From an optimization exercise on the open Yosys and OpenROAD flow, aimed at small area, a short achievable clock period and few clock cycles per item; shortcuts taken in it are not production practice.
Only simulation tests tie the RTL to the original design; equivalence was not proved.
Some runs may be left out. An edit can pass the tests and still lose a function that they never use.
Treat power and IR drop as tool artefacts here; the default activity estimate runs too high for this design.

Fig. 1: run 1, metal 3
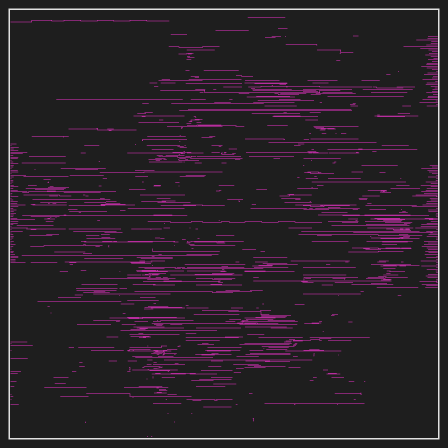
Fig. 2: run 1, metal layers overlaid
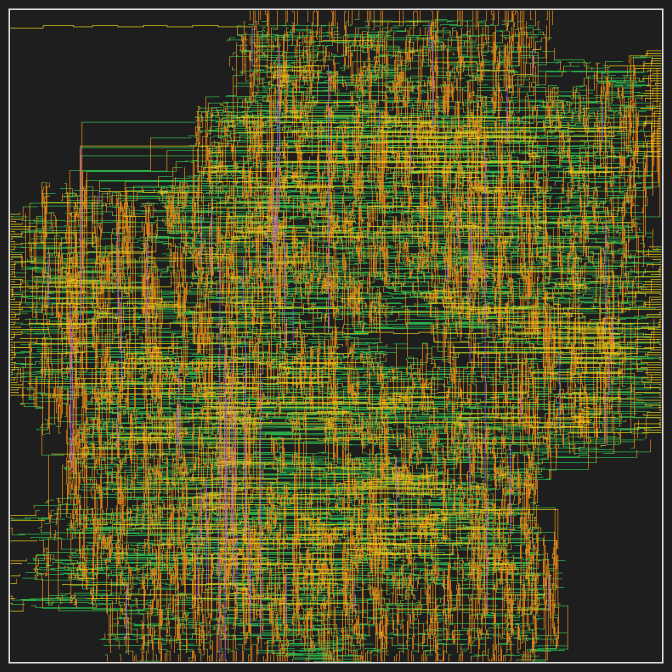
Fig. 3: run 1, wire density map
Scale bar: 100 um. 35 x 35 tiles, from dark purple (low) to yellow (high), scaled to the fullest tile. Values are wire area over tile area, all layers added.
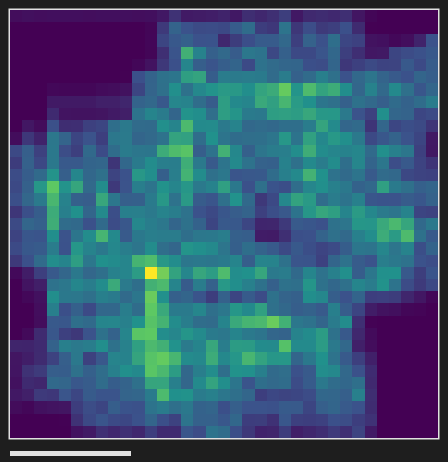
Fig. 4: run 1, sizing map
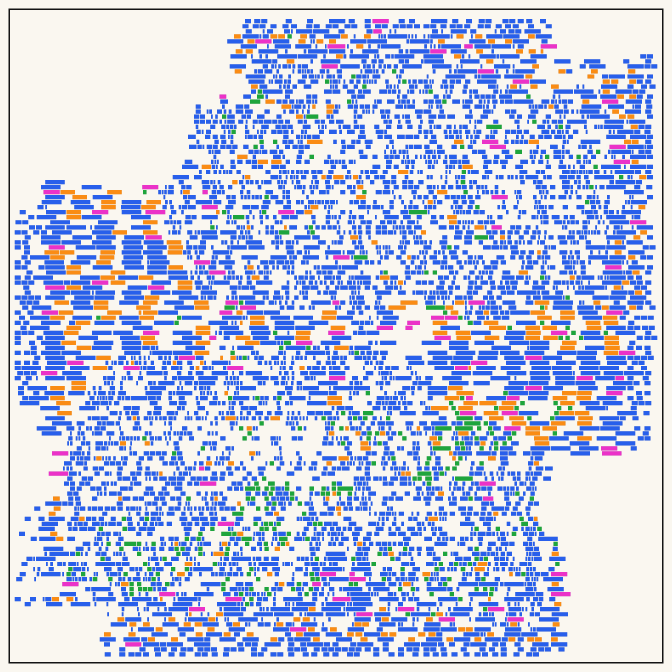
### flow/design.v
`default_nettype none
module xtea (
    input  wire         clk,         
    input  wire         rst_i,       
    input  wire         valid_i,     
    input  wire         en_i,        
    input  wire [ 63:0] data_i,      
    input  wire [127:0] key,         
    input  wire         decrypt_i,   
    output reg  [ 63:0] result_o,    
    output reg          valid_o,     
    output reg          busy_o       
);
  localparam reg [2:0] IDLE = 3'b000;
  localparam reg [2:0] ENC_Y = 3'b001;
  localparam reg [2:0] ENC_S = 3'b010;
  localparam reg [2:0] ENC_Z = 3'b011;
  localparam reg [2:0] DENC_Z = 3'b100;
  localparam reg [2:0] DENC_S = 3'b101;
  localparam reg [2:0] DENC_Y = 3'b110;
  localparam reg [2:0] DONE = 3'b111;
  reg [2:0] state;
  reg [31:0] k[4];
  reg [31:0] y, z, limit, sum;
  reg [31:0] delta;
  always @(posedge clk or posedge rst_i) begin : xtea
    if (rst_i) begin : reset_block
      state <= IDLE;
      valid_o <= 0;
      busy_o <= 0;
      result_o <= 0;
      delta <= 32'h9e3779b9;   
      sum <= 0;
    end else begin : xtea_core
      case (state)
        IDLE: begin
          busy_o  <= 0;
          valid_o <= 0;
          if (valid_i & en_i) begin
            k[0] <= key[127:96];   
            k[1] <= key[95:64];   
            k[2] <= key[63:32];   
            k[3] <= key[31:0];   
            y <= data_i[63:32];   
            z <= data_i[31:0];   
            busy_o <= 1;
            if (decrypt_i) begin : Encryption
              state <= DENC_Z;
              sum   <= 32'hc6ef3720;   
            end else begin : Decryption
              limit <= 32'hc6ef3720;   
              state <= ENC_Y;
              sum   <= 0;
            end
          end
        end
        ENC_Y: begin
          y <= y + ((((z << 4) ^ (z >> 5)) + z) ^ (sum + k[sum&3]));
          state <= ENC_S;
        end
        ENC_S: begin
          sum   <= sum + delta;
          state <= ENC_Z;
        end
        ENC_Z: begin
          z <= z + ((((y << 4) ^ (y >> 5)) + y) ^ (sum + k[(sum>>11)&3]));
          if (sum != limit) begin
            state <= ENC_Y;
          end else begin
            state <= DONE;
          end
        end
        DENC_Z: begin
          z <= z - ((((y << 4) ^ (y >> 5)) + y) ^ (sum + k[(sum>>11)&3]));
          state <= DENC_S;
        end
        DENC_S: begin
          sum   <= sum - delta;
          state <= DENC_Y;
        end
        DENC_Y: begin
          y <= y - ((((z << 4) ^ (z >> 5)) + z) ^ (sum + k[sum&3]));
          if (sum != 0) begin
            state <= DENC_Z;
          end else begin
            state <= DONE;
          end
        end
        DONE: begin
          valid_o <= 1;
          result_o <= {y, z};
          state <= IDLE;
        end
        default: begin
          state <= IDLE;
        end
      endcase
    end
  end
endmodule
`default_nettype none
module xtea_cores (
    input wire clk,
    input wire rst_i,
    input wire valid_i,
    input wire en_i,
    input wire [63:0] data_a_i,
    input wire [63:0] data_b_i,
    input wire [127:0] key,
    input wire decrypt_i,
    output reg [63:0] result_a_o,
    output reg [63:0] result_b_o,
    output reg valid_o,
    output reg busy_o
);
  wire [63:0] result_a_o_w, result_b_o_w;
  wire valid_o_a_w, valid_o_b_w;
  wire busy_o_a_w, busy_o_b_w;
  xtea core_1 (
      .clk(clk),
      .rst_i(rst_i),
      .valid_i(valid_i),
      .en_i(en_i),
      .data_i(data_a_i),
      .key(key),
      .decrypt_i(decrypt_i),
      .result_o(result_a_o_w),
      .valid_o(valid_o_a_w),
      .busy_o(busy_o_a_w)
  );
  xtea core_2 (
      .clk(clk),
      .rst_i(rst_i),
      .valid_i(valid_i),
      .en_i(en_i),
      .data_i(data_b_i),
      .key(key),
      .decrypt_i(decrypt_i),
      .result_o(result_b_o_w),
      .valid_o(valid_o_b_w),
      .busy_o(busy_o_b_w)
  );
  always @(busy_o_a_w or busy_o_b_w or valid_o_a_w or valid_o_b_w) begin
    valid_o <= valid_o_a_w & valid_o_b_w;
    busy_o  <= busy_o_a_w & busy_o_b_w;
  end
  always @(result_a_o_w or result_b_o_w) begin
    result_a_o <= result_a_o_w;
    result_b_o <= result_b_o_w;
  end
endmodule
### flow/constraint.sdc
create_clock -name core_clock -period 7.0 [get_ports {clk}]
set_input_delay 1.4000 -clock core_clock [delete_from_list [all_inputs] [get_ports {clk}]]
set_output_delay 1.4000 -clock core_clock [all_outputs]
set_load 0.01 [all_outputs]
### flow/run.sh
#!/bin/bash
# synth_recipe.tcl (not shown) runs the flow's synth.tcl, then flattens the netlist and writes it again
# the make line also repeats each setting of config.mk as NAME=value (left out here)
make -C /OpenROAD-flow-scripts/flow DESIGN_CONFIG=/design/flow/config.mk WORK_HOME=/design/flow/orfs CLKGATE_MAP_FILE= SYNTH_SCRIPT=/design/flow/synth_recipe.tcl finish
### flow/config.mk
export PLATFORM = sky130hd
export DESIGN_NAME = xtea_cores
export DESIGN_NICKNAME = xtea_cores
export VERILOG_FILES = /design/flow/design.v
export SDC_FILE = /design/flow/constraint.sdc
export NUM_CORES = 4
export LEC_CHECK = 0
export CAP_MARGIN = 20
export CORE_MARGIN = 2
export CORE_UTILIZATION = 40
export SLEW_MARGIN = 20
==> results.txt, run 1 <==
min-delay worst type=flip-flop to flip-flop; cts bufs inserted=between 60 and 70; router iterations before antenna repair=6; DP HPWL=between 100,000 and 150,000 um; CP startpoint=core_1.sum[12]$_DFFE_PP0P_; register area=16,600 um^2; total grt overflow=0; dominant cell type by area after synthesis=edfxtp_1; Die Footprint=125,000 um^2; CP most frequent cell=buf_4; Setup CP Type=flip-flop to flip-flop; Vias per Instance=5.85; Max FO, Critical Path=6; Synth Register Bits=between 500 and 600; Worst Setup Start Kind=flip-flop; fin. max-slew vios=0; TNS Setup=0 ns; Hold Buf Count CTS=0; Antenna Violating Nets Remaining=0; asr flop ratio synth=34.5%; Adder-Cell Fraction of Synth Area=between 10 and 15%; reg2reg start=core_1.sum[12]$_DFFE_PP0P_; Avg Cell Area, Syn=10.1 um^2; Finish-stage setup viols=0; xor and xnor fraction of the mapped netlist area=13.4%; CTS tree=built; synthesized area=48,700 um^2; Die Width=approximately 350 um; slowest CP cell=or4_1; hold_sp=core_1.result_o[0]$_DFFE_PP0P_; Synth Warn #=3; Max clock buf depth=3; worst r2r dst=core_1.z[31]$_DFFE_PP_; post-synthesis compound-gate area fraction=18.3%; CP max stage delay=approximately 0.55 ns; f_max=0.148 GHz; post-synth top area share=23.7%; pre-CTS setup slack=-0.213 ns; Hold Crit Depth=2; Setup crit end kind=flip-flop; Tightest Pin Transition=roughly 1.1 ns; initial antenna violation count=8; Post-synth EDFFs=384; Final Skew=0.0289 ns; Fin. Hold Viols=0; largest family of logic cells by synthesized area=compound AO/OA/AOI/OAI gates; reg2reg path depth=26; synth top area cells=edfxtp_1 (24%), ha_1 (12%), dfrtp_1 (10%), xnor2_1 (7.5%), mux4_2 (5.9%); Starting Density=~40%; final instance area=59,200 um^2; Syn Nets=5,549; starting DRC count in detailed routing=3,985; DRC errors left=0; CTS Root Cell=clkbuf_16; I/O Buffers=390; gpl congestion=0.964; die height=approximately 350 um; DP Area=56,400 um^2; Synth cell types=110; row count=127; run status=complete, no violations; Hold Slack=0.483 ns; ys flop type=edfxtp_1; worst setup margin=between 0.2 and 0.25 ns; crit path DAT=7.11 ns; hold path endpoint=core_1.result_o[0]$_DFFE_PP0P_; multiplexer area fraction after synthesis=8.88%; CTS Sinks=586; Final Cycle Share=96.6%; # fillers=between 10,000 and 15,000
Testbench counts for the RTL of run 1, summed over its fixed seeds: cycles 37,632, items 768.
-- Fig. 1 (at the start) --
main direction: horizontal
nets with wire on the layer: 749
met3 GRT Util: 4.54%
Vias: 41,700
final WL: 171,000 um

-- Fig. 2 (at the start) --
[met1] green | wire length: 81.1 mm
[met3] yellow | wire length: 15,100 um
[met2] orange | wire length: 72.1 mm
[met4] purple | wire length: 3,210 um
DR WL/cell: 24.1 um
total track usage: 26.7%

-- Fig. 3 (at the start) --
mean over tiles: 0.22
fullest tile: 0.75
nearly empty tiles: 13%
tiles over half the peak: 12%

-- Fig. 4 (at the start) --
[drive 1 or less] blue | cells: 4,698 | share: 85% | most used: ha_1
[drive 2] orange | cells: 389 | share: 7.1% | most used: mux4_2
[drive 6 and up] magenta | cells: 99 | share: 1.8% | most used: clkbuf_16
[drive 3 to 4] green | cells: 322 | share: 5.8% | most used: buf_4

## run 1: Yosys cell counts, types with 54 or more instances
| library cell | count |
|---|---|
| a211oi_1 | 54 |
| a21o_1 | 187 |
| a21oi_1 | 431 |
| a31oi_1 | 59 |
| clkbuf_1 | 115 |
| dfrtp_1 | 202 |
| edfxtp_1 | 384 |
| ha_1 | 452 |
| inv_1 | 116 |
| mux2_2 | 126 |
| mux4_2 | 128 |
| nand2_1 | 355 |
| nand3_1 | 94 |
| nor2_1 | 273 |
| nor3_1 | 85 |
| o21ai_0 | 311 |
| o21bai_1 | 55 |
| xnor2_1 | 417 |
| xor2_1 | 306 |
## run 1: flip-flops by register name, indices dropped and copies added (netlist names), 3 cells and up
register,count
core_1.state,3
core_2.k,128
core_2.state,3
core_1.z,32
core_2.y,32
core_2.z,32
core_1.k,128
core_1.sum,32
core_1.result_o,64
core_2.result_o,64
core_1.y,32
core_2.sum,32
## run 1: worst max-delay path, delay by kind of cell, from the launching register on
| kind | cells | cell delay, ns |
|---|---|---|
| simple gates | 5 | 1.27 |
| mux | 1 | 0.53 |
| xor+xnor | 3 | 0.43 |
| compound gates | 12 | 2.42 |
| flops | 1 | 0.48 |
| fa+ha+maj | 2 | 0.75 |
| buf+inv | 3 | 0.59 |
## run 1: final cells by class
cell class	count	area share [%]
clock buffers	95	3.22
clock inverters	32	0.547
flip-flops and latches	586	28.0
inverters	116	0.748
well taps	1612	3.40
diodes	2	0.00845
multi-input cells	3989	53.4
repair buffers	690	10.6
## run 1: metal layers
metal  part of all wire [%]  wire length (um)  GRT usage, %
met1                     47             81100          40.8
met2                     42             72100          39.2
met3                    8.8             15100          4.54
met4                    1.9              3210          5.46
met5                      0                 0             0
## run 1: cell usage in the layout, fill, tap and decap left out, types with 17 or more instances in the layout
cell and count:
or3_1 22, nand4_1 52, a21oi_1 419, o21a_1 38
buf_4 288, edfxtp_1 384, clkbuf_16 71, a31oi_1 53
and2_1 18, and3_1 47, a21o_1 187, nand2b_1 41
o21bai_1 55, o31ai_1 28, nand2_1 354, xor2_1 306
dfrtp_1 195, nor4_1 23, nand3_1 92, inv_1 115
nor2b_1 33, nor2_1 264, o211ai_1 18, or2_2 17
ha_1 448, nor3_1 81, xnor2_1 409, o21ai_0 304
a211oi_1 51, clkdlybuf4s50_1 390, clkbuf_1 20, mux2_2 126
o21ai_1 29, mux4_2 128
## run 1: how the worst max path moves through the flow
stage | endpoint | slack [ns] | cells past startpoint
floorplan | core_2.y[31]$_DFFE_PP_ | 0.07 | 28
global placement | core_2.y[31]$_DFFE_PP_ | -0.23 | 28
detailed placement | core_2.y[31]$_DFFE_PP_ | -0.21 | 28
CTS | core_2.y[30]$_DFFE_PP_ | 0.004 | 30
global route | core_2.y[31]$_DFFE_PP_ | -0.06 | 32
finish | core_1.z[31]$_DFFE_PP_ | 0.24 | 26
## run 1: per-stage QoR
step	std cells
2_1_floorplan	4822
3_3_place_gp	6969
3_5_place_dp	6970
4_1_cts	7099
5_1_grt	7122
6_report	7122
## run 1: kinds of logic after synthesis
group | Yosys count
compound gates | 1400
buf+inv | 247
fa+ha+maj | 466
flops | 586
simple gates | 1136
xor+xnor | 731
mux | 256
## run 1: timing repair
item / 4_1_cts / 5_1_grt
buffers inserted: 2 / 20
gates cloned: 0 / 0
pin swaps: 1 / 16
gates resized for setup: 7 / 72
hold endpoints to repair: 0 / 0
setup endpoints to repair: 4 / 22
==> run 2, diff against run 1 <==
==> flow/design.v (replaced) <==
`default_nettype none
module xtea (
    input  wire [31:0] a,
    input  wire [31:0] b,
    input  wire [31:0] k,
    input  wire        g,
    input  wire        cin,
    output wire [31:0] y
);
  wire [31:0] bg = b & {32{g}};
  wire [31:0] f = ((bg << 4) ^ (bg >> 5)) + bg;
  wire [32:0] s = {a, cin} + {f ^ k, cin};
  assign y = s[32:1];
endmodule
`default_nettype none
module xtea_cores (
    input wire clk,
    input wire rst_i,
    input wire valid_i,
    input wire en_i,
    input wire [63:0] data_a_i,
    input wire [63:0] data_b_i,
    input wire [127:0] key,
    input wire decrypt_i,
    output wire [63:0] result_a_o,
    output wire [63:0] result_b_o,
    output reg valid_o,
    output reg busy_o
);
  localparam [31:0] DELTA = 32'h9e3779b9;
  localparam [31:0] SUM32 = 32'hc6ef3720;
  reg [6:0] cnt;
  reg dec;
  reg g;
  reg [31:0] k0, k1, k2, k3;
  reg [31:0] aa, ba, ab, bb;
  reg [31:0] kr, t;
  wire acc = (~busy_o | valid_o) & valid_i & en_i;
  wire last = dec ? (cnt == 7'd65) : (cnt == 7'd63);
  always @(posedge clk or posedge rst_i) begin
    if (rst_i) begin
      busy_o <= 1'b0;
      valid_o <= 1'b0;
      cnt <= 7'd0;
      dec <= 1'b0;
      g <= 1'b0;
    end else begin
      if (acc) begin
        busy_o <= 1'b1;
        valid_o <= 1'b0;
        cnt <= 7'd0;
        dec <= decrypt_i;
        g <= ~decrypt_i;
      end else begin
        if (valid_o) begin
          busy_o <= 1'b0;
          valid_o <= 1'b0;
        end else if (busy_o) begin
          valid_o <= last;
        end
        cnt <= cnt + 7'd1;
        g <= ~(dec & (cnt == 7'd64));
      end
    end
  end
  always @(posedge clk) begin
    if (acc) begin
      k0 <= key[127:96];
      k1 <= key[95:64];
      k2 <= key[63:32];
      k3 <= key[31:0];
    end
  end
  wire p = cnt[0] ^ dec;   
  wire [1:0] sel = cnt[0] ? t[1:0] : t[12:11];
  reg [31:0] ksel;
  always @(*) begin
    case (sel)
      2'd0: ksel = k0;
      2'd1: ksel = k1;
      2'd2: ksel = k2;
      default: ksel = k3;
    endcase
  end
  wire [31:0] sk = t + ksel;
  wire swap_next = dec & (cnt == 7'd64);
  always @(posedge clk) begin
    if (acc) begin
      kr <= decrypt_i ? 32'hffffffff : key[127:96];
      t  <= decrypt_i ? SUM32 : DELTA;
    end else begin
      kr <= swap_next ? 32'hffffffff : (sk ^ {32{dec}});
      if (p) t <= dec ? t - DELTA : t + DELTA;
    end
  end
  wire [31:0] na, nb;
  xtea step_a (.a(aa), .b(ba), .k(kr), .g(g), .cin(dec), .y(na));
  xtea step_b (.a(ab), .b(bb), .k(kr), .g(g), .cin(dec), .y(nb));
  always @(posedge clk) begin
    if (acc) begin
      aa <= data_a_i[63:32];
      ba <= data_a_i[31:0];
      ab <= data_b_i[63:32];
      bb <= data_b_i[31:0];
    end else begin
      aa <= ba;
      ba <= na;
      ab <= bb;
      bb <= nb;
    end
  end
  assign result_a_o = {aa, ba};
  assign result_b_o = {ab, bb};
endmodule
--- a/flow/config.mk
+++ b/flow/config.mk
@@ -7,2 +7,3 @@
 export LEC_CHECK = 0
+export ABC_CLOCK_PERIOD_IN_PS = 4000
 export CAP_MARGIN = 20
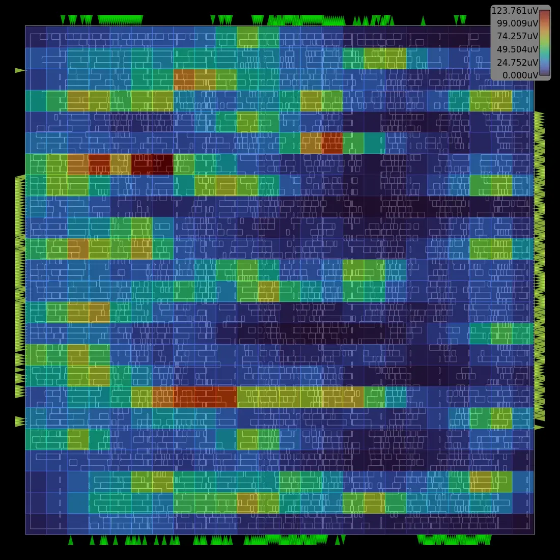
Fig. 5. IR drop over the die (run 2).

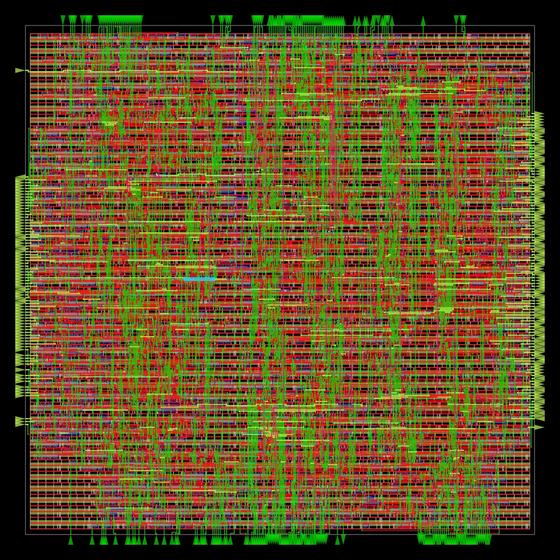
Fig. 6. Wires after detailed routing (run 2).
DR WL/cell: 20.2 um
met3 wire length: 3550 um
routed wl met2: 33,200 um

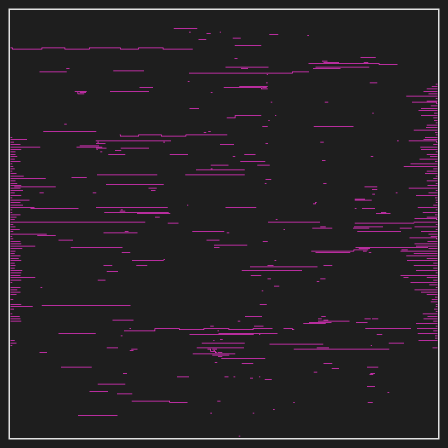
Fig. 7. Metal 3 (run 2).
nets with wire on the layer: 324
wire length on this layer: 3,550 um
main direction: horizontal
share of all routed wire: 5.0%
longest straight run: 75.4 um

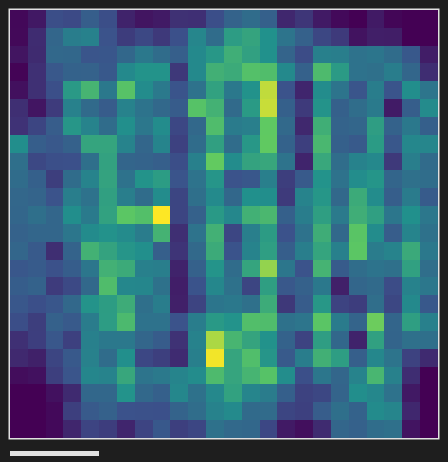
Fig. 8. Wire density map (run 2).
Scale bar: 50 um. 24 x 24 tiles, from dark purple (low) to yellow (high), scaled to the fullest tile. Values are wire area over tile area, all layers added.
tiles over half the peak: 21%
mean over tiles: 0.20
nearly empty tiles: 3.0%
Vias: 19,100
total track usage: 24.3%
final WL: 71,300 um

==> run 2 against run 1 <==
  * Clock skew fell by 0.0098 ns
  * Core utilization is 2.3 points higher
  * Worst hold slack better by 0.018 ns
  * Cell area decreased by 52%
  * Still clean
==> results.txt, run 2 <==
Hold Buf Count CTS=0 (unchanged); xor and xnor fraction of the mapped netlist area=13.2% (was 13.4%); router iterations before antenna repair=7 (was 6); post-synthesis compound-gate area fraction=17.5% (was 18.3%); min-delay worst type=flip-flop to flip-flop (unchanged); Tightest Pin Transition=0.901 ns (was 1.10 ns); CP delay by family, top=compound AO/OA/AOI/OAI gates (unchanged); crit path DAT=6.41 ns (was 7.11 ns); Worst Setup Start Kind=flip-flop (unchanged); f_max=0.169 GHz (was 0.148 GHz); Starting Density=40.5% (about the same); row count=86 (was 127); Max FO, Critical Path=17 (was 6); synthesized area=22,400 um^2 (was 48,700 um^2); Avg Cell Area, Syn=9.39 um^2 (was 10.1 um^2); most frequent cells in the layout=clkdlybuf4s50_1 (390), nand2_1 (331), xnor2_1 (224) (was ha_1 (448), a21oi_1 (419), xnor2_1 (409)); postcts setup bufs=0 (was 2); WP depth=23 (was 26); CTS tree=built (unchanged); Die Footprint=57,900 um^2 (was 125,000 um^2); initial antenna violation count=2 (was 8); ys flop type=edfxtp_1 (unchanged); multiplexer area fraction after synthesis=3.49% (was 8.88%); CTS Sinks=331 (was 586); Synth cell types=79 (was 110); commonest non-fill, non-tap cell in the layout=clkdlybuf4s50_1 (was ha_1); Setup crit end=ba[31]$_DFF_P_ (was core_1.z[31]$_DFFE_PP_); reg2reg path depth=23 (was 26); Die Width=241 um (was 353 um); Fin. Hold Viols=0 (unchanged); CTS resizes=0 (was 7); I/O Buffers=390 (unchanged); Max clock buf depth=3 (unchanged); CP max stage delay=0.51 ns (was 0.55 ns); dominant cell type by area after synthesis=edfxtp_1 (unchanged); sequential-to-total area share from yosys stat=37.0% (was 34.1%); Util after Layout=51.5% (was 49.2%); Adder-Cell Fraction of Synth Area=11.3% (was 12.2%); CP startpoint=g$_DFF_PP0_ (was core_1.sum[12]$_DFFE_PP0P_); CTS Root Cell=clkbuf_16 (unchanged); dpl cells=3,454 (was 6,970); CP Buf/Inv Count=0 (was 3); Finish-stage setup viols=0 (unchanged); slowest CP cell=o41ai_1 (was or4_1); Vias per Instance=5.41 (was 5.85); count leader, synth=nand2_1 (was ha_1); Syn Nets=2,843 (was 5,549); DP HPWL=55,400 um (was 137,000 um); Synth Warn #=1 (was 3); run status=complete, no violations (unchanged); Final Skew=0.0191 ns (was 0.0289 ns); Hold Slack=0.500 ns (was 0.483 ns); Final Cycle Share=84.5% (was 96.6%); synth top area cells=edfxtp_1 (21%), dfxtp_1 (14%), ha_1 (11%), xnor2_1 (8.8%), nand2_1 (5.6%) (was edfxtp_1 (24%), ha_1 (12%), dfrtp_1 (10%), xnor2_1 (7.5%), mux4_2 (5.9%)); reg2reg start=g$_DFF_PP0_ (was core_1.sum[12]$_DFFE_PP0P_); fin. max-slew vios=0 (unchanged); gpl congestion=0.906 (was 0.964); cts bufs inserted=39 (was 69); worst r2r dst=ba[31]$_DFF_P_ (was core_1.z[31]$_DFFE_PP_); Synth Register Bits=331 (was 586); largest family of logic cells by synthesized area=compound AO/OA/AOI/OAI gates (unchanged); asr flop ratio synth=3.32% (was 34.5%); Setup crit end kind=flip-flop (unchanged); TNS Setup=0 ns (unchanged); Antenna Violating Nets Remaining=0 (unchanged); Post-synth EDFFs=160 (was 384); CP most frequent cell=a21o_1 (was buf_4); DRC errors left=0 (unchanged); Setup CP Type=flip-flop to flip-flop (unchanged); final cell count without fillers=3,528 (was 7,122); Area growth syn-to-layout=27.1% (was 21.7%)
Testbench counts for the RTL of run 2, summed over its fixed seeds: cycles 25,346, items 768.
## run 2: layer usage
| layer | routed length [um] | track usage [%] | up-vias |
|---|---|---|---|
| li1 | - | - | 9288 |
| met5 | 12 | 0 | - |
| met3 | 3550 | 3.09 | 129 |
| met4 | 2130 | 7.57 | 2 |
| met2 | 33200 | 40.4 | 558 |
| met1 | 32300 | 33.0 | 9111 |
## run 2: through the flow
step	worst slack [ns]	instance area (um^2)
after floorplan	0.848	22400
after global placement	1.31	27100
after detailed placement	1.11	27100
after CTS	1.09	28400
after global routing	0.551	28400
final	1.09	28400
## run 2: worst min path at each step
stage,start,end,slack [ns],cells past startpoint
2_1_floorplan,ba[3]$_DFF_P_,aa[3]$_DFF_P_,0.50,2
3_3_place_gp,ba[0]$_DFF_P_,aa[0]$_DFF_P_,0.49,2
3_5_place_dp,ba[0]$_DFF_P_,aa[0]$_DFF_P_,0.49,2
4_1_cts,ba[0]$_DFF_P_,aa[0]$_DFF_P_,0.50,2
5_1_grt,ba[0]$_DFF_P_,aa[0]$_DFF_P_,0.53,2
6_report,ba[0]$_DFF_P_,aa[0]$_DFF_P_,0.50,2
## run 2: layout make-up
class | count | area [um^2]
Clock buffer | 56 | 1120
Antenna cell | 1 | 2.50
Fill cell | 5137 | 26800
Clock inverter | 16 | 226
Multi-Input combinational cell | 1924 | 13600
Inverter | 47 | 184
Timing Repair Buffer | 405 | 4060
Sequential cell | 331 | 8290
Tap cell | 748 | 936
## run 2: worst min-delay path: cells and delay by family (launching register included)
| kind | cells | cell delay [ns] |
|---|---|---|
| DFF | 1 | 0.34 |
| and+or+nand+nor | 2 | 0.11 |
## run 2: kinds of logic after synthesis
group,count (synthesis)
muxes,38
and+or+nand+nor,747
xor gates and xnor gates,328
AOI/OAI and AO/OA,610
adders and majority gates,201
buffers and inverters,128
DFF,331
==> run 3, diff against run 2 <==
--- a/flow/config.mk
+++ b/flow/config.mk
@@ -7,3 +7,3 @@
 export LEC_CHECK = 0
-export ABC_CLOCK_PERIOD_IN_PS = 4000
+export ABC_CLOCK_PERIOD_IN_PS = 2500
 export CAP_MARGIN = 20
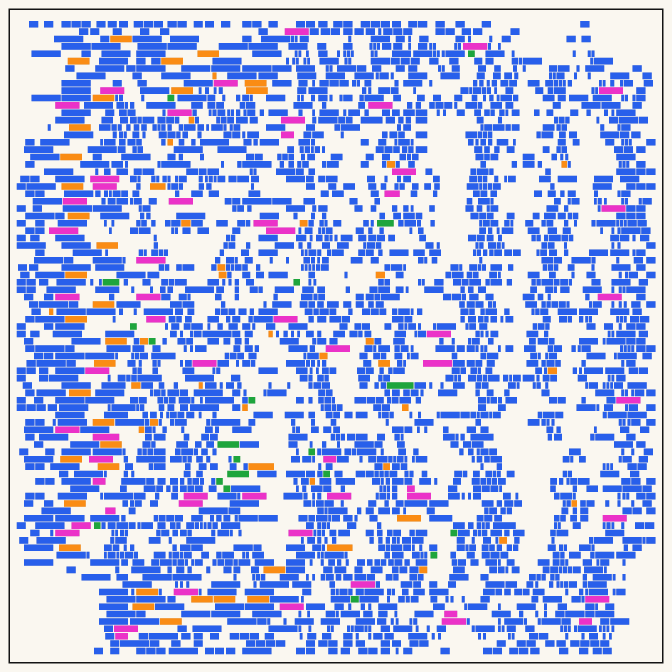
Fig. 9. Sizing map (run 3).
[drive 2] orange | cells: 64 | share: 2.3% | most used: mux4_2
[drive 3 to 4] green | cells: 20 | share: 0.72% | most used: buf_4
[drive 1 or less] blue | cells: 2,638 | share: 95% | most used: clkdlybuf4s50_1
[drive 6 and up] magenta | cells: 57 | share: 2.1% | most used: clkbuf_16

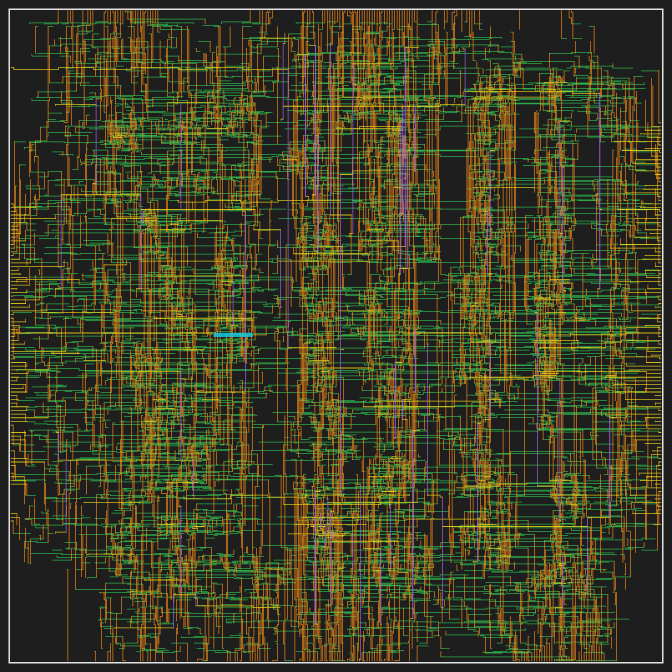
Fig. 10. Metal layers overlaid (run 3).
[met4] purple | wire length: 2,130 um
[met1] green | wire length: 32.3 mm
[met2] orange | wire length: 33.2 mm
[met5] cyan | wire length: 12.9 um
[met3] yellow | wire length: 3,550 um

==> run 3 against run 2 <==
  * Still clean on timing, DRC and antenna
  * First-iteration DRC count is the same
  * Clock skew is the same
==> results.txt, run 3 <==
Setup crit end kind=flip-flop (unchanged); die height=241 um (unchanged); CP max stage delay=0.51 ns (about the same); most frequent cells in the layout=clkdlybuf4s50_1 (390), nand2_1 (331), xnor2_1 (224) (unchanged); DP Area=27,100 um^2 (unchanged); met3 wire length=3550 um (unchanged); crit path DAT=6.41 ns (about the same); routed wl met2=33,200 um (unchanged); Synth Register Bits=331 (unchanged); Util after Layout=51.5% (unchanged); ys flop type=edfxtp_1 (unchanged); CTS resizes=0 (unchanged); final WL=71,300 um (unchanged); # fillers=5,137 (unchanged); Hold Slack=0.500 ns (unchanged); DR WL/cell=20.2 um (unchanged); CTS tree=built (unchanged); postcts setup bufs=0 (unchanged); Post-synth EDFFs=160 (unchanged); CP most frequent cell=a21o_1 (unchanged); CTS Sinks=331 (unchanged); count leader, synth=nand2_1 (unchanged); CP delay by family, top=compound AO/OA/AOI/OAI gates (unchanged); asr flop ratio synth=3.32% (unchanged); Fin. Hold Viols=0 (unchanged); Finish-stage setup viols=0 (unchanged); Starting Density=40.5% (unchanged); I/O Buffers=390 (unchanged); Synth Warn #=1 (unchanged); TNS Setup=0 ns (unchanged); min-delay worst type=flip-flop to flip-flop (unchanged); Vias=19,100 (unchanged); DRC errors left=0 (unchanged); Die Footprint=57,900 um^2 (unchanged); gpl congestion=0.906 (unchanged); total track usage=24.3% (unchanged); Setup CP Type=flip-flop to flip-flop (unchanged); Antenna Violating Nets Remaining=0 (unchanged); Die Width=241 um (unchanged); Avg Cell Area, Syn=9.39 um^2 (unchanged); Worst Setup Start Kind=flip-flop (unchanged); commonest non-fill, non-tap cell in the layout=clkdlybuf4s50_1 (unchanged); Tightest Pin Transition=0.901 ns (unchanged); Vias per Instance=5.41 (unchanged); initial antenna violation count=2 (unchanged); synthesized area=22,400 um^2 (unchanged); final instance area=28,400 um^2 (unchanged); synth top area cells=edfxtp_1 (21%), dfxtp_1 (14%), ha_1 (11%), xnor2_1 (8.8%), nand2_1 (5.6%) (unchanged); router iterations before antenna repair=7 (unchanged); Syn Nets=2,843 (unchanged); run status=complete, no violations (unchanged); multi-input logic area=13,600 um^2 (unchanged); Area growth syn-to-layout=27.1% (unchanged)
==> run 3: cell counts in the layout (fill, tap and decap cells not counted) <==
No cell type changed its count.
==> run 3: area by class of cell <==
cell class	count	share of cell area [%]
antenna	1	0.00880
tap	748	3.29
multi-input combinational	1924	47.9
sequential	331	29.1
inverter	47	0.647
timing repair buffer	405	14.3
clock buffer	56	3.94
clock inverter	16	0.796
==> run 3: cell families (layout without fill, tap and decap cells) <==
kind of cell             after synthesis  after routing  share of synthesized area (%)
AND/OR/NAND/NOR                      747            747                           15.1
AO/OA/AOI/OAI                        610            610                           17.5
flip-flops                           331            331                           37.0
XOR/XNOR                             328            328                           13.2
adder cells (fa/ha/maj)              201            201                           11.3
buffers and inverters                128            524                           2.33
multiplexers                          38             38                           3.49
other                                  0              1                              0
==> run 3: through the flow <==
stage          setup WS, ns  std cells
2_1_floorplan         0.848       2383
3_3_place_gp           1.31       3454
3_5_place_dp           1.11       3454
4_1_cts                1.09       3526
5_1_grt               0.551       3528
6_report               1.09       3528
==> run 3: path summary, 6_finish.rpt <==
path | start | cells past startpoint | end | slack [ns]
hold reg to reg | ba[0]$_DFF_P_ | 2 | aa[0]$_DFF_P_ | 0.50
max in group asynchronous | rst_i | 2 | dec$_DFFE_PP0P_ | 5.34
min in group asynchronous | rst_i | 2 | g$_DFF_PP0_ | 1.22
setup reg to reg | g$_DFF_PP0_ | 23 | ba[31]$_DFF_P_ | 1.09
setup / recovery | g$_DFF_PP0_ | 23 | ba[31]$_DFF_P_ | 1.09
hold / removal | ba[0]$_DFF_P_ | 2 | aa[0]$_DFF_P_ | 0.50
==> run 3: routing by layer <==
| layer | up-vias | GRT usage [%] |
|---|---|---|
| li1 | 9288 | - |
| met1 | 9111 | 33.0 |
| met2 | 558 | 40.4 |
| met3 | 129 | 3.09 |
| met4 | 2 | 7.57 |
| met5 | - | 0 |
==> run 3: tightest hold or removal path, stage by stage, from the launching register on <==
cell and delay [ns]:
dfxtp_1 0.34, nand2_1 0.07, nand2_1 0.04
==> run 4, diff against run 3 <==
--- a/flow/config.mk
+++ b/flow/config.mk
@@ -7,3 +7,2 @@
 export LEC_CHECK = 0
-export ABC_CLOCK_PERIOD_IN_PS = 2500
 export CAP_MARGIN = 20
@@ -11,2 +10,3 @@
 export CORE_UTILIZATION = 40
+export SETUP_SLACK_MARGIN = 1.5
 export SLEW_MARGIN = 20
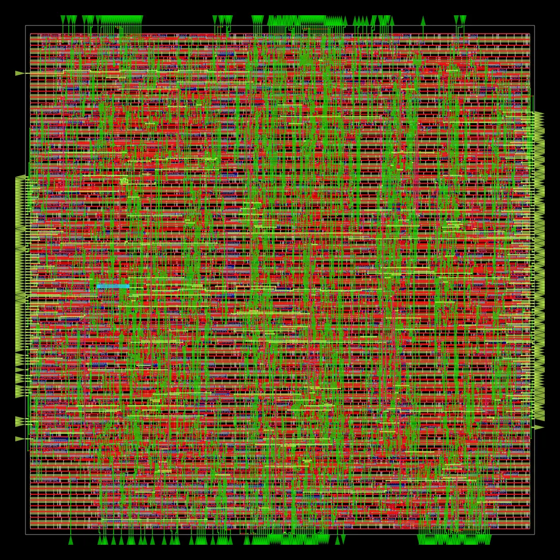
Fig. 11. Wires after detailed routing (run 4).
DR WL/cell: 20.3 um
Vias: 19,100
final WL: 72,000 um
wl on met1: 32,700 um

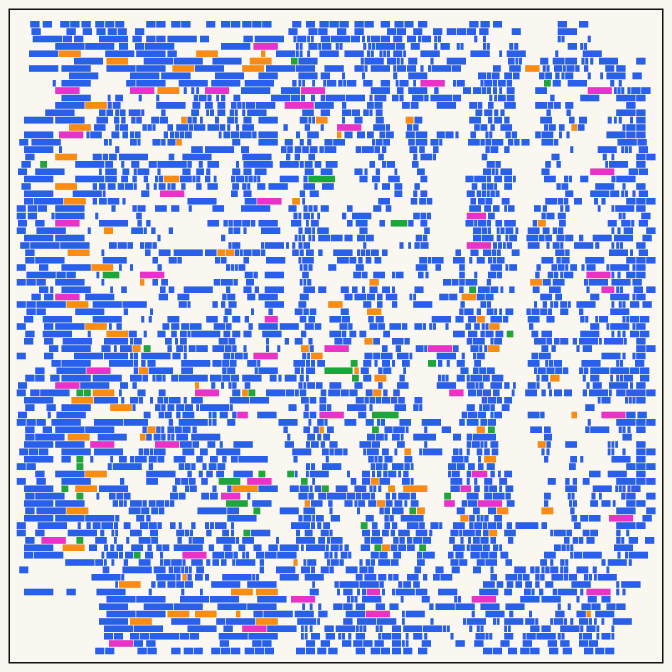
Fig. 12. Sizing map (run 4).
[drive 2] orange | cells: 90 | share: 3.2% | most used: mux4_2
[drive 3 to 4] green | cells: 38 | share: 1.4% | most used: buf_4
[drive 1 or less] blue | cells: 2,617 | share: 94% | most used: clkdlybuf4s50_1
[drive 6 and up] magenta | cells: 49 | share: 1.8% | most used: clkbuf_16

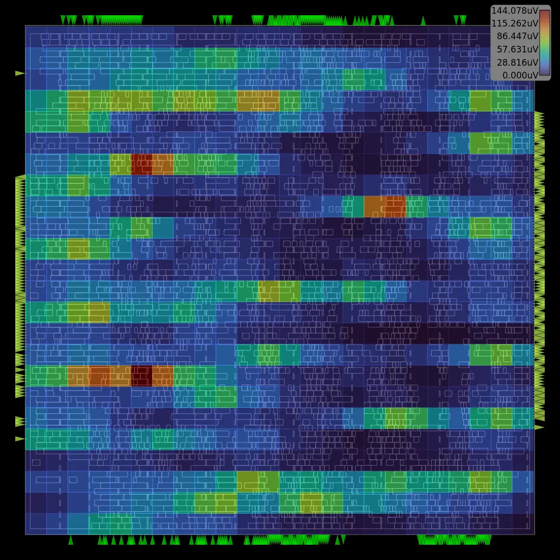
Fig. 13. IR drop over the die (run 4).

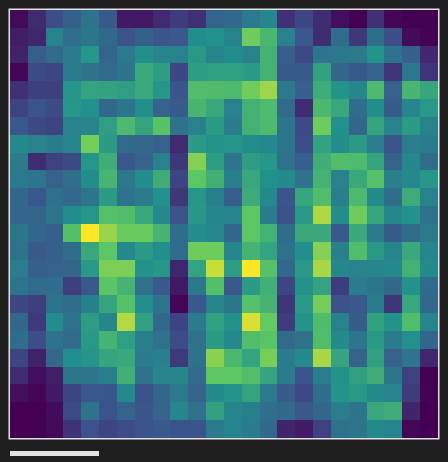
Fig. 14. Wire density map (run 4).
Scale bar: 50 um. 24 x 24 tiles, from dark purple (low) to yellow (high), scaled to the fullest tile. Values are wire area over tile area, all layers added.
mean over tiles: 0.20
fullest tile: 0.47
tiles over half the peak: 33%
nearly empty tiles: 3.0%

==> run 4 against run 3 <==
  * Global-route usage about the same
  * Highest routed layer unchanged
  * Still clean on timing, DRC and antenna
  * Register-to-register slack better by 0.61 ns
  * Sequential share of layout area down 0.058 points
  * Critical path depth down 1
  * Critical endpoint is now bb[24]$_DFF_P_
  * Cell area up 0.23%
  * Synthesized area unchanged
==> results.txt, run 4 <==
Die Footprint=57,900 um^2 (unchanged); total track usage=24.3% (about the same); Synth cell types=79 (unchanged); router iterations before antenna repair=5 (was 7); count leader, synth=nand2_1 (unchanged); DP HPWL=56,200 um (was 55,400 um); initial antenna violation count=2 (unchanged); total grt overflow=0 (unchanged); Setup CP Type=flip-flop to flip-flop (unchanged); gpl congestion=0.913 (was 0.906); Vias per Instance=5.39 (was 5.41); Final nets=3,226 (was 3,208); Final Skew=0.0182 ns (was 0.0191 ns); Die Width=241 um (unchanged); CP max stage delay=0.53 ns (was 0.51 ns); Core ar.=55,200 um^2 (unchanged); DP Area=27,100 um^2 (about the same); fin. max-slew vios=0 (unchanged); top cell types by occurrence after synthesis=nand2_1 (332), xnor2_1 (224), a21oi_1 (198) (unchanged); Syn Nets=2,843 (unchanged); dominant cell type by area after synthesis=edfxtp_1 (unchanged); starting DRC count in detailed routing=941 (was 1,147); # fillers=5,088 (was 5,137); f_max=0.189 GHz (was 0.169 GHz); commonest non-fill, non-tap cell in the layout=clkdlybuf4s50_1 (unchanged); RSZ-0062 raised after global routing=true (was false); n_diodes=0 (was 1); DRC errors left=0 (unchanged); TNS Setup=0 ns (unchanged); synthesized area=22,400 um^2 (unchanged); cts bufs inserted=38 (was 39); multi-input logic area=13,700 um^2 (was 13,600 um^2); CTS Root Cell=clkbuf_16 (unchanged); I/O Buffers=390 (unchanged); Worst Setup Start Kind=flip-flop (unchanged); min-delay worst type=flip-flop to flip-flop (unchanged); worst path cell trace=buf_2 > buf_8 > and2_1 > ha_1 > or3_1 > o22ai_2 > o21ai_1 > a31oi_2 > o21bai_1 > a21oi_1 > xnor2_1 > ha_1 > nand2_1 > a211oi_1 > o311ai_0 > o21ba_2 > o211ai_1 > o211a_1 > o21ai_0 > a21oi_1 > xnor2_1 > a21oi_1 (was and2_1 > ha_1 > ha_1 > a31o_2 > a21o_1 > a21oi_1 > o21ai_1 > a21oi_1 > o21ai_1 > a31o_2 > a21o_1 > a21oi_1 > xnor2_1 > ha_1 > a21o_1 > a21o_1 > a221o_1 > o41ai_1 > a31oi_1 > a21o_1 > a21oi_1 > xnor3_1 > o21ai_1); synth top area cells=edfxtp_1 (21%), dfxtp_1 (14%), ha_1 (11%), xnor2_1 (8.8%), nand2_1 (5.6%) (unchanged); Post-synth EDFFs=160 (unchanged); CP most frequent cell=a21oi_1 (was a21o_1); pin count of the biggest net entering global routing=94 (was 120); ys flop type=edfxtp_1 (unchanged); sequential-to-total area share from yosys stat=37.0% (unchanged); relative slew slack=35.8% (was 39.7%); row count=86 (unchanged); Fin. Hold Viols=0 (unchanged); CTS tree=built (unchanged); post-synth top area share=21.5% (unchanged); Hold Crit Depth=2 (unchanged); crit path DAT=5.73 ns (was 6.41 ns); register area=8290 um^2 (about the same); Synth Register Bits=331 (unchanged); Final Cycle Share=75.8% (was 84.5%); Max FO, Critical Path=40 (was 17); share of cells above drive strength 1=6.34% (was 5.07%); CTS Sinks=331 (unchanged); asr flop ratio synth=3.32% (unchanged); minimum clock period=5.30 ns (was 5.91 ns); slowest CP cell=dfrtp_4 (was o41ai_1); most frequent cells in the layout=clkdlybuf4s50_1 (390), nand2_1 (331), xnor2_1 (224) (unchanged); run status=complete, no violations (unchanged); reg2reg path depth=22 (was 23); Hold Buf Count CTS=0 (unchanged); Area growth syn-to-layout=27.4% (was 27.1%); final instance area=28,500 um^2 (was 28,400 um^2); Avg Cell Area, Syn=9.39 um^2 (unchanged); Finish-stage setup viols=0 (unchanged); die height=241 um (unchanged); Setup crit end kind=flip-flop (unchanged); Tightest Pin Transition=0.963 ns (was 0.901 ns); Starting Density=40.5% (unchanged); Syn Inst Count=2,383 (unchanged); Max clock buf depth=3 (unchanged); Antenna Violating Nets Remaining=0 (unchanged); Synth Warn #=1 (unchanged)
[run 4: cell types whose count changed in the layout (fill, tap and decap cells not counted), sizes merged]
cell / previous run / this run
clkinv: 8 / 15
buf: 15 / 34
inv: 48 / 47
bufinv: 5 / 1
clkbuf: 56 / 50
diode: 1 / 0
[run 4: repair_timing]
item / 4_1_cts / 5_1_grt
pin swaps: 3 / 12
gates resized for setup: 9 / 22
buffers inserted: 4 / 13
endpoints found under the setup margin: 8 / 13
[run 4: path summary, 6_finish.rpt]
path	startpoint	end	slack [ns]
min	ba[3]$_DFF_P_	aa[3]$_DFF_P_	0.51
min reg2reg	ba[3]$_DFF_P_	aa[3]$_DFF_P_	0.51
min in group asynchronous	rst_i	g$_DFF_PP0_	1.20
max in group asynchronous	rst_i	g$_DFF_PP0_	5.33
max	g$_DFF_PP0_	bb[24]$_DFF_P_	1.70
max reg2reg	g$_DFF_PP0_	bb[24]$_DFF_P_	1.70
[run 4: cells by family after synthesis]
kind of cell | Yosys count | synth area share [%]
compound gates | 610 | 17.5
flops | 331 | 37.0
xor+xnor | 328 | 13.2
buf+inv | 128 | 2.33
simple gates | 747 | 15.1
fa+ha+maj | 201 | 11.3
mux | 38 | 3.49
[run 4: stage by stage]
stage / hold slack (ns) / cells / worst slack, ns / util [%]
floorplan: 0.497 / 2383 / 1.54 / -
global placement: 0.502 / 3457 / 1.35 / 49.0
detailed placement: 0.509 / 3457 / 1.24 / 49.0
CTS: 0.511 / 3529 / 1.50 / 51.3
global route: 0.534 / 3542 / 1.40 / 51.6
finish: 0.506 / 3542 / 1.70 / 51.6
[run 4: area by class of cell]
cell class / instances / area share [%]
clock buffer: 50 / 3.60
clock inverter: 18 / 0.487
inverter: 47 / 0.658
multi-input combinational: 1924 / 48.2
sequential: 331 / 29.1
tap: 748 / 3.28
timing repair buffer: 424 / 14.7
[run 4: metal layers]
metal	vias to the layer above	GRT usage [%]	routed length (um)
met1	9142	32.4	32700
met4	2	5.87	1480
met5	-	0	13
li1	9332	-	-
met3	97	3.03	3610
met2	508	41.9	34300
[run 4: worst max-delay path: cells and delay by family, from the launching register on]
family / cells / cell delay [ns]
flops: 1 / 0.53
fa+ha+maj: 2 / 0.60
xor+xnor: 2 / 0.23
buf+inv: 2 / 0.40
simple gates: 3 / 0.65
compound gates: 13 / 2.75
==> run 5, diff against run 4 <==
--- a/flow/config.mk
+++ b/flow/config.mk
@@ -10,3 +10,3 @@
 export CORE_UTILIZATION = 40
-export SETUP_SLACK_MARGIN = 1.5
+export SETUP_SLACK_MARGIN = 3
 export SLEW_MARGIN = 20
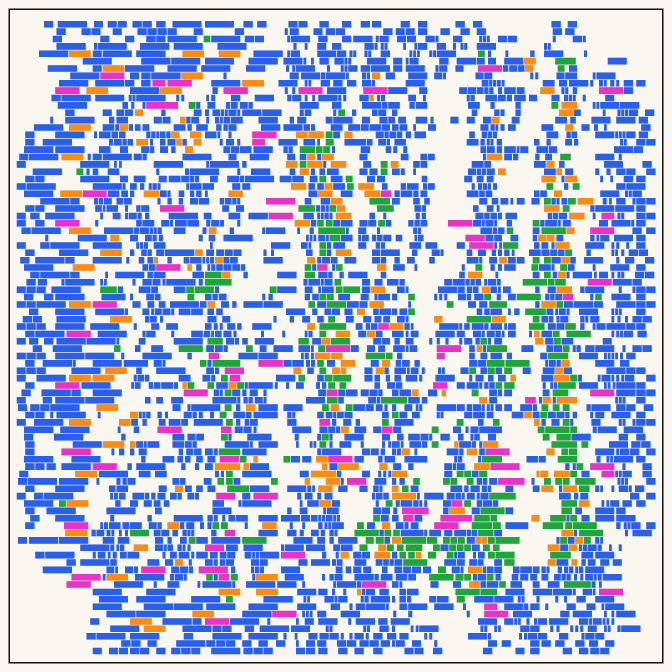
Fig. 15. Sizing map (run 5).
[drive 2] orange | cells: 194 | share: 6.6% | most used: a21oi_2
[drive 1 or less] blue | cells: 2,423 | share: 82% | most used: clkdlybuf4s50_1
[drive 3 to 4] green | cells: 250 | share: 8.5% | most used: buf_4
[drive 6 and up] magenta | cells: 79 | share: 2.7% | most used: clkbuf_16
Area growth syn-to-layout: 40.1%
Non-Clock Buffer Count: 568
final instance area: 31,400 um^2

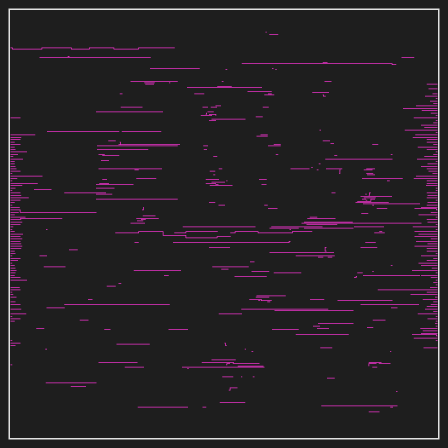
Fig. 16. Metal 3 (run 5).
share of all routed wire: 5.0%
nets with wire on the layer: 342
longest straight run: 84.4 um
final WL: 74,900 um
met3 GRT Util: 3.08%

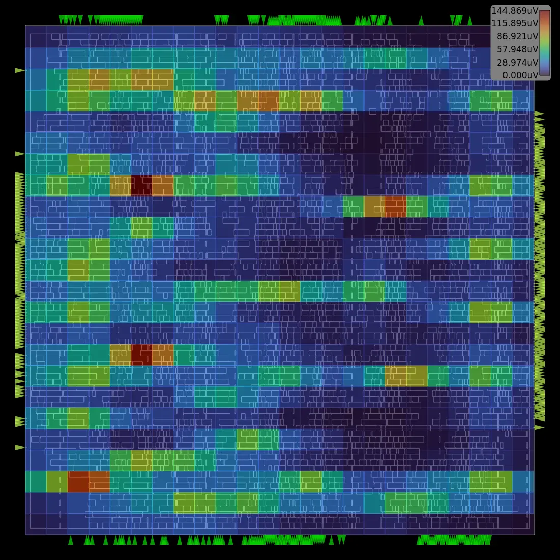
Fig. 17. IR drop over the die (run 5).

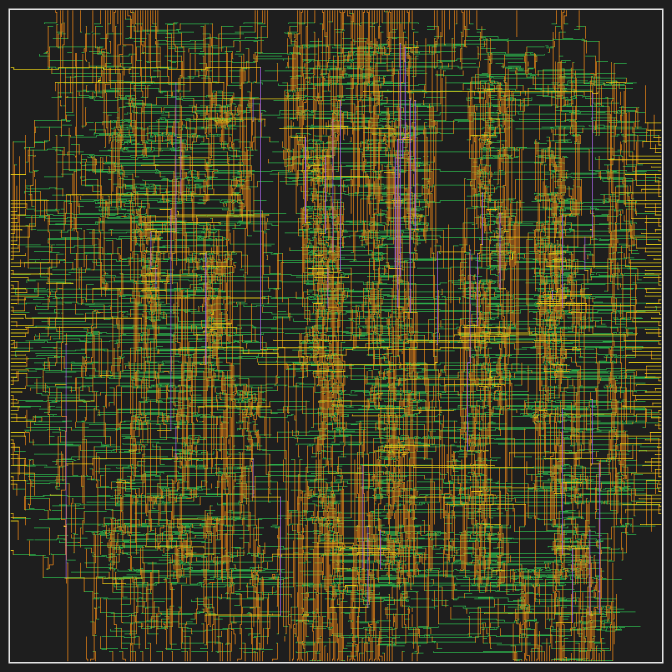
Fig. 18. Metal layers overlaid (run 5).
[met2] orange | wire length: 36.1 mm
[met4] purple | wire length: 1,590 um
[met1] green | wire length: 33.5 mm
[met3] yellow | wire length: 3,770 um
DR WL/cell: 20.3 um
total track usage: 24.8%
Vias: 19,800

==> run 5 against run 4 <==
  * Still clean on timing, DRC and antenna
  * Largest cell class unchanged
  * First-iteration DRC count grew 14%
  * Global-route usage increased by 0.47 points
  * Via count rose by 3.9%
  * Cell area is 10% higher
  * Critical path depth is 2 higher
  * Cell count grew 4.3%
  * Synthesized area unchanged
  * Worst hold slack better by 0.0044 ns
  * Sequential share of layout area fell by 2.6 points
==> results.txt, run 5 <==
fin. max-slew vios=0 (unchanged); f_max=0.200 GHz (was 0.189 GHz); worst path cell trace=buf_12 > and2_4 > ha_4 > ha_4 > a31o_4 > a21o_1 > a21oi_2 > o21ai_2 > a21oi_2 > o21ai_2 > a31o_2 > a21o_1 > a21oi_2 > xnor2_1 > ha_1 > a21o_1 > a21o_1 > a221o_1 > o41ai_4 > a31oi_2 > a21o_1 > a21oi_2 > xnor3_1 > o21ai_1 (was buf_2 > buf_8 > and2_1 > ha_1 > or3_1 > o22ai_2 > o21ai_1 > a31oi_2 > o21bai_1 > a21oi_1 > xnor2_1 > ha_1 > nand2_1 > a211oi_1 > o311ai_0 > o21ba_2 > o211ai_1 > o211a_1 > o21ai_0 > a21oi_1 > xnor2_1 > a21oi_1); Post-synth EDFFs=160 (unchanged); row count=86 (unchanged); ys flop type=edfxtp_1 (unchanged); I/O pin total=391 (unchanged); worst endpoint required time=7.51 ns (was 7.43 ns); minimum clock period=5.01 ns (was 5.30 ns); DRC errors left=0 (unchanged); cts bufs inserted=40 (was 38); Final nets=3,375 (was 3,226); pin count of the biggest net entering global routing=109 (was 94); TNS Setup=0 ns (unchanged); n_diodes=0 (unchanged); CTS Root Cell=clkbuf_16 (unchanged); reg2reg path depth=24 (was 22); Setup crit end kind=flip-flop (unchanged); Tightest Pin Transition=0.930 ns (was 0.963 ns); gpl congestion=0.885 (was 0.913); WP depth=24 (was 22); synth top area cells=edfxtp_1 (21%), dfxtp_1 (14%), ha_1 (11%), xnor2_1 (8.8%), nand2_1 (5.6%) (unchanged); Synth cell types=79 (unchanged); min-delay worst type=flip-flop to flip-flop (unchanged); Final Cycle Share=71.6% (was 75.8%); Vias per Instance=5.37 (was 5.39); crit path DAT=5.53 ns (was 5.73 ns); CP Buf/Inv Count=1 (was 2); Finish-stage setup viols=0 (unchanged); RSZ-0062 raised after global routing=true (unchanged); worst r2r dst=ba[31]$_DFF_P_ (was bb[24]$_DFF_P_); Worst Setup Start Kind=flip-flop (unchanged); I/O Buffers=390 (unchanged); CTS Sinks=331 (unchanged); Core ar.=55,200 um^2 (unchanged); Syn Nets=2,843 (unchanged); pre-CTS setup slack=1.37 ns (was 1.24 ns); slowest CP cell=dfrtp_2 (was dfrtp_4); DP HPWL=55,000 um (was 56,200 um); share of cells above drive strength 1=17.8% (was 6.34%); hold_sp=ba[0]$_DFF_P_ (was ba[3]$_DFF_P_); CP delay by family, top=compound AO/OA/AOI/OAI gates (unchanged); Die Footprint=57,900 um^2 (unchanged); worst setup margin=1.99 ns (was 1.70 ns); Final Skew=0.0201 ns (was 0.0182 ns); first-pass GRT wire length=111,000 um (was 108,000 um); vias in the first global route=19,500 (was 19,000); Antenna Violating Nets Remaining=0 (unchanged); H-tree levels=2 (unchanged); Setup CP Type=flip-flop to flip-flop (unchanged); Max FO, Critical Path=5 (was 40); count leader, synth=nand2_1 (unchanged); R2R setup slack=1.99 ns (was 1.70 ns); router iterations before antenna repair=6 (was 5); Synth Warn #=1 (unchanged); Synth Register Bits=331 (unchanged); total grt overflow=0 (unchanged); synthesized area=22,400 um^2 (unchanged); Worst-Skew Late Latency=0.58 ns (about the same); post-synth top area share=21.5% (unchanged); CP max stage delay=0.46 ns (was 0.53 ns); CTS tree=built (unchanged); Reg clk slew, reported paths=0.07 ns (was 0.06 ns); initial antenna violation count=0 (was 2); dominant cell type by area after synthesis=edfxtp_1 (unchanged); die height=241 um (unchanged); Avg Cell Area, Syn=9.39 um^2 (unchanged); asr flop ratio synth=3.32% (unchanged); commonest non-fill, non-tap cell in the layout=clkdlybuf4s50_1 (unchanged); relative slew slack=37.8% (was 35.8%); # fillers=4,817 (was 5,088); Syn Inst Count=2,383 (unchanged); run status=complete, no violations (unchanged); Fin. Hold Viols=0 (unchanged); CP most frequent cell=a21o_1 (was a21oi_1); Hold Crit Depth=2 (unchanged); starting DRC count in detailed routing=1,076 (was 941); maxcap violations=0 (unchanged); Starting Density=40.5% (unchanged); reg2reg start=g$_DFF_PP0_ (unchanged); Max clock buf depth=3 (unchanged); hold path endpoint=aa[0]$_DFF_P_ (was aa[3]$_DFF_P_); sequential-to-total area share from yosys stat=37.0% (unchanged); most frequent cells in the layout=clkdlybuf4s50_1 (390), nand2_1 (326), xnor2_1 (206) (was clkdlybuf4s50_1 (390), nand2_1 (331), xnor2_1 (224)); Die Width=241 um (unchanged); top cell types by occurrence after synthesis=nand2_1 (332), xnor2_1 (224), a21oi_1 (198) (unchanged)
-- run 5: final cells by class --
cell class                      instances  area (um^2)  share of cell area (%)
Tap cell                              748          936                    2.98
Clock buffer                           57         1110                    3.56
Clock inverter                         16          230                   0.734
Inverter                               47          191                   0.610
Timing Repair inverter                  3         17.5                  0.0559
Sequential cell                       331         8290                    26.4
Timing Repair Buffer                  568         5490                    17.5
Multi-Input combinational cell       1924        15100                    48.1
-- run 5: worst register-to-register path, cell delays in order, from the launching register on --
cell and delay, ns:
dfrtp_2 0.46, buf_12 0.16, and2_4 0.17, ha_4 0.17
ha_4 0.15, a31o_4 0.20, a21o_1 0.17, a21oi_2 0.18
o21ai_2 0.09, a21oi_2 0.21, o21ai_2 0.11, a31o_2 0.26
a21o_1 0.16, a21oi_2 0.12, xnor2_1 0.14, ha_1 0.29
a21o_1 0.20, a21o_1 0.17, a221o_1 0.36, o41ai_4 0.32
a31oi_2 0.17, a21o_1 0.20, a21oi_2 0.12, xnor3_1 0.22
o21ai_1 0.13
-- run 5: cells by family (layout without fill, tap and decap cells) --
| logic type | after synthesis | in the layout | share of synthesized area, % |
|---|---|---|---|
| and+or+nand+nor | 747 | 747 | 15.1 |
| AOI/OAI and AO/OA | 610 | 610 | 17.5 |
| DFF | 331 | 331 | 37.0 |
| xor gates and xnor gates | 328 | 328 | 13.2 |
| adders and majority gates | 201 | 201 | 11.3 |
| buffers and inverters | 128 | 691 | 2.33 |
| muxes | 38 | 38 | 3.49 |
-- run 5: worst max path at each step --
stage | from | slack [ns] | endpoint
after CTS | g$_DFF_PP0_ | 2.16 | ba[31]$_DFF_P_
after global placement | g$_DFF_PP0_ | 1.48 | bb[31]$_DFF_P_
after global routing | g$_DFF_PP0_ | 1.75 | ba[31]$_DFF_P_
final | g$_DFF_PP0_ | 1.99 | ba[31]$_DFF_P_
after detailed placement | g$_DFF_PP0_ | 1.37 | bb[31]$_DFF_P_
after floorplan | g$_DFF_PP0_ | 1.88 | ba[31]$_DFF_P_
-- run 5: timing repair --
item	CTS	global route
gates cloned	6	2
endpoints found under the setup margin	85	61
setup buffers	115	43
pin swaps	117	97
hold buffers	0	0
gates resized for setup	158	125
-- run 5: through the flow --
stage / std cells / hold slack (ns) / utilization, % / instance area [um^2]
final: 3694 / 0.510 / 56.8 / 31400
after global routing: 3694 / 0.535 / 56.8 / 31400
after CTS: 3649 / 0.520 / 55.1 / 30400
after detailed placement: 3455 / 0.511 / 49.4 / 27300
after global placement: 3455 / 0.499 / 49.4 / 27300
after floorplan: 2383 / 0.497 / - / 22700
-- run 5: metal layers --
layer | share of wire (%) | track usage [%] | vias up
met5 | 0 | 0 | -
met4 | 2.1 | 6.15 | 0
met3 | 5.0 | 3.08 | 92
met2 | 48 | 42.4 | 569
met1 | 45 | 33.2 | 9535
li1 | - | - | 9633
==> run 6, diff against run 5 <==
--- a/flow/config.mk
+++ b/flow/config.mk
@@ -10,3 +10,2 @@
 export CORE_UTILIZATION = 40
-export SETUP_SLACK_MARGIN = 3
 export SLEW_MARGIN = 20
==> run 6 against run 5 <==
  * Synthesized area is the same
  * Register-to-register slack lost 0.90 ns
  * Fmax shrank 15%
  * Highest routed layer is now met5
  * Routed wire length shrank 4.9%
  * Still clean on timing, DRC and antenna
  * Via count shrank 3.7%
  * Synthesized cell count is the same
  * Cell area shrank 9.3%
==> results.txt, run 6 <==
starting DRC count in detailed routing=1,147 (was 1,076); final cell count without fillers=3,528 (was 3,694); Hold Buf Count CTS=0 (unchanged); Max clock buf depth=3 (unchanged); H-tree levels=2 (unchanged); Max FO, Critical Path=17 (was 5); Syn Inst Count=2,383 (unchanged); final WL=71,300 um (was 74,900 um); row count=86 (unchanged); CP most frequent cell=a21o_1 (unchanged); count leader, synth=nand2_1 (unchanged); run status=complete, no violations (unchanged); Fin. Hold Viols=0 (unchanged); Synth Register Bits=331 (unchanged); Starting Density=40.5% (unchanged); DR WL/cell=20.2 um (was 20.3 um); Reg clk slew, reported paths=0.07 ns (about the same); Area growth syn-to-layout=27.1% (was 40.1%); DP HPWL=55,400 um (was 55,000 um); CP max stage delay=0.51 ns (was 0.46 ns); top cell types by occurrence after synthesis=nand2_1 (332), xnor2_1 (224), a21oi_1 (198) (unchanged); dominant cell type by area after synthesis=edfxtp_1 (unchanged); vias in the first global route=19,100 (was 19,500); CTS resizes=0 (was 158); Vias per Instance=5.41 (was 5.37); Die Width=241 um (unchanged); I/O pin total=391 (unchanged); dpl cells=3,454 (was 3,455); reg2reg start=g$_DFF_PP0_ (unchanged); Setup crit end kind=flip-flop (unchanged); commonest non-fill, non-tap cell in the layout=clkdlybuf4s50_1 (unchanged); synthesized area=22,400 um^2 (unchanged); maxcap violations=0 (unchanged); sequential-to-total area share from yosys stat=37.0% (unchanged); Hold Crit Depth=2 (unchanged); total grt overflow=0 (unchanged); f_max=0.169 GHz (was 0.200 GHz); most frequent cells in the layout=clkdlybuf4s50_1 (390), nand2_1 (331), xnor2_1 (224) (was clkdlybuf4s50_1 (390), nand2_1 (326), xnor2_1 (206)); minimum clock period=5.91 ns (was 5.01 ns)
==> run 6: cell counts after synthesis <==
No cell type changed its count.
==> run 6: cell families (layout without fill, tap and decap cells) <==
kind of cell | count (synthesis) | count (layout) | synth area share, %
buf+inv | 128 | 524 | 2.33
xor+xnor | 328 | 328 | 13.2
other cells | 0 | 1 | 0
mux | 38 | 38 | 3.49
simple gates | 747 | 747 | 15.1
compound gates | 610 | 610 | 17.5
fa+ha+maj | 201 | 201 | 11.3
flops | 331 | 331 | 37.0
==> run 6: metal layers <==
metal,global-route usage (%),share of wire (%),up-vias
li1,-,-,9288
met1,33.0,45,9111
met2,40.4,47,558
met3,3.09,5.0,129
met4,7.57,3.0,2
met5,0,0.017,-
==> run 6: worst max-delay path by stage <==
stage | start | to | slack [ns] | cells after the start
global placement | g$_DFF_PP0_ | ba[31]$_DFF_P_ | 1.31 | 23
detailed placement | g$_DFF_PP0_ | bb[31]$_DFF_P_ | 1.11 | 23
CTS | g$_DFF_PP0_ | bb[31]$_DFF_P_ | 1.09 | 23
floorplan | en_i | k0[0]$_DFFE_PP_ | 0.85 | 4
finish | g$_DFF_PP0_ | ba[31]$_DFF_P_ | 1.09 | 23
global route | g$_DFF_PP0_ | bb[31]$_DFF_P_ | 0.55 | 23
==> run 6: area by class of cell <==
class | count | area [um^2] | area share [%]
Timing Repair Buffer | 405 | 4060 | 14.3
Clock inverter | 16 | 226 | 0.796
Clock buffer | 56 | 1120 | 3.94
Tap cell | 748 | 936 | 3.29
Inverter | 47 | 184 | 0.647
Sequential cell | 331 | 8290 | 29.1
Antenna cell | 1 | 2.50 | 0.00880
Multi-Input combinational cell | 1924 | 13600 | 47.9
==> run 6: critical path: cells and delay by family (launching register included) <==
kind / cells / cell delay [ns]
xor+xnor: 2 / 0.37
fa+ha+maj: 3 / 0.75
flops: 1 / 0.50
simple gates: 1 / 0.21
compound gates: 17 / 4.00
==> run 6: stage by stage <==
step           worst slack (ns)  utilization [%]  instance area [um^2]
5_1_grt                   0.551             51.5                 28400
3_3_place_gp               1.31             49.0                 27100
4_1_cts                    1.09             51.5                 28400
6_report                   1.09             51.5                 28400
2_1_floorplan             0.848                -                 22400
3_5_place_dp               1.11             49.0                 27100
==> run 7, diff against run 6 <==
--- a/flow/design.v
+++ b/flow/design.v
@@ -5,3 +5,2 @@
     input  wire [31:0] k,
-    input  wire        g,
     input  wire        cin,
@@ -9,4 +8,3 @@
 );
-  wire [31:0] bg = b & {32{g}};
-  wire [31:0] f = ((bg << 4) ^ (bg >> 5)) + bg;
+  wire [31:0] f = ((b << 4) ^ (b >> 5)) + b;
   wire [32:0] s = {a, cin} + {f ^ k, cin};
@@ -33,3 +31,3 @@
   reg dec;
-  reg g;
+  reg swp;
   reg [31:0] k0, k1, k2, k3;
@@ -45,3 +43,3 @@
       dec <= 1'b0;
-      g <= 1'b0;
+      swp <= 1'b0;
     end else begin
@@ -52,3 +50,3 @@
         dec <= decrypt_i;
-        g <= ~decrypt_i;
+        swp <= decrypt_i;
       end else begin
@@ -61,3 +59,3 @@
         cnt <= cnt + 7'd1;
-        g <= ~(dec & (cnt == 7'd64));
+        swp <= dec & (cnt == 7'd64);
       end
@@ -85,9 +83,8 @@
   wire [31:0] sk = t + ksel;
-  wire swap_next = dec & (cnt == 7'd64);
   always @(posedge clk) begin
     if (acc) begin
-      kr <= decrypt_i ? 32'hffffffff : key[127:96];
+      kr <= key[127:96];
       t  <= decrypt_i ? SUM32 : DELTA;
     end else begin
-      kr <= swap_next ? 32'hffffffff : (sk ^ {32{dec}});
+      kr <= sk ^ {32{dec}};
       if (p) t <= dec ? t - DELTA : t + DELTA;
@@ -96,4 +93,4 @@
   wire [31:0] na, nb;
-  xtea step_a (.a(aa), .b(ba), .k(kr), .g(g), .cin(dec), .y(na));
-  xtea step_b (.a(ab), .b(bb), .k(kr), .g(g), .cin(dec), .y(nb));
+  xtea step_a (.a(aa), .b(ba), .k(kr), .cin(dec), .y(na));
+  xtea step_b (.a(ab), .b(bb), .k(kr), .cin(dec), .y(nb));
   always @(posedge clk) begin
@@ -106,5 +103,5 @@
       aa <= ba;
-      ba <= na;
+      ba <= swp ? aa : na;
       ab <= bb;
-      bb <= nb;
+      bb <= swp ? ab : nb;
     end
==> flow/flow/run.sh (new file) <==
#!/bin/bash
# Standard ORFS layout, but the port buffers are the smallest buffer cell.
set -euo pipefail
export BUFFER_PORTS_ARGS="-buffer_cell sky130_fd_sc_hd__buf_1"
bash standard.sh > standard_make.log 2>&1
==> flow/standard.sh (new file) <==
#!/bin/bash
# synth_recipe.tcl (not shown) runs the flow's synth.tcl, then flattens the netlist and writes it again
# the make line also repeats each setting of config.mk as NAME=value (left out here)
make -C /OpenROAD-flow-scripts/flow DESIGN_CONFIG=/design/flow/config.mk WORK_HOME=/design/flow/orfs CLKGATE_MAP_FILE= SYNTH_SCRIPT=/design/flow/synth_recipe.tcl "${@:-finish}"
--- a/flow/config.mk
+++ b/flow/config.mk
@@ -10,2 +10,3 @@
 export CORE_UTILIZATION = 40
+export SETUP_SLACK_MARGIN = 1.5
 export SLEW_MARGIN = 20
removed: flow/run.sh
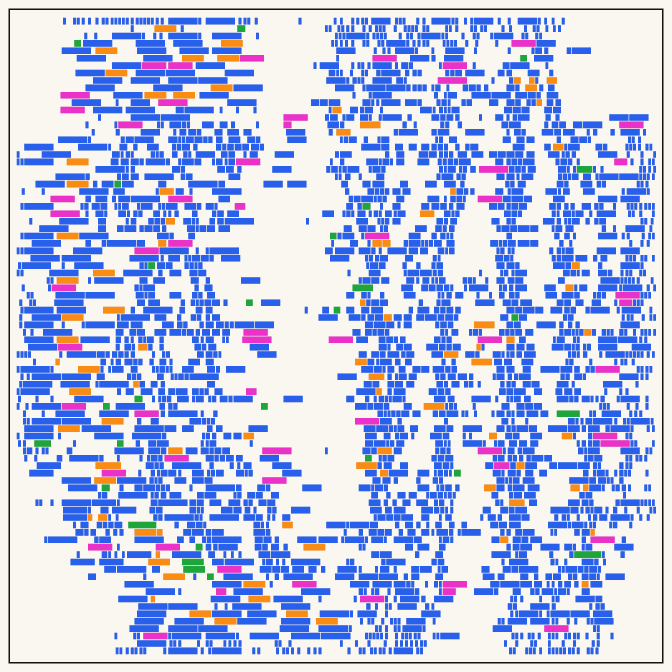
Fig. 19. Sizing map (run 7).
[drive 6 and up] magenta | cells: 57 | share: 2.0% | most used: clkbuf_16
[drive 2] orange | cells: 87 | share: 3.1% | most used: mux4_2
[drive 3 to 4] green | cells: 27 | share: 0.97% | most used: buf_4
[drive 1 or less] blue | cells: 2,612 | share: 94% | most used: buf_1
Area growth syn-to-layout: 17.1%
worst setup margin: 1.73 ns

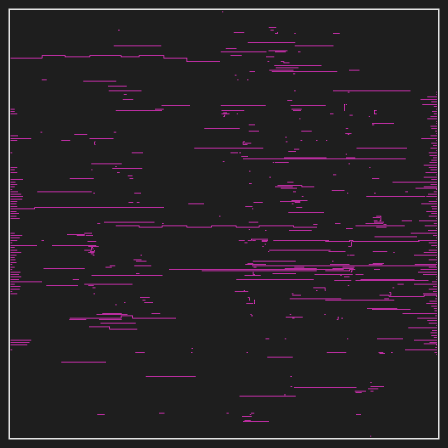
Fig. 20. Metal 3 (run 7).
nets with wire on the layer: 348
share of all routed wire: 5.5%
final WL: 68,500 um
met3 GRT Util: 3.49%
Vias: 19,200

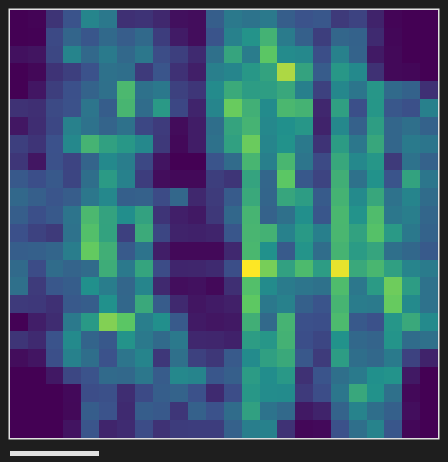
Fig. 21. Wire density map (run 7).
Scale bar: 50 um. 24 x 24 tiles, from dark purple (low) to yellow (high), scaled to the fullest tile. Values are wire area over tile area, all layers added.
emptiest ninth of the die: south-west
tiles over half the peak: 21%
fullest tile: 0.59

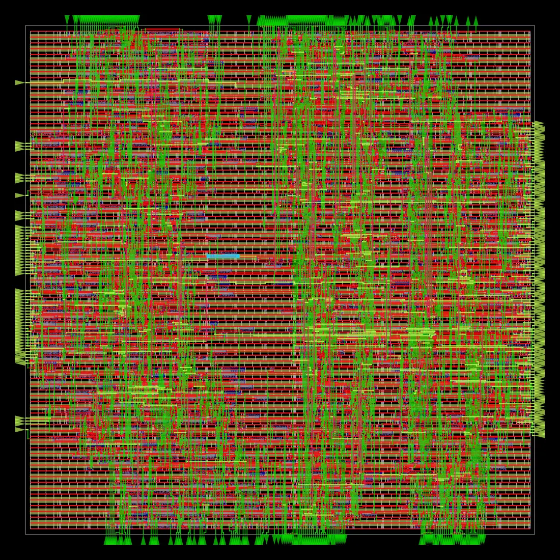
Fig. 22. Wires after detailed routing (run 7).
Top Layer Used: met5
routed wl met2: 32,600 um
total track usage: 23.3%
DR WL/cell: 19.4 um
met3 wire length: 3790 um

==> run 7 against run 6 <==
  * Highest routed layer unchanged
  * Critical path depth decreased by 2
  * First-iteration DRC count increased by 2.0%
  * Sequential share of layout area increased by 2.8 points
  * Critical path type unchanged
  * Critical endpoint unchanged
  * Via count increased by 0.37%
==> results.txt, run 7 <==
run status=complete, no violations (unchanged); commonest non-fill, non-tap cell in the layout=buf_1 (was clkdlybuf4s50_1); H-tree levels=2 (unchanged); first-pass GRT wire length=104,000 um (was 108,000 um); Post-synth EDFFs=160 (unchanged); die height=239 um (was 241 um); Worst Setup Start Kind=flip-flop (unchanged); top cell types by occurrence after synthesis=nand2_1 (309), a21oi_1 (265), nor2_1 (203) (was nand2_1 (332), xnor2_1 (224), a21oi_1 (198)); Die Width=239 um (was 241 um); Final Cycle Share=75.2% (was 84.5%); postcts setup bufs=0 (unchanged); most frequent cells in the layout=buf_1 (390), nand2_1 (308), a21oi_1 (262) (was clkdlybuf4s50_1 (390), nand2_1 (331), xnor2_1 (224)); Worst-Skew Late Latency=0.58 ns (was 0.57 ns); sequential-to-total area share from yosys stat=37.4% (was 37.0%); Starting Density=40.3% (was 40.5%); Fin. Hold Viols=0 (unchanged); Die Footprint=57,300 um^2 (was 57,900 um^2); synthesized area=22,200 um^2 (was 22,400 um^2); n_diodes=0 (was 1); Hold Slack=0.504 ns (was 0.500 ns); vias in the first global route=19,000 (was 19,100); post-synth top area share=21.7% (was 21.5%); crit path DAT=5.76 ns (was 6.41 ns); TNS Setup=0 ns (unchanged); DP Area=24,400 um^2 (was 27,100 um^2); Max FO, Critical Path=6 (was 17); Max clock buf depth=3 (unchanged); Vias per Instance=5.43 (was 5.41); final instance area=26,000 um^2 (was 28,400 um^2); ys flop type=edfxtp_1 (unchanged); share of cells above drive strength 1=6.14% (was 5.07%); Setup crit end kind=flip-flop (unchanged); starting DRC count in detailed routing=1,170 (was 1,147); Synth Register Bits=331 (unchanged); asr flop ratio synth=3.32% (unchanged); Reg clk slew, reported paths=0.06 ns (was 0.07 ns); minimum clock period=5.27 ns (was 5.91 ns); CTS Sinks=331 (unchanged); DP HPWL=53,100 um (was 55,400 um); total grt overflow=0 (unchanged); pin count of the biggest net entering global routing=134 (was 120); Final Skew=0.0152 ns (was 0.0191 ns); CTS tree=built (unchanged)
Testbench counts for the RTL of run 7, summed over its fixed seeds: cycles 25,346, items 768.
-- run 7: per-stage QoR --
step                setup WS (ns)
detailed placement           1.50
floorplan                    2.04
CTS                          1.52
global route                 1.36
global placement             1.58
finish                       1.73
-- run 7: metal layers --
layer  up-vias  global-route usage (%)  wire [um]
met5         -                       0         13
met4         2                    9.17       2580
met3       159                    3.49       3790
met2       666                    39.9      32600
met1      9028                    29.6      29500
li1       9303                       -          -
-- run 7: worst paths after layout --
| path | cells after the start | to | slack (ns) | startpoint |
|---|---|---|---|---|
| setup / recovery | 21 | ba[31]$_DFF_P_ | 1.73 | ba[5]$_DFF_P_ |
| hold / removal | 2 | ba[31]$_DFF_P_ | 0.50 | aa[31]$_DFF_P_ |
| setup reg to reg | 21 | ba[31]$_DFF_P_ | 1.73 | ba[5]$_DFF_P_ |
| hold reg to reg | 2 | ba[31]$_DFF_P_ | 0.50 | aa[31]$_DFF_P_ |
| max in group asynchronous | 2 | swp$_DFF_PP0_ | 5.87 | rst_i |
| min in group asynchronous | 2 | cnt[4]$_DFF_PP0_ | 0.79 | rst_i |
-- run 7: cell families (layout without fill, tap and decap cells) --
| logic type | after synthesis | in the layout | share of synthesized area, % |
|---|---|---|---|
| muxes | 50 | 50 | 4.09 |
| and+or+nand+nor | 718 | 718 | 14.4 |
| adders and majority gates | 207 | 207 | 11.9 |
| xor gates and xnor gates | 311 | 311 | 12.3 |
| buffers and inverters | 116 | 522 | 1.97 |
| DFF | 331 | 331 | 37.4 |
| AOI/OAI and AO/OA | 644 | 644 | 18.0 |
-- run 7: worst max-delay path, cell delays in order (launching register included) --
cell and delay, ns:
dfxtp_1 0.47, ha_1 0.27, fa_1 0.23, a21o_1 0.15
a21oi_2 0.08, o31ai_2 0.39, a21oi_2 0.16, o31ai_1 0.22
buf_4 0.17, a41oi_1 0.15, a211oi_1 0.36, a211o_1 0.22
xnor2_1 0.13, ha_1 0.31, a21o_1 0.18, a21o_1 0.18
or2_2 0.28, o311ai_0 0.36, a211oi_2 0.09, and3_2 0.23
or4_1 0.39, a31oi_1 0.16
-- run 7: repair_timing --
action                                  in CTS  in global routing
endpoints found under the setup margin       1                 13
pin swaps                                    0                  1
cloned                                       0                  0
resized for setup                            1                 18
-- run 7: area by class of cell --
class                   count  area (um^2)
inverters                  46          180
well taps                 748          936
clock buffers              48         1080
clock inverters            26          375
fillers                  5218        29000
flip-flops and latches    331         8290
repair buffers            402         1560
multi-input cells        1930        13500
==> run 8, diff against run 7 <==
==> flow/flow/run.sh (replaced) <==
#!/bin/bash
# Standard ORFS layout, but the port buffers are the smallest buffer cell and
# CTS uses smaller buffers and no dummy loads.
set -euo pipefail
export BUFFER_PORTS_ARGS="-buffer_cell sky130_fd_sc_hd__buf_1"
export CTS_ARGS="-sink_clustering_enable -repair_clock_nets -dont_use_dummy_load -buf_list {sky130_fd_sc_hd__clkbuf_4 sky130_fd_sc_hd__clkbuf_8}"
export RECOVER_POWER=100
bash standard.sh > standard_make.log 2>&1
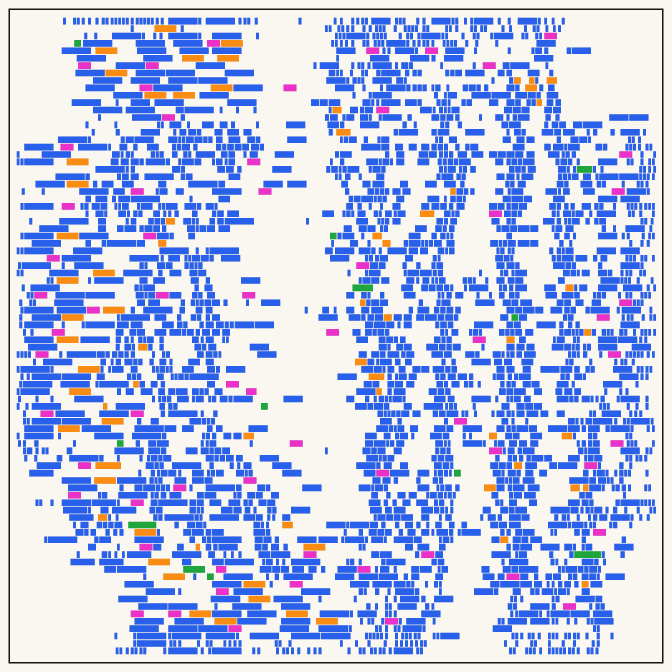
Fig. 23. Sizing map (run 8).
[drive 1 or less] blue | cells: 2,626 | share: 95% | most used: buf_1
[drive 6 and up] magenta | cells: 62 | share: 2.2% | most used: clkbuf_8
[drive 2] orange | cells: 69 | share: 2.5% | most used: mux4_2
[drive 3 to 4] green | cells: 12 | share: 0.43% | most used: buf_4

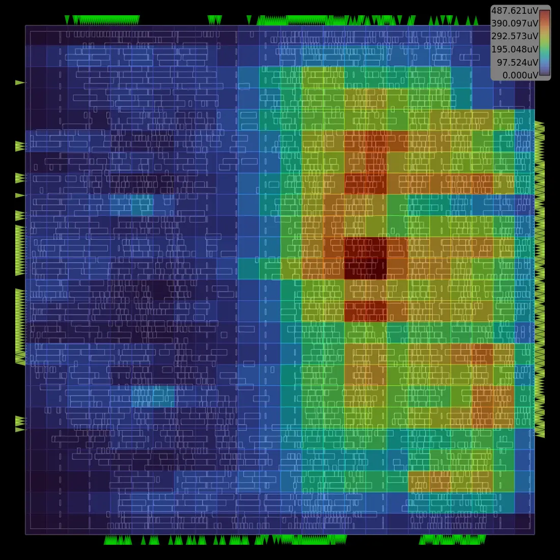
Fig. 24. IR drop over the die (run 8).

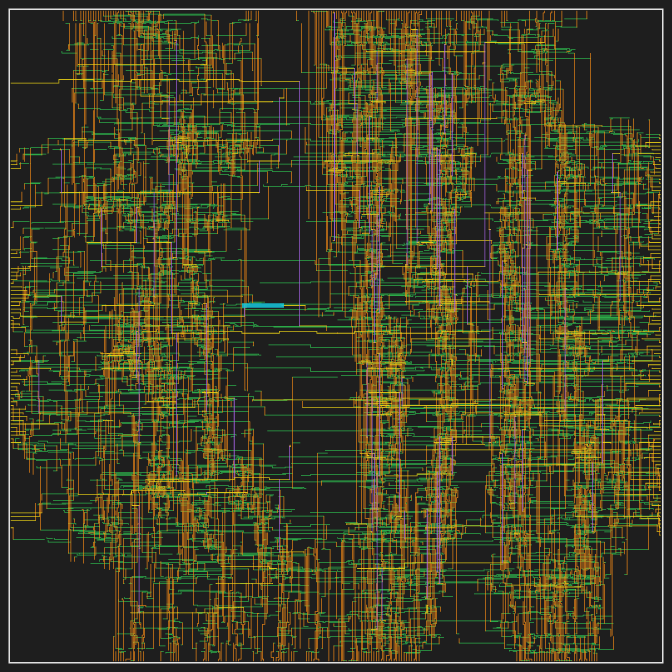
Fig. 25. Metal layers overlaid (run 8).
[met5] cyan | wire length: 13.8 um
[met2] orange | wire length: 32.5 mm
[met4] purple | wire length: 2,660 um
[met1] green | wire length: 29.4 mm
[met3] yellow | wire length: 3,890 um
DR WL/cell: 19.5 um
Vias: 19,200
final WL: 68,500 um
total track usage: 23.3%

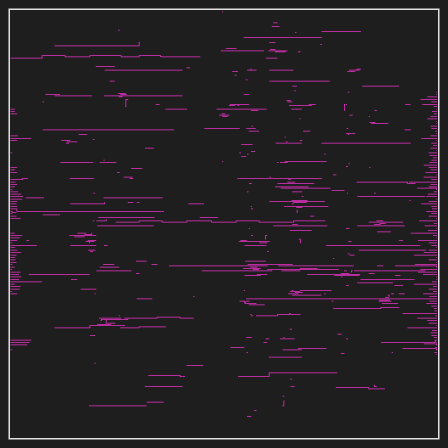
Fig. 26. Metal 3 (run 8).
nets with wire on the layer: 342
main direction: horizontal
share of all routed wire: 5.7%

==> run 8 against run 7 <==
  * Now fails the layout checks on max-capacitance violations, max-slew violations
  * Register-to-register slack got worse by 0.86 ns
  * Fmax fell by 14%
  * Critical path type unchanged
  * Critical endpoint unchanged
  * Highest routed layer unchanged
==> results.txt, run 8 <==
Hold Buf Count CTS=0 (unchanged); fin. max-slew vios=223 (was 0); initial antenna violation count=1 (unchanged); n_diodes=0 (unchanged); sequential-to-total area share from yosys stat=37.4% (unchanged); final cell count without fillers=3,517 (was 3,531); synthesized area=22,200 um^2 (unchanged); Hold Slack=0.496 ns (was 0.504 ns); CTS Root Cell=clkbuf_8 (was clkbuf_16); minimum clock period=6.13 ns (was 5.27 ns); Tightest Pin Transition=2.22 ns (was 0.915 ns); reg2reg path depth=20 (was 21); most frequent cells in the layout=buf_1 (388), nand2_1 (309), a21oi_1 (262) (was buf_1 (390), nand2_1 (308), a21oi_1 (262)); run status=failed layout checks (was complete, no violations); Final nets=3,239 (was 3,219); pin count of the biggest net entering global routing=134 (unchanged); Core ar.=55,000 um^2 (unchanged); f_max=0.163 GHz (was 0.190 GHz); Post-synth EDFFs=160 (unchanged); first-pass GRT wire length=104,000 um (about the same); CTS Sinks=331 (unchanged); asr flop ratio synth=3.32% (unchanged); I/O Buffers=390 (unchanged); gpl congestion=0.955 (unchanged); starting DRC count in detailed routing=1,070 (was 1,170); worst endpoint required time=7.55 ns (was 7.50 ns); Syn Inst Count=2,377 (unchanged); crit path DAT=6.68 ns (was 5.76 ns); router iterations before antenna repair=5 (was 7); Max FO, Critical Path=6 (unchanged); die height=239 um (unchanged); Die Footprint=57,300 um^2 (unchanged); Worst-Skew Late Latency=0.67 ns (was 0.58 ns); share of cells above drive strength 1=5.16% (was 6.14%); count leader, synth=nand2_1 (unchanged); Avg Cell Area, Syn=9.32 um^2 (unchanged); RSZ-0062 raised after global routing=true (unchanged); dpl cells=3,457 (unchanged); Synth Register Bits=331 (unchanged); CTS tree=built (unchanged); commonest non-fill, non-tap cell in the layout=buf_1 (unchanged); Worst Setup Start Kind=flip-flop (unchanged); vias in the first global route=19,100 (was 19,000); maxcap violations=5 (was 0); ys flop type=edfxtp_1 (unchanged); Max clock buf depth=3 (unchanged); row count=86 (unchanged); Starting Density=40.3% (unchanged); Fin. Hold Viols=0 (unchanged); Setup CP Type=flip-flop to flip-flop (unchanged); Fail Reasons=max-capacitance violations, max-slew violations; Die Width=239 um (unchanged); synth top area cells=edfxtp_1 (22%), dfxtp_1 (14%), ha_1 (11%), xnor2_1 (7.0%), a21oi_1 (6.0%) (unchanged); Vias per Instance=5.45 (was 5.43); Synth Warn #=1 (unchanged); Syn Nets=2,845 (unchanged); DRC errors left=0 (unchanged); I/O pin total=391 (unchanged); Reg clk slew, reported paths=0.06 ns (about the same); DP HPWL=53,100 um (unchanged); top cell types by occurrence after synthesis=nand2_1 (309), a21oi_1 (265), nor2_1 (203) (unchanged); total grt overflow=0 (unchanged); min-delay worst type=flip-flop to flip-flop (unchanged); TNS Setup=0 ns (unchanged); Setup crit end kind=flip-flop (unchanged); dominant cell type by area after synthesis=edfxtp_1 (unchanged); Synth cell types=81 (unchanged); Finish-stage setup viols=0 (unchanged); H-tree levels=2 (unchanged); post-synth top area share=21.7% (unchanged)
[run 8: cell type report]
cell class / count / area, um^2 / share of cell area [%]
clock buffers: 60 / 826 / 3.27
inverters: 46 / 180 / 0.714
multi-input cells: 1930 / 13500 / 53.3
flip-flops and latches: 331 / 8290 / 32.9
well taps: 748 / 936 / 3.71
repair buffers: 402 / 1550 / 6.13
[run 8: kinds of logic (layout without fill, tap and decap cells)]
| group | after synthesis | count (layout) | synth area share (%) |
|---|---|---|---|
| muxes | 50 | 50 | 4.09 |
| and+or+nand+nor | 718 | 718 | 14.4 |
| adders and majority gates | 207 | 207 | 11.9 |
| buffers and inverters | 116 | 508 | 1.97 |
| AOI/OAI and AO/OA | 644 | 644 | 18.0 |
| xor gates and xnor gates | 311 | 311 | 12.3 |
| DFF | 331 | 331 | 37.4 |
[run 8: path summary, 6_finish.rpt]
path | slack [ns] | startpoint | endpoint
worst max-delay path | 0.87 | ba[6]$_DFF_P_ | ba[31]$_DFF_P_
worst min-delay path | 0.50 | aa[31]$_DFF_P_ | ba[31]$_DFF_P_
worst max register to register | 0.87 | ba[6]$_DFF_P_ | ba[31]$_DFF_P_
worst min register to register | 0.50 | aa[31]$_DFF_P_ | ba[31]$_DFF_P_
max in group asynchronous | 5.94 | rst_i | swp$_DFF_PP0_
min in group asynchronous | 0.72 | rst_i | busy_o$_DFFE_PP0P_
[run 8: stage by stage]
stage,cell area (um^2),setup WS (ns),utilization (%)
after detailed placement,24400,1.50,44.4
final,25200,0.873,45.9
after global placement,24400,1.58,44.4
after floorplan,22200,2.04,-
after CTS,25300,1.51,45.9
after global routing,25200,0.702,45.9
[run 8: per-layer routing]
layer | GRT usage, % | vias up | wire length, um
li1 | - | 9297 | -
met1 | 29.3 | 9073 | 29400
met2 | 39.8 | 648 | 32500
met3 | 3.54 | 163 | 3890
met4 | 9.72 | 2 | 2660
met5 | 0 | - | 13
[run 8: worst max-delay path, cell delays in order (launching register included)]
cell and delay [ns]:
dfxtp_1 0.49, ha_1 0.31, a211oi_1 0.21, o21bai_1 0.15, o41ai_1 0.63, nand2_1 0.22
a21o_1 0.23, a21oi_1 0.17, xnor2_1 0.12, ha_1 0.22, a21o_1 0.19, a21oi_1 0.32
or2b_1 0.27, nor4b_1 0.83, o21ai_0 0.44, a21oi_4 0.31, nor2_2 0.07, a211oi_2 0.17
a21oi_1 0.08, or4_1 0.46, a31oi_1 0.16
[run 8: repair_timing]
action,in CTS,in global routing
gates resized for setup,0,18
setup endpoints to repair,0,12
hold endpoints to repair,0,0
==> run 9, diff against run 8 <==
--- a/flow/flow/run.sh
+++ b/flow/flow/run.sh
@@ -6,3 +6,2 @@
 export CTS_ARGS="-sink_clustering_enable -repair_clock_nets -dont_use_dummy_load -buf_list {sky130_fd_sc_hd__clkbuf_4 sky130_fd_sc_hd__clkbuf_8}"
-export RECOVER_POWER=100
 bash standard.sh > standard_make.log 2>&1
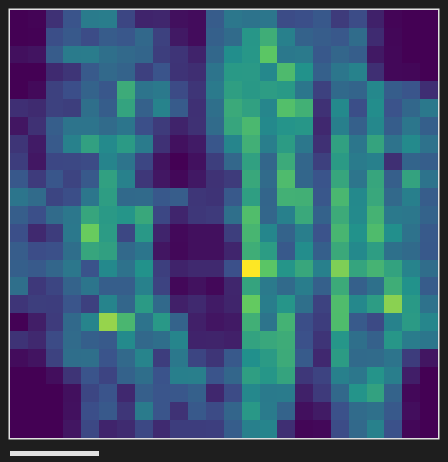
Fig. 27. Wire density map (run 9).
Scale bar: 50 um. 24 x 24 tiles, from dark purple (low) to yellow (high), scaled to the fullest tile. Values are wire area over tile area, all layers added.
emptiest ninth of the die: south-west
nearly empty tiles: 6.2%
densest ninth of the die: east
tiles over half the peak: 18%
fullest tile: 0.62
mean over tiles: 0.19
Vias: 19,200
DR WL/cell: 19.4 um
final WL: 68,300 um

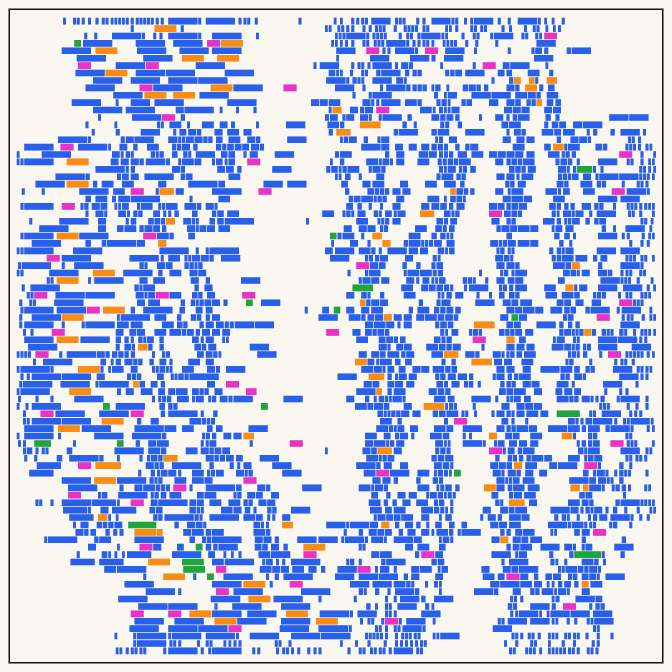
Fig. 28. Sizing map (run 9).
[drive 1 or less] blue | cells: 2,608 | share: 94% | most used: buf_1
[drive 3 to 4] green | cells: 19 | share: 0.69% | most used: buf_4
[drive 2] orange | cells: 80 | share: 2.9% | most used: mux4_2
[drive 6 and up] magenta | cells: 62 | share: 2.2% | most used: clkbuf_8
Area growth syn-to-layout: 14.3%
worst setup margin: 1.73 ns
Non-Clock Buffer Count: 402
final instance area: 25,300 um^2

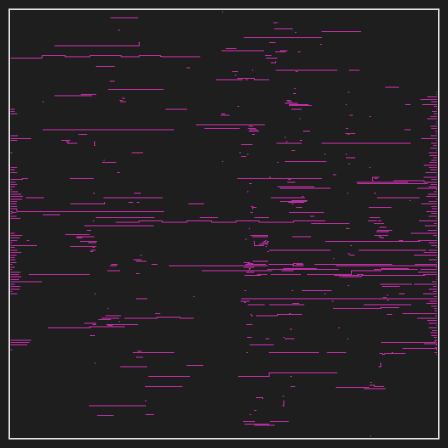
Fig. 29. Metal 3 (run 9).
wire length on this layer: 3,970 um
longest straight run: 109 um
main direction: horizontal
met3 GRT Util: 3.54%

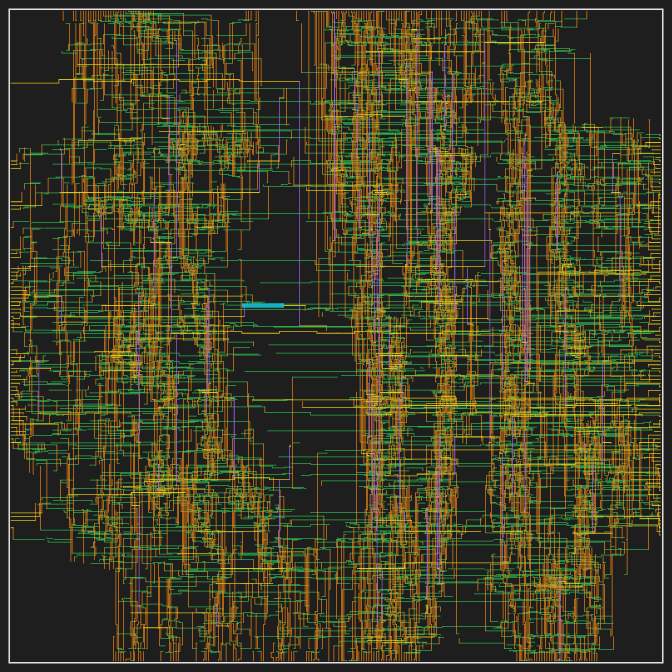
Fig. 30. Metal layers overlaid (run 9).
[met3] yellow | wire length: 3,970 um
[met1] green | wire length: 29.1 mm
[met4] purple | wire length: 2,760 um
[met2] orange | wire length: 32.4 mm
[met5] cyan | wire length: 13.8 um

==> run 9 against run 8 <==
  * Now clean on timing, DRC and antenna
  * Flip-flop and latch count stayed put
  * Via count is 0.23% higher
  * Fmax is 16% higher
  * Clock skew is 0.00051 ns higher
  * Worst hold slack hardly changed
  * Global-route usage stayed put
  * Synthesized area stayed put
  * Non-clock buffer count stayed put
==> results.txt, run 9 <==
run status=complete, no violations (was failed layout checks); CTS Root Cell=clkbuf_8 (unchanged); I/O pin total=391 (unchanged); gpl congestion=0.955 (unchanged); post-synth top area share=21.7% (unchanged); wl on met1=29,100 um (was 29,400 um); minimum clock period=5.27 ns (was 6.13 ns); worst endpoint required time=7.55 ns (about the same); Core ar.=55,000 um^2 (unchanged); Finish-stage setup viols=0 (unchanged); DP Area=24,400 um^2 (unchanged); min-delay worst type=flip-flop to flip-flop (unchanged); share of cells above drive strength 1=5.81% (was 5.16%); row count=86 (unchanged); Syn Inst Count=2,377 (unchanged); I/O Buffers=390 (unchanged); router iterations before antenna repair=7 (was 5); CTS tree=built (unchanged); synth top area cells=edfxtp_1 (22%), dfxtp_1 (14%), ha_1 (11%), xnor2_1 (7.0%), a21oi_1 (6.0%) (unchanged); Post-synth EDFFs=160 (unchanged); Util after Layout=46.1% (was 45.9%); DRC errors left=0 (unchanged); vias in the first global route=19,100 (unchanged); Die Width=239 um (unchanged); CP startpoint=bb[5]$_DFF_P_ (was ba[6]$_DFF_P_); ys flop type=edfxtp_1 (unchanged); n_diodes=0 (unchanged); final cell count without fillers=3,517 (unchanged); met3 wire length=3970 um (was 3890 um); starting DRC count in detailed routing=1,071 (was 1,070); relative slew slack=38.8% (was -48.4%); Max FO, Critical Path=6 (unchanged); top cell types by occurrence after synthesis=nand2_1 (309), a21oi_1 (265), nor2_1 (203) (unchanged); first-pass GRT wire length=104,000 um (unchanged); crit path DAT=5.82 ns (was 6.68 ns); dominant cell type by area after synthesis=edfxtp_1 (unchanged); Top Layer Used=met5 (unchanged); most frequent cells in the layout=buf_1 (390), nand2_1 (308), a21oi_1 (262) (was buf_1 (388), nand2_1 (309), a21oi_1 (262)); cts bufs inserted=60 (unchanged); H-tree levels=2 (unchanged); sequential-to-total area share from yosys stat=37.4% (unchanged); Worst-Skew Late Latency=0.67 ns (about the same); Setup CP Type=flip-flop to flip-flop (unchanged); Hold Buf Count CTS=0 (unchanged); pin count of the biggest net entering global routing=134 (unchanged); dpl cells=3,457 (unchanged); DP HPWL=53,100 um (unchanged); Synth Warn #=1 (unchanged); Fin. Hold Viols=0 (unchanged); Final Cycle Share=75.2% (was 87.5%); # fillers=5,272 (was 5,290); die height=239 um (unchanged); reg2reg start=bb[5]$_DFF_P_ (was ba[6]$_DFF_P_); total track usage=23.3% (unchanged); asr flop ratio synth=3.32% (unchanged); routed wl met2=32,400 um (was 32,500 um); hold_sp=aa[31]$_DFF_P_ (unchanged); maxcap violations=0 (was 5); RSZ-0062 raised after global routing=true (unchanged); Reg clk slew, reported paths=0.06 ns (about the same); Final Skew=0.0720 ns (was 0.0715 ns); Starting Density=40.3% (unchanged); Synth Register Bits=331 (unchanged); fin. max-slew vios=0 (was 223); Worst Setup Start Kind=flip-flop (unchanged); R2R setup slack=1.73 ns (was 0.87 ns); Avg Cell Area, Syn=9.32 um^2 (unchanged); Vias per Instance=5.47 (was 5.45); Synth cell types=81 (unchanged); f_max=0.190 GHz (was 0.163 GHz); CTS Sinks=331 (unchanged); Syn Nets=2,845 (unchanged); Setup crit end kind=flip-flop (unchanged); initial antenna violation count=1 (unchanged); Tightest Pin Transition=0.917 ns (was 2.22 ns); synthesized area=22,200 um^2 (unchanged); TNS Setup=0 ns (unchanged); count leader, synth=nand2_1 (unchanged); Antenna Violating Nets Remaining=0 (unchanged); Die Footprint=57,300 um^2 (unchanged); Final nets=3,239 (unchanged); commonest non-fill, non-tap cell in the layout=buf_1 (unchanged); total grt overflow=0 (unchanged)
run 9: layer usage:
| layer | GRT usage (%) | vias to the layer above |
|---|---|---|
| li1 | - | 9309 |
| met1 | 29.3 | 9078 |
| met2 | 39.8 | 664 |
| met3 | 3.54 | 175 |
| met4 | 9.72 | 2 |
| met5 | 0 | - |
run 9: through the flow:
stage                     setup slack, ns  hold WS (ns)
after floorplan                      2.04         0.505
after global placement               1.58         0.504
after detailed placement             1.50         0.501
after CTS                            1.51         0.499
after global routing                 1.38         0.514
final                                1.73         0.496
run 9: logic make-up after synthesis:
kind of cell / synth area share, %
xor+xnor: 12.3
fa+ha+maj: 11.9
simple gates: 14.4
mux: 4.09
flops: 37.4
compound gates: 18.0
buf+inv: 1.97
run 9: cell type report:
type	instances	area (um^2)	area share (%)
multi-input cells	1930	13500	53.4
flip-flops and latches	331	8290	32.7
repair buffers	402	1560	6.15
well taps	748	936	3.70
clock buffers	60	826	3.26
inverters	46	180	0.711
run 9: timing repair:
action                     4_1_cts  5_1_grt
gates resized for setup          0       18
hold endpoints to repair         0        0
setup buffers                    0        0
setup endpoints to repair        0       12
run 9: worst paths after layout:
kind                       cells past startpoint                 end
max in group asynchronous                      2       swp$_DFF_PP0_
max                                           22      bb[31]$_DFF_P_
min reg2reg                                    2      ba[31]$_DFF_P_
min                                            2      ba[31]$_DFF_P_
max reg2reg                                   22      bb[31]$_DFF_P_
min in group asynchronous                      2  busy_o$_DFFE_PP0P_
run 9: critical path: stages (launching register included):
cell and delay, ns:
dfxtp_1 0.38, ha_1 0.25, fa_1 0.42, a21o_1 0.18
a21oi_1 0.27, o21ai_2 0.14, a221oi_2 0.37, o211a_1 0.24
nor2_1 0.09, a21o_1 0.18, a21oi_1 0.16, xnor2_1 0.10
ha_1 0.25, a2111oi_2 0.33, a211oi_1 0.15, a22o_1 0.22
a311o_1 0.39, and3_1 0.19, nor3_1 0.20, nor3_1 0.09
xnor2_1 0.13, or3_1 0.31, a31oi_1 0.16
==> run 10, diff against run 9 <==
--- a/flow/config.mk
+++ b/flow/config.mk
@@ -10,3 +10,3 @@
 export CORE_UTILIZATION = 40
-export SETUP_SLACK_MARGIN = 1.5
+export SETUP_SLACK_MARGIN = 2.6
 export SLEW_MARGIN = 20
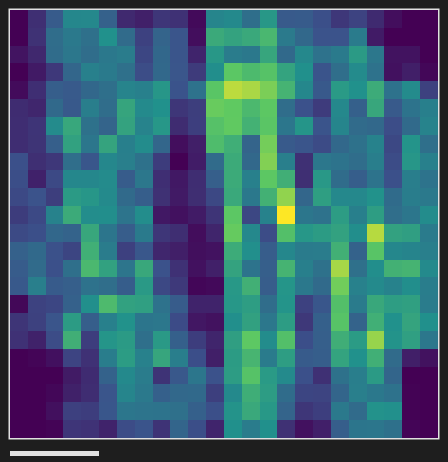
Fig. 31. Wire density map (run 10).
Scale bar: 50 um. 24 x 24 tiles, from dark purple (low) to yellow (high), scaled to the fullest tile. Values are wire area over tile area, all layers added.
emptiest ninth of the die: south-west
nearly empty tiles: 5.7%
mean over tiles: 0.20
fullest tile: 0.56
tiles over half the peak: 23%
total track usage: 23.8%
final WL: 70,400 um

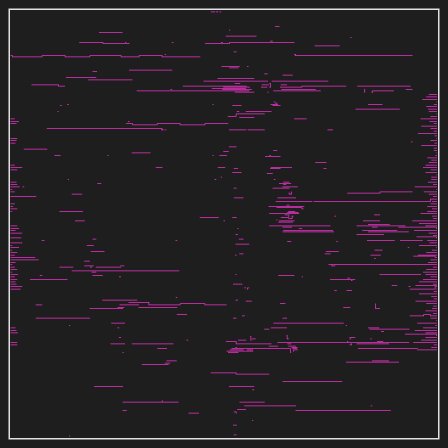
Fig. 32. Metal 3 (run 10).
share of all routed wire: 5.2%
nets with wire on the layer: 323
main direction: horizontal
wire length on this layer: 3,640 um
longest straight run: 73.4 um

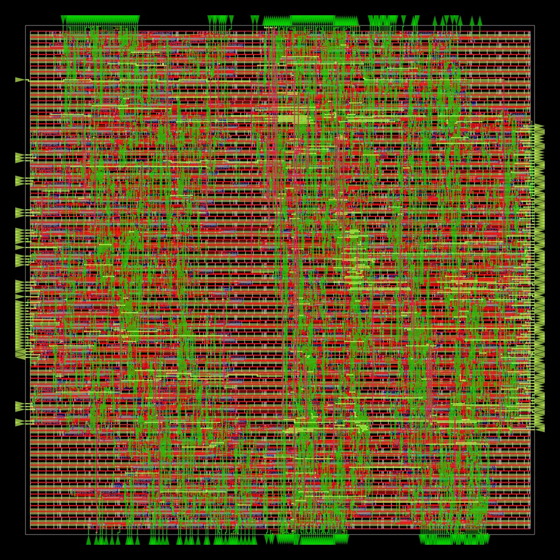
Fig. 33. Wires after detailed routing (run 10).
Top Layer Used: met4
routed wl met2: 33,500 um
met3 wire length: 3640 um
DR WL/cell: 19.5 um

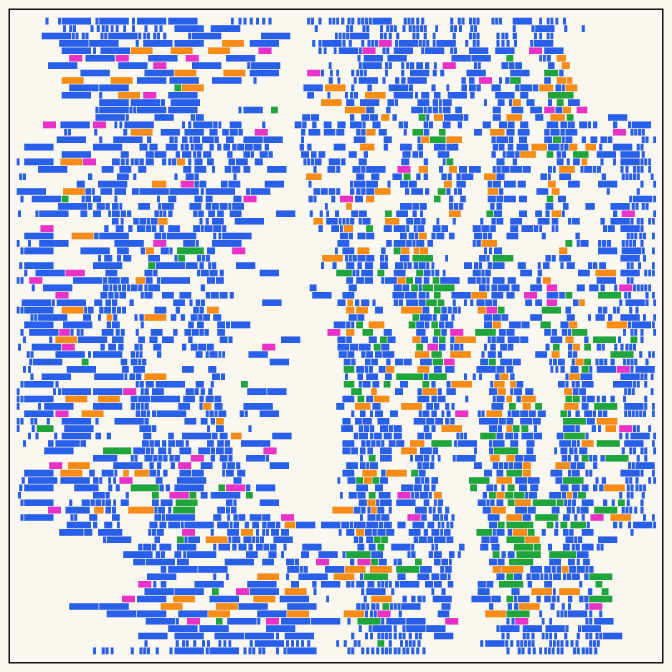
Fig. 34. Sizing map (run 10).
[drive 3 to 4] green | cells: 161 | share: 5.6% | most used: buf_4
[drive 1 or less] blue | cells: 2,445 | share: 85% | most used: buf_1
[drive 2] orange | cells: 183 | share: 6.4% | most used: mux4_2
[drive 6 and up] magenta | cells: 71 | share: 2.5% | most used: clkbuf_8

==> run 10 against run 9 <==
  * Critical endpoint unchanged
  * Core utilization grew 3.0 points
  * Flip-flop and latch count is the same
==> results.txt, run 10 <==
run status=complete, no violations (unchanged); pre-CTS setup slack=1.69 ns (was 1.50 ns); cts bufs inserted=60 (unchanged); dominant cell type by area after synthesis=edfxtp_1 (unchanged); asr flop ratio synth=3.32% (unchanged); Setup CP Type=flip-flop to flip-flop (unchanged); I/O pin total=391 (unchanged); f_max=0.209 GHz (was 0.190 GHz); worst endpoint required time=7.54 ns (was 7.55 ns); dpl cells=3,457 (unchanged); share of cells above drive strength 1=14.5% (was 5.81%); fin. max-slew vios=0 (unchanged); Final Cycle Share=68.3% (was 75.2%); count leader, synth=nand2_1 (unchanged); router iterations before antenna repair=5 (was 7); Final nets=3,330 (was 3,239); most frequent cells in the layout=buf_1 (390), nand2_1 (304), a21oi_1 (234) (was buf_1 (390), nand2_1 (308), a21oi_1 (262)); RSZ-0062 raised after global routing=true (unchanged); Final Skew=0.0589 ns (was 0.0720 ns); CTS Root Cell=clkbuf_8 (unchanged); Util after Layout=49.1% (was 46.1%); row count=86 (unchanged); DP Area=24,600 um^2 (was 24,400 um^2); DP HPWL=53,200 um (was 53,100 um); maxcap violations=0 (unchanged); relative slew slack=35.6% (was 38.8%); sequential-to-total area share from yosys stat=37.4% (unchanged); Syn Inst Count=2,377 (unchanged); synth top area cells=edfxtp_1 (22%), dfxtp_1 (14%), ha_1 (11%), xnor2_1 (7.0%), a21oi_1 (6.0%) (unchanged); Die Footprint=57,300 um^2 (unchanged); # fillers=5,144 (was 5,272); H-tree levels=2 (unchanged); top cell types by occurrence after synthesis=nand2_1 (309), a21oi_1 (265), nor2_1 (203) (unchanged); minimum clock period=4.78 ns (was 5.27 ns); CTS Sinks=331 (unchanged); post-synth top area share=21.7% (unchanged); Vias=19,600 (was 19,200); total grt overflow=0 (unchanged); commonest non-fill, non-tap cell in the layout=buf_1 (unchanged); Vias per Instance=5.43 (was 5.47); Synth Warn #=1 (unchanged); largest family of logic cells by synthesized area=compound AO/OA/AOI/OAI gates (unchanged); final instance area=27,000 um^2 (was 25,300 um^2); Core ar.=55,000 um^2 (unchanged); Finish-stage setup viols=0 (unchanged); Avg Cell Area, Syn=9.32 um^2 (unchanged); Synth Register Bits=331 (unchanged); Fin. Hold Viols=0 (unchanged); multi-input logic area=14,400 um^2 (was 13,500 um^2); crit path DAT=5.32 ns (was 5.82 ns); Worst Setup Start Kind=flip-flop (unchanged); ys flop type=edfxtp_1 (unchanged); TNS Setup=0 ns (unchanged); Antenna Violating Nets Remaining=0 (unchanged); vias in the first global route=19,300 (was 19,100); synthesized area=22,200 um^2 (unchanged); register area=8380 um^2 (was 8290 um^2); Post-Synth Simple-Gate Area=14.4% (unchanged); Starting Density=40.3% (unchanged); multiplexer area fraction after synthesis=4.09% (unchanged); worst setup margin=2.22 ns (was 1.73 ns); starting DRC count in detailed routing=1,113 (was 1,071); Setup crit end kind=flip-flop (unchanged); die height=239 um (unchanged); Synth cell types=81 (unchanged); DRC errors left=0 (unchanged); reg2reg path depth=22 (unchanged); I/O Buffers=390 (unchanged); first-pass GRT wire length=106,000 um (was 104,000 um); pin count of the biggest net entering global routing=91 (was 134); Hold Crit Depth=2 (unchanged); min-delay worst type=flip-flop to flip-flop (unchanged); Post-synth EDFFs=160 (unchanged); Max clock buf depth=3 (unchanged); initial antenna violation count=1 (unchanged); Worst-Skew Late Latency=0.66 ns (was 0.67 ns); Tightest Pin Transition=0.965 ns (was 0.917 ns); xor and xnor fraction of the mapped netlist area=12.3% (unchanged); CTS tree=built (unchanged); Adder-Cell Fraction of Synth Area=11.9% (unchanged); gpl congestion=0.921 (was 0.955); post-synthesis compound-gate area fraction=18.0% (unchanged); Die Width=239 um (unchanged); Max FO, Critical Path=4 (was 6); final cell count without fillers=3,609 (was 3,517); Syn Nets=2,845 (unchanged); Area growth syn-to-layout=21.8% (was 14.3%); Reg clk slew, reported paths=0.06 ns (about the same)
## run 10: cell count changes in the layout (fill, tap and decap cells not counted), sizes merged
cell   delta
diode     +1
buf      +91
## run 10: worst paths after layout
kind	slack, ns	end	from
worst min-delay path	0.50	aa[3]$_DFF_P_	ba[3]$_DFF_P_
min in group asynchronous	0.71	busy_o$_DFFE_PP0P_	rst_i
worst max register to register	2.22	bb[31]$_DFF_P_	bb[0]$_DFF_P_
worst max-delay path	2.22	bb[31]$_DFF_P_	bb[0]$_DFF_P_
max in group asynchronous	5.94	swp$_DFF_PP0_	rst_i
worst min register to register	0.50	aa[3]$_DFF_P_	ba[3]$_DFF_P_
## run 10: per-stage QoR
step                hold slack (ns)
detailed placement            0.493
global route                  0.508
finish                        0.499
floorplan                     0.492
CTS                           0.498
global placement              0.496
## run 10: kinds of logic after synthesis
logic type / after synthesis
and+or+nand+nor: 718
DFF: 331
adders and majority gates: 207
buffers and inverters: 116
AOI/OAI and AO/OA: 644
xor gates and xnor gates: 311
muxes: 50
## run 10: what timing repair did
| action | 4_1_cts | 5_1_grt |
|---|---|---|
| resized for setup | 138 | 89 |
| setup buffers | 59 | 32 |
| endpoints found under the setup margin | 44 | 41 |
| pin swaps | 78 | 88 |
| hold buffers | 0 | 0 |
| cloned | 0 | 0 |
## run 10: area by class of cell
type | count | share of cell area, %
diodes | 1 | 0.00927
clock buffers | 60 | 3.06
inverters | 46 | 0.668
multi-input cells | 1930 | 53.2
flip-flops and latches | 331 | 31.0
well taps | 748 | 3.47
repair buffers | 493 | 8.53
## run 10: metal layers
layer	part of all wire, %	routed length [um]	global-route usage [%]
met1	44	30800	30.9
met2	48	33500	40.5
met3	5.2	3640	3.31
met4	3.5	2460	8.37
met5	0	0	0
## run 10: critical path: stages, from the launching register on
cell and delay, ns:
dfxtp_4 0.36, ha_4 0.17, fa_2 0.38, a21o_1 0.19, a21oi_2 0.17, o21ai_2 0.10, a221oi_2 0.32, o211a_1 0.25
nor2_4 0.06, and3_4 0.20, nor2_4 0.09, xnor2_2 0.11, ha_1 0.28, buf_4 0.16, and2_1 0.18, a22o_1 0.19
a311o_1 0.35, and3_4 0.22, nor3_4 0.18, nor3_2 0.06, xnor2_1 0.14, or3_1 0.31, a31oi_1 0.19
==> run 11, diff against run 10 <==
--- a/flow/config.mk
+++ b/flow/config.mk
@@ -7,2 +7,3 @@
 export LEC_CHECK = 0
+export ABC_AREA = 1
 export CAP_MARGIN = 20
@@ -10,3 +11,3 @@
 export CORE_UTILIZATION = 40
-export SETUP_SLACK_MARGIN = 2.6
+export SETUP_SLACK_MARGIN = 2.2
 export SLEW_MARGIN = 20
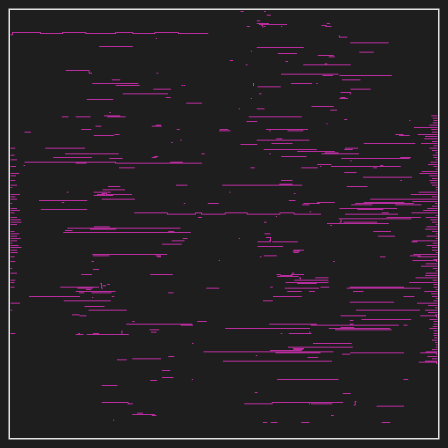
Fig. 35. Metal 3 (run 11).
longest straight run: 76.1 um
wire length on this layer: 4,430 um
Vias: 23,600
met3 GRT Util: 3.24%
final WL: 85,500 um

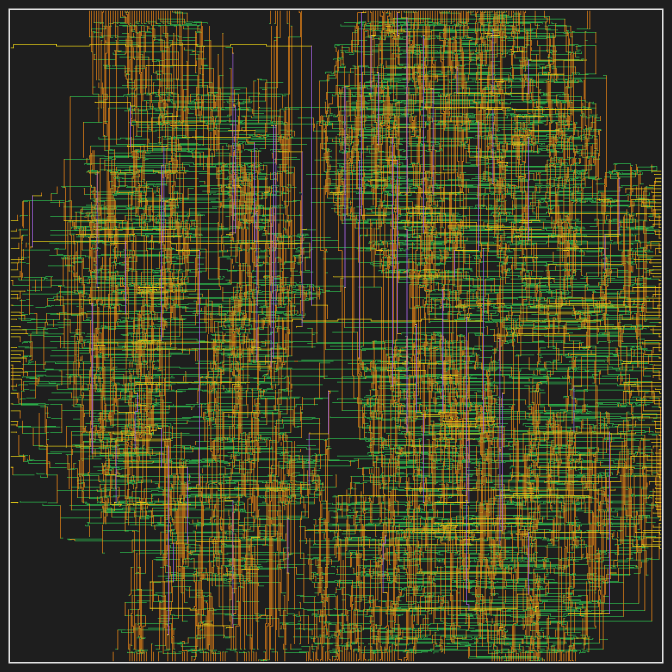
Fig. 36. Metal layers overlaid (run 11).
[met2] orange | wire length: 39.5 mm
[met3] yellow | wire length: 4,430 um
[met1] green | wire length: 38.8 mm
[met4] purple | wire length: 2,760 um

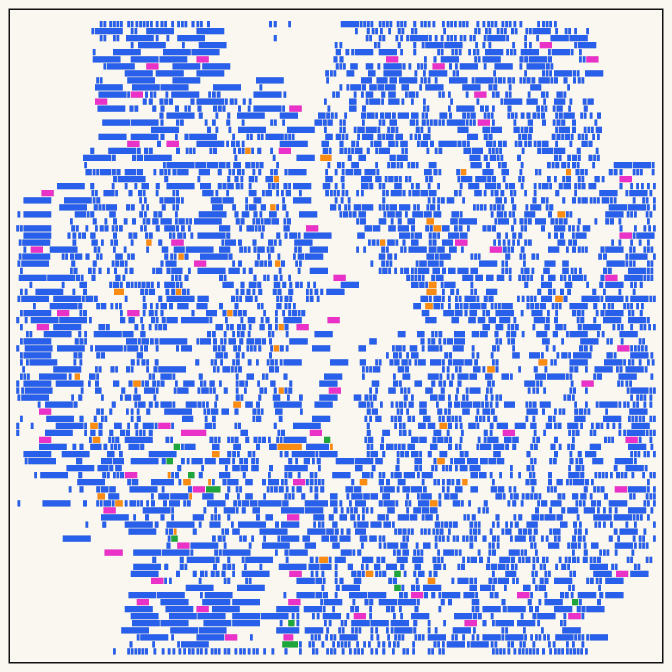
Fig. 37. Sizing map (run 11).
[drive 2] orange | cells: 48 | share: 1.3% | most used: or2_2
[drive 6 and up] magenta | cells: 61 | share: 1.6% | most used: clkbuf_8
[drive 1 or less] blue | cells: 3,655 | share: 97% | most used: nand2_1
[drive 3 to 4] green | cells: 11 | share: 0.29% | most used: buf_4
final instance area: 27,600 um^2
worst setup margin: 2.73 ns

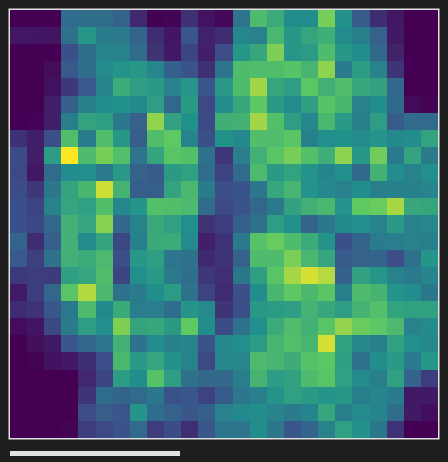
Fig. 38. Wire density map (run 11).
Scale bar: 100 um. 25 x 25 tiles, from dark purple (low) to yellow (high), scaled to the fullest tile. Values are wire area over tile area, all layers added.
fullest tile: 0.52
tiles over half the peak: 38%
nearly empty tiles: 7.8%
mean over tiles: 0.22
emptiest ninth of the die: south-west

==> run 11 against run 10 <==
  * Still clean
  * Sequential share of layout area is 1.0 points lower
  * Global-route usage is 2.6 points higher
  * Worst hold slack worse by 0.0079 ns
  * Critical path type unchanged
  * Highest routed layer unchanged
==> results.txt, run 11 <==
run status=complete, no violations (unchanged); met2 Track Usage GR=44.0% (was 40.5%); count leader, synth=nand2_1 (unchanged); synth top area cells=edfxtp_1 (20%), nand2_1 (15%), dfxtp_1 (13%), ha_1 (10%), xor2_1 (6.5%) (was edfxtp_1 (22%), dfxtp_1 (14%), ha_1 (11%), xnor2_1 (7.0%), a21oi_1 (6.0%)); CP most frequent cell=nand2_1; maxcap violations=0 (unchanged); DRC errors left=0 (unchanged); starting DRC count in detailed routing=1,700 (was 1,113); worst path cell trace=xor2_1 > ha_1 > nand2_1 > inv_1 > a21oi_1 > nand2_1 > a21oi_2 > o21ai_2 > a21oi_2 > o21ai_1 > nand2_1 > inv_1 > nor2_1 > ha_1 > nand2_1 > inv_1 > a21oi_1 > nand2_1 > a21oi_1 > nand2_1 > nand3_1 > nand4_1 > nand3_1 > nand2_1 (was ha_4 > fa_2 > a21o_1 > a21oi_2 > o21ai_2 > a221oi_2 > o211a_1 > nor2_4 > and3_4 > nor2_4 > xnor2_2 > ha_1 > buf_4 > and2_1 > a22o_1 > a311o_1 > and3_4 > nor3_4 > nor3_2 > xnor2_1 > or3_1 > a31oi_1); # fillers=6,398 (was 5,144); top cell types by occurrence after synthesis=nand2_1 (973), inv_1 (342), nor2_1 (291) (was nand2_1 (309), a21oi_1 (265), nor2_1 (203)); Starting Density=40.5% (was 40.3%); reg2reg start=bb[10]$_DFF_P_ (was bb[0]$_DFF_P_); pin count of the biggest net entering global routing=149 (was 91); Synth cell types=51 (was 81); crit path DAT=4.77 ns (was 5.32 ns); Synth Register Bits=331 (unchanged); DP HPWL=68,900 um (was 53,200 um); first-pass GRT wire length=129,000 um (was 106,000 um); routed wl met2=39,500 um (was 33,500 um); met1 Use GR=35.3% (was 30.9%); I/O Buffers=390 (unchanged); Core ar.=60,500 um^2 (was 55,000 um^2); CTS Root Cell=clkbuf_8 (unchanged); reg2reg path depth=24 (was 22)
[run 11: changes by cell type after synthesis, moves of 48 or more]
cell / previous run / this run
nand2_1: 309 / 973
inv_1: 46 / 342
o21ai_0: 113 / 237
xnor2_1: 177 / 57
nand3_1: 37 / 152
nor2_1: 203 / 291
a21o_1: 90 / 31
xor2_1: 134 / 182
[run 11: worst min path at each step]
stage,depth (start not counted),to
6_report,2,ab[2]$_DFF_P_
5_1_grt,2,ab[2]$_DFF_P_
4_1_cts,2,ab[2]$_DFF_P_
3_5_place_dp,2,aa[31]$_DFF_P_
3_3_place_gp,2,aa[31]$_DFF_P_
2_1_floorplan,2,aa[28]$_DFF_P_
[run 11: critical path: cells and delay by family, from the launching register on]
family / cells / cell delay, ns
DFF: 1 / 0.59
AOI/OAI and AO/OA: 7 / 1.12
buffers and inverters: 3 / 0.13
xor gates and xnor gates: 1 / 0.26
adders and majority gates: 2 / 0.62
and+or+nand+nor: 11 / 1.44
[run 11: area by class of cell]
| class | instances | area share (%) |
|---|---|---|
| clock buffers | 58 | 2.89 |
| repair buffers | 400 | 5.69 |
| flip-flops and latches | 331 | 30.0 |
| multi-input cells | 2638 | 53.1 |
| inverters | 348 | 4.77 |
| well taps | 782 | 3.55 |
[run 11: per-stage QoR]
step                      hold slack [ns]  instance area (um^2)
after floorplan                     0.515                 24500
after global placement              0.515                 26800
after detailed placement            0.523                 26800
after CTS                           0.485                 27600
after global routing                0.503                 27600
final                               0.491                 27600
[run 11: cells by family after synthesis]
group                      count (synthesis)  synth area share, %
buffers and inverters                    421                 6.53
DFF                                      331                 33.8
and+or+nand+nor                         1542                 25.6
adders and majority gates                207                 10.7
AOI/OAI and AO/OA                        650                 14.8
xor gates and xnor gates                 239                 8.54

==> layout pictures side by side <==
IR drop over the die.
panel A
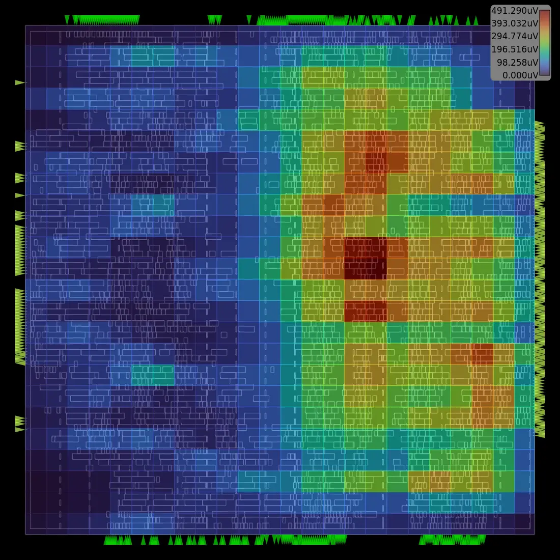
panel B
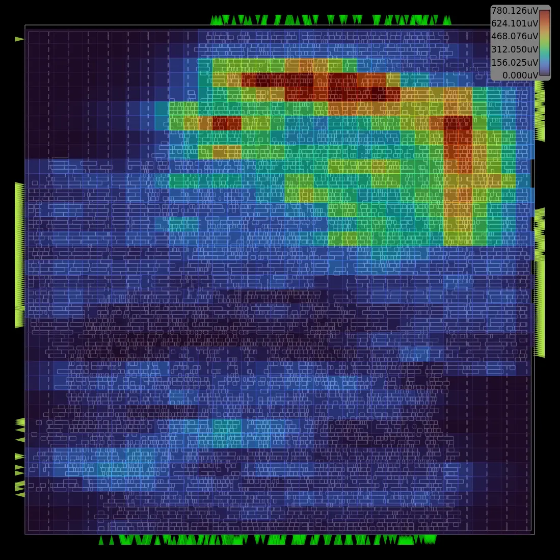
panel C
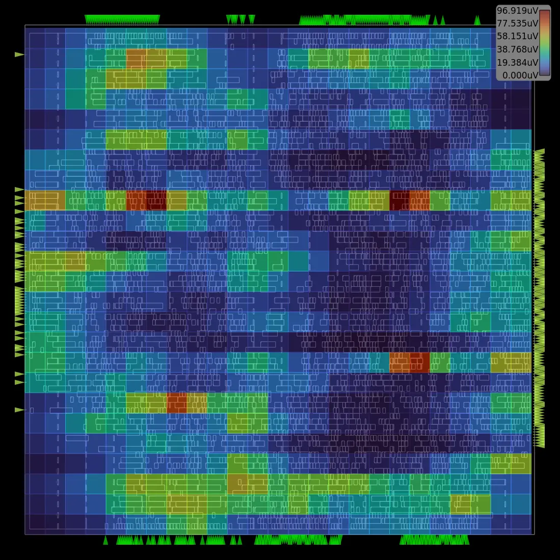
run 11: panel C
run 7: panel A
run 1: panel B


## Gallery

Metal layers overlaid.
shot_01.png
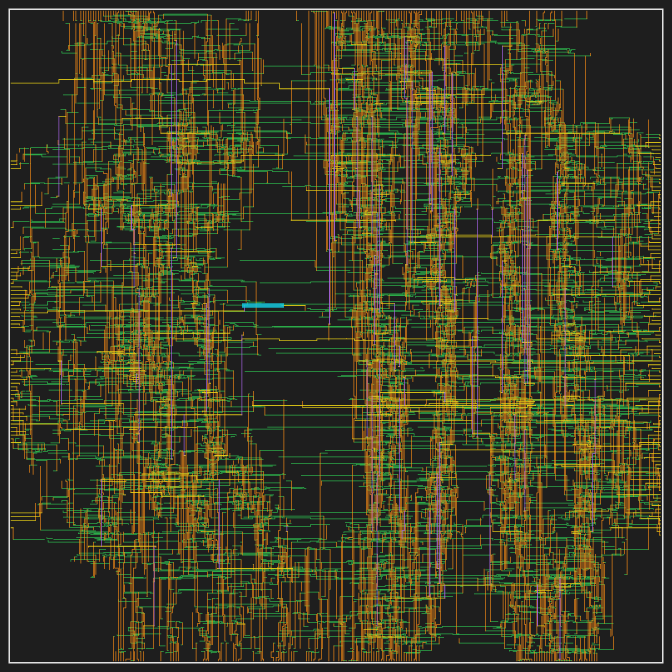
shot_02.png
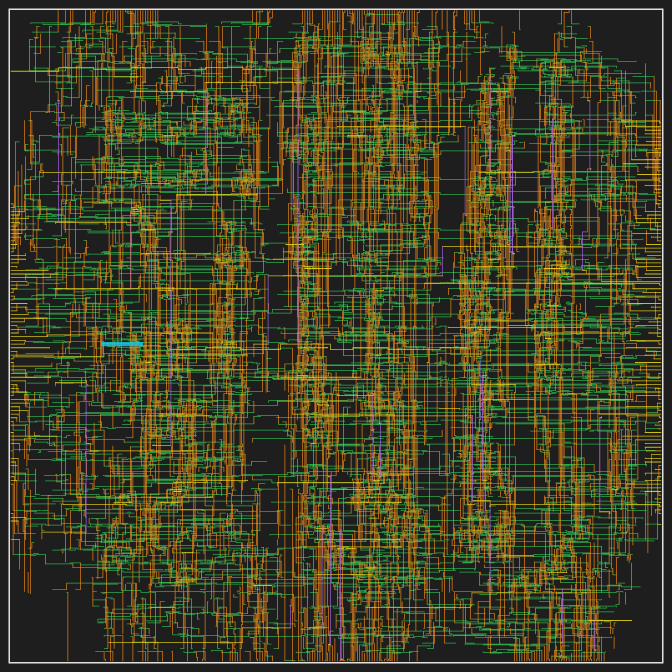
Run 7 is shot_01.png.
Run 4 is shot_02.png.

Key to shot_02.png:
[met4] purple | wire length: 1,480 um
[met5] cyan | wire length: 13.8 um
[met3] yellow | wire length: 3,610 um
[met2] orange | wire length: 34.3 mm
[met1] green | wire length: 32.7 mm

==> afterwards: timing with drivers on the ports <==
In the flow no input, the clock included, has a driving cell. The finished layouts below were timed again as built, in two steps.
Step 1, drivers: a clkbuf_16 drives clk and a buf_2 each remaining input, both assumed.
Step 2 also shifts input and output timing later by t, the mid clock arrival at the registers, as if the neighbouring blocks saw the same clock.
a / b / c = ideal / step 1 / step 2; a / b = the first two.
run | t (ns) | setup slack, ns | pins driven straight from the clock port
run 1 | 0.706 | 0.241 / 0.241 / 0.241 | 1
run 2 | 0.617 | 1.087 / 1.087 / 1.087 | 1
run 3 | 0.617 | 1.087 / 1.087 / 1.087 | 1
run 4 | 0.631 | 1.697 / 1.697 / 1.697 | 1
run 5 | 0.629 | 1.988 / 1.988 / 1.988 | 1
run 6 | 0.617 | 1.087 / 1.087 / 1.087 | 1
run 7 | 0.627 | 1.735 / 1.735 / 1.735 | 1
run 8 | 0.683 | 0.873 / 0.873 / 0.685 | 1
run 9 | 0.684 | 1.733 / 1.733 / 1.733 | 1
run 10 | 0.680 | 2.219 / 2.219 / 2.219 | 1
run 11 | 0.688 | 2.728 / 2.728 / 2.728 | 1
The setup slack of run 8, which loses most, moves by 0.000 ns with the drivers and by -0.188 ns with both steps.
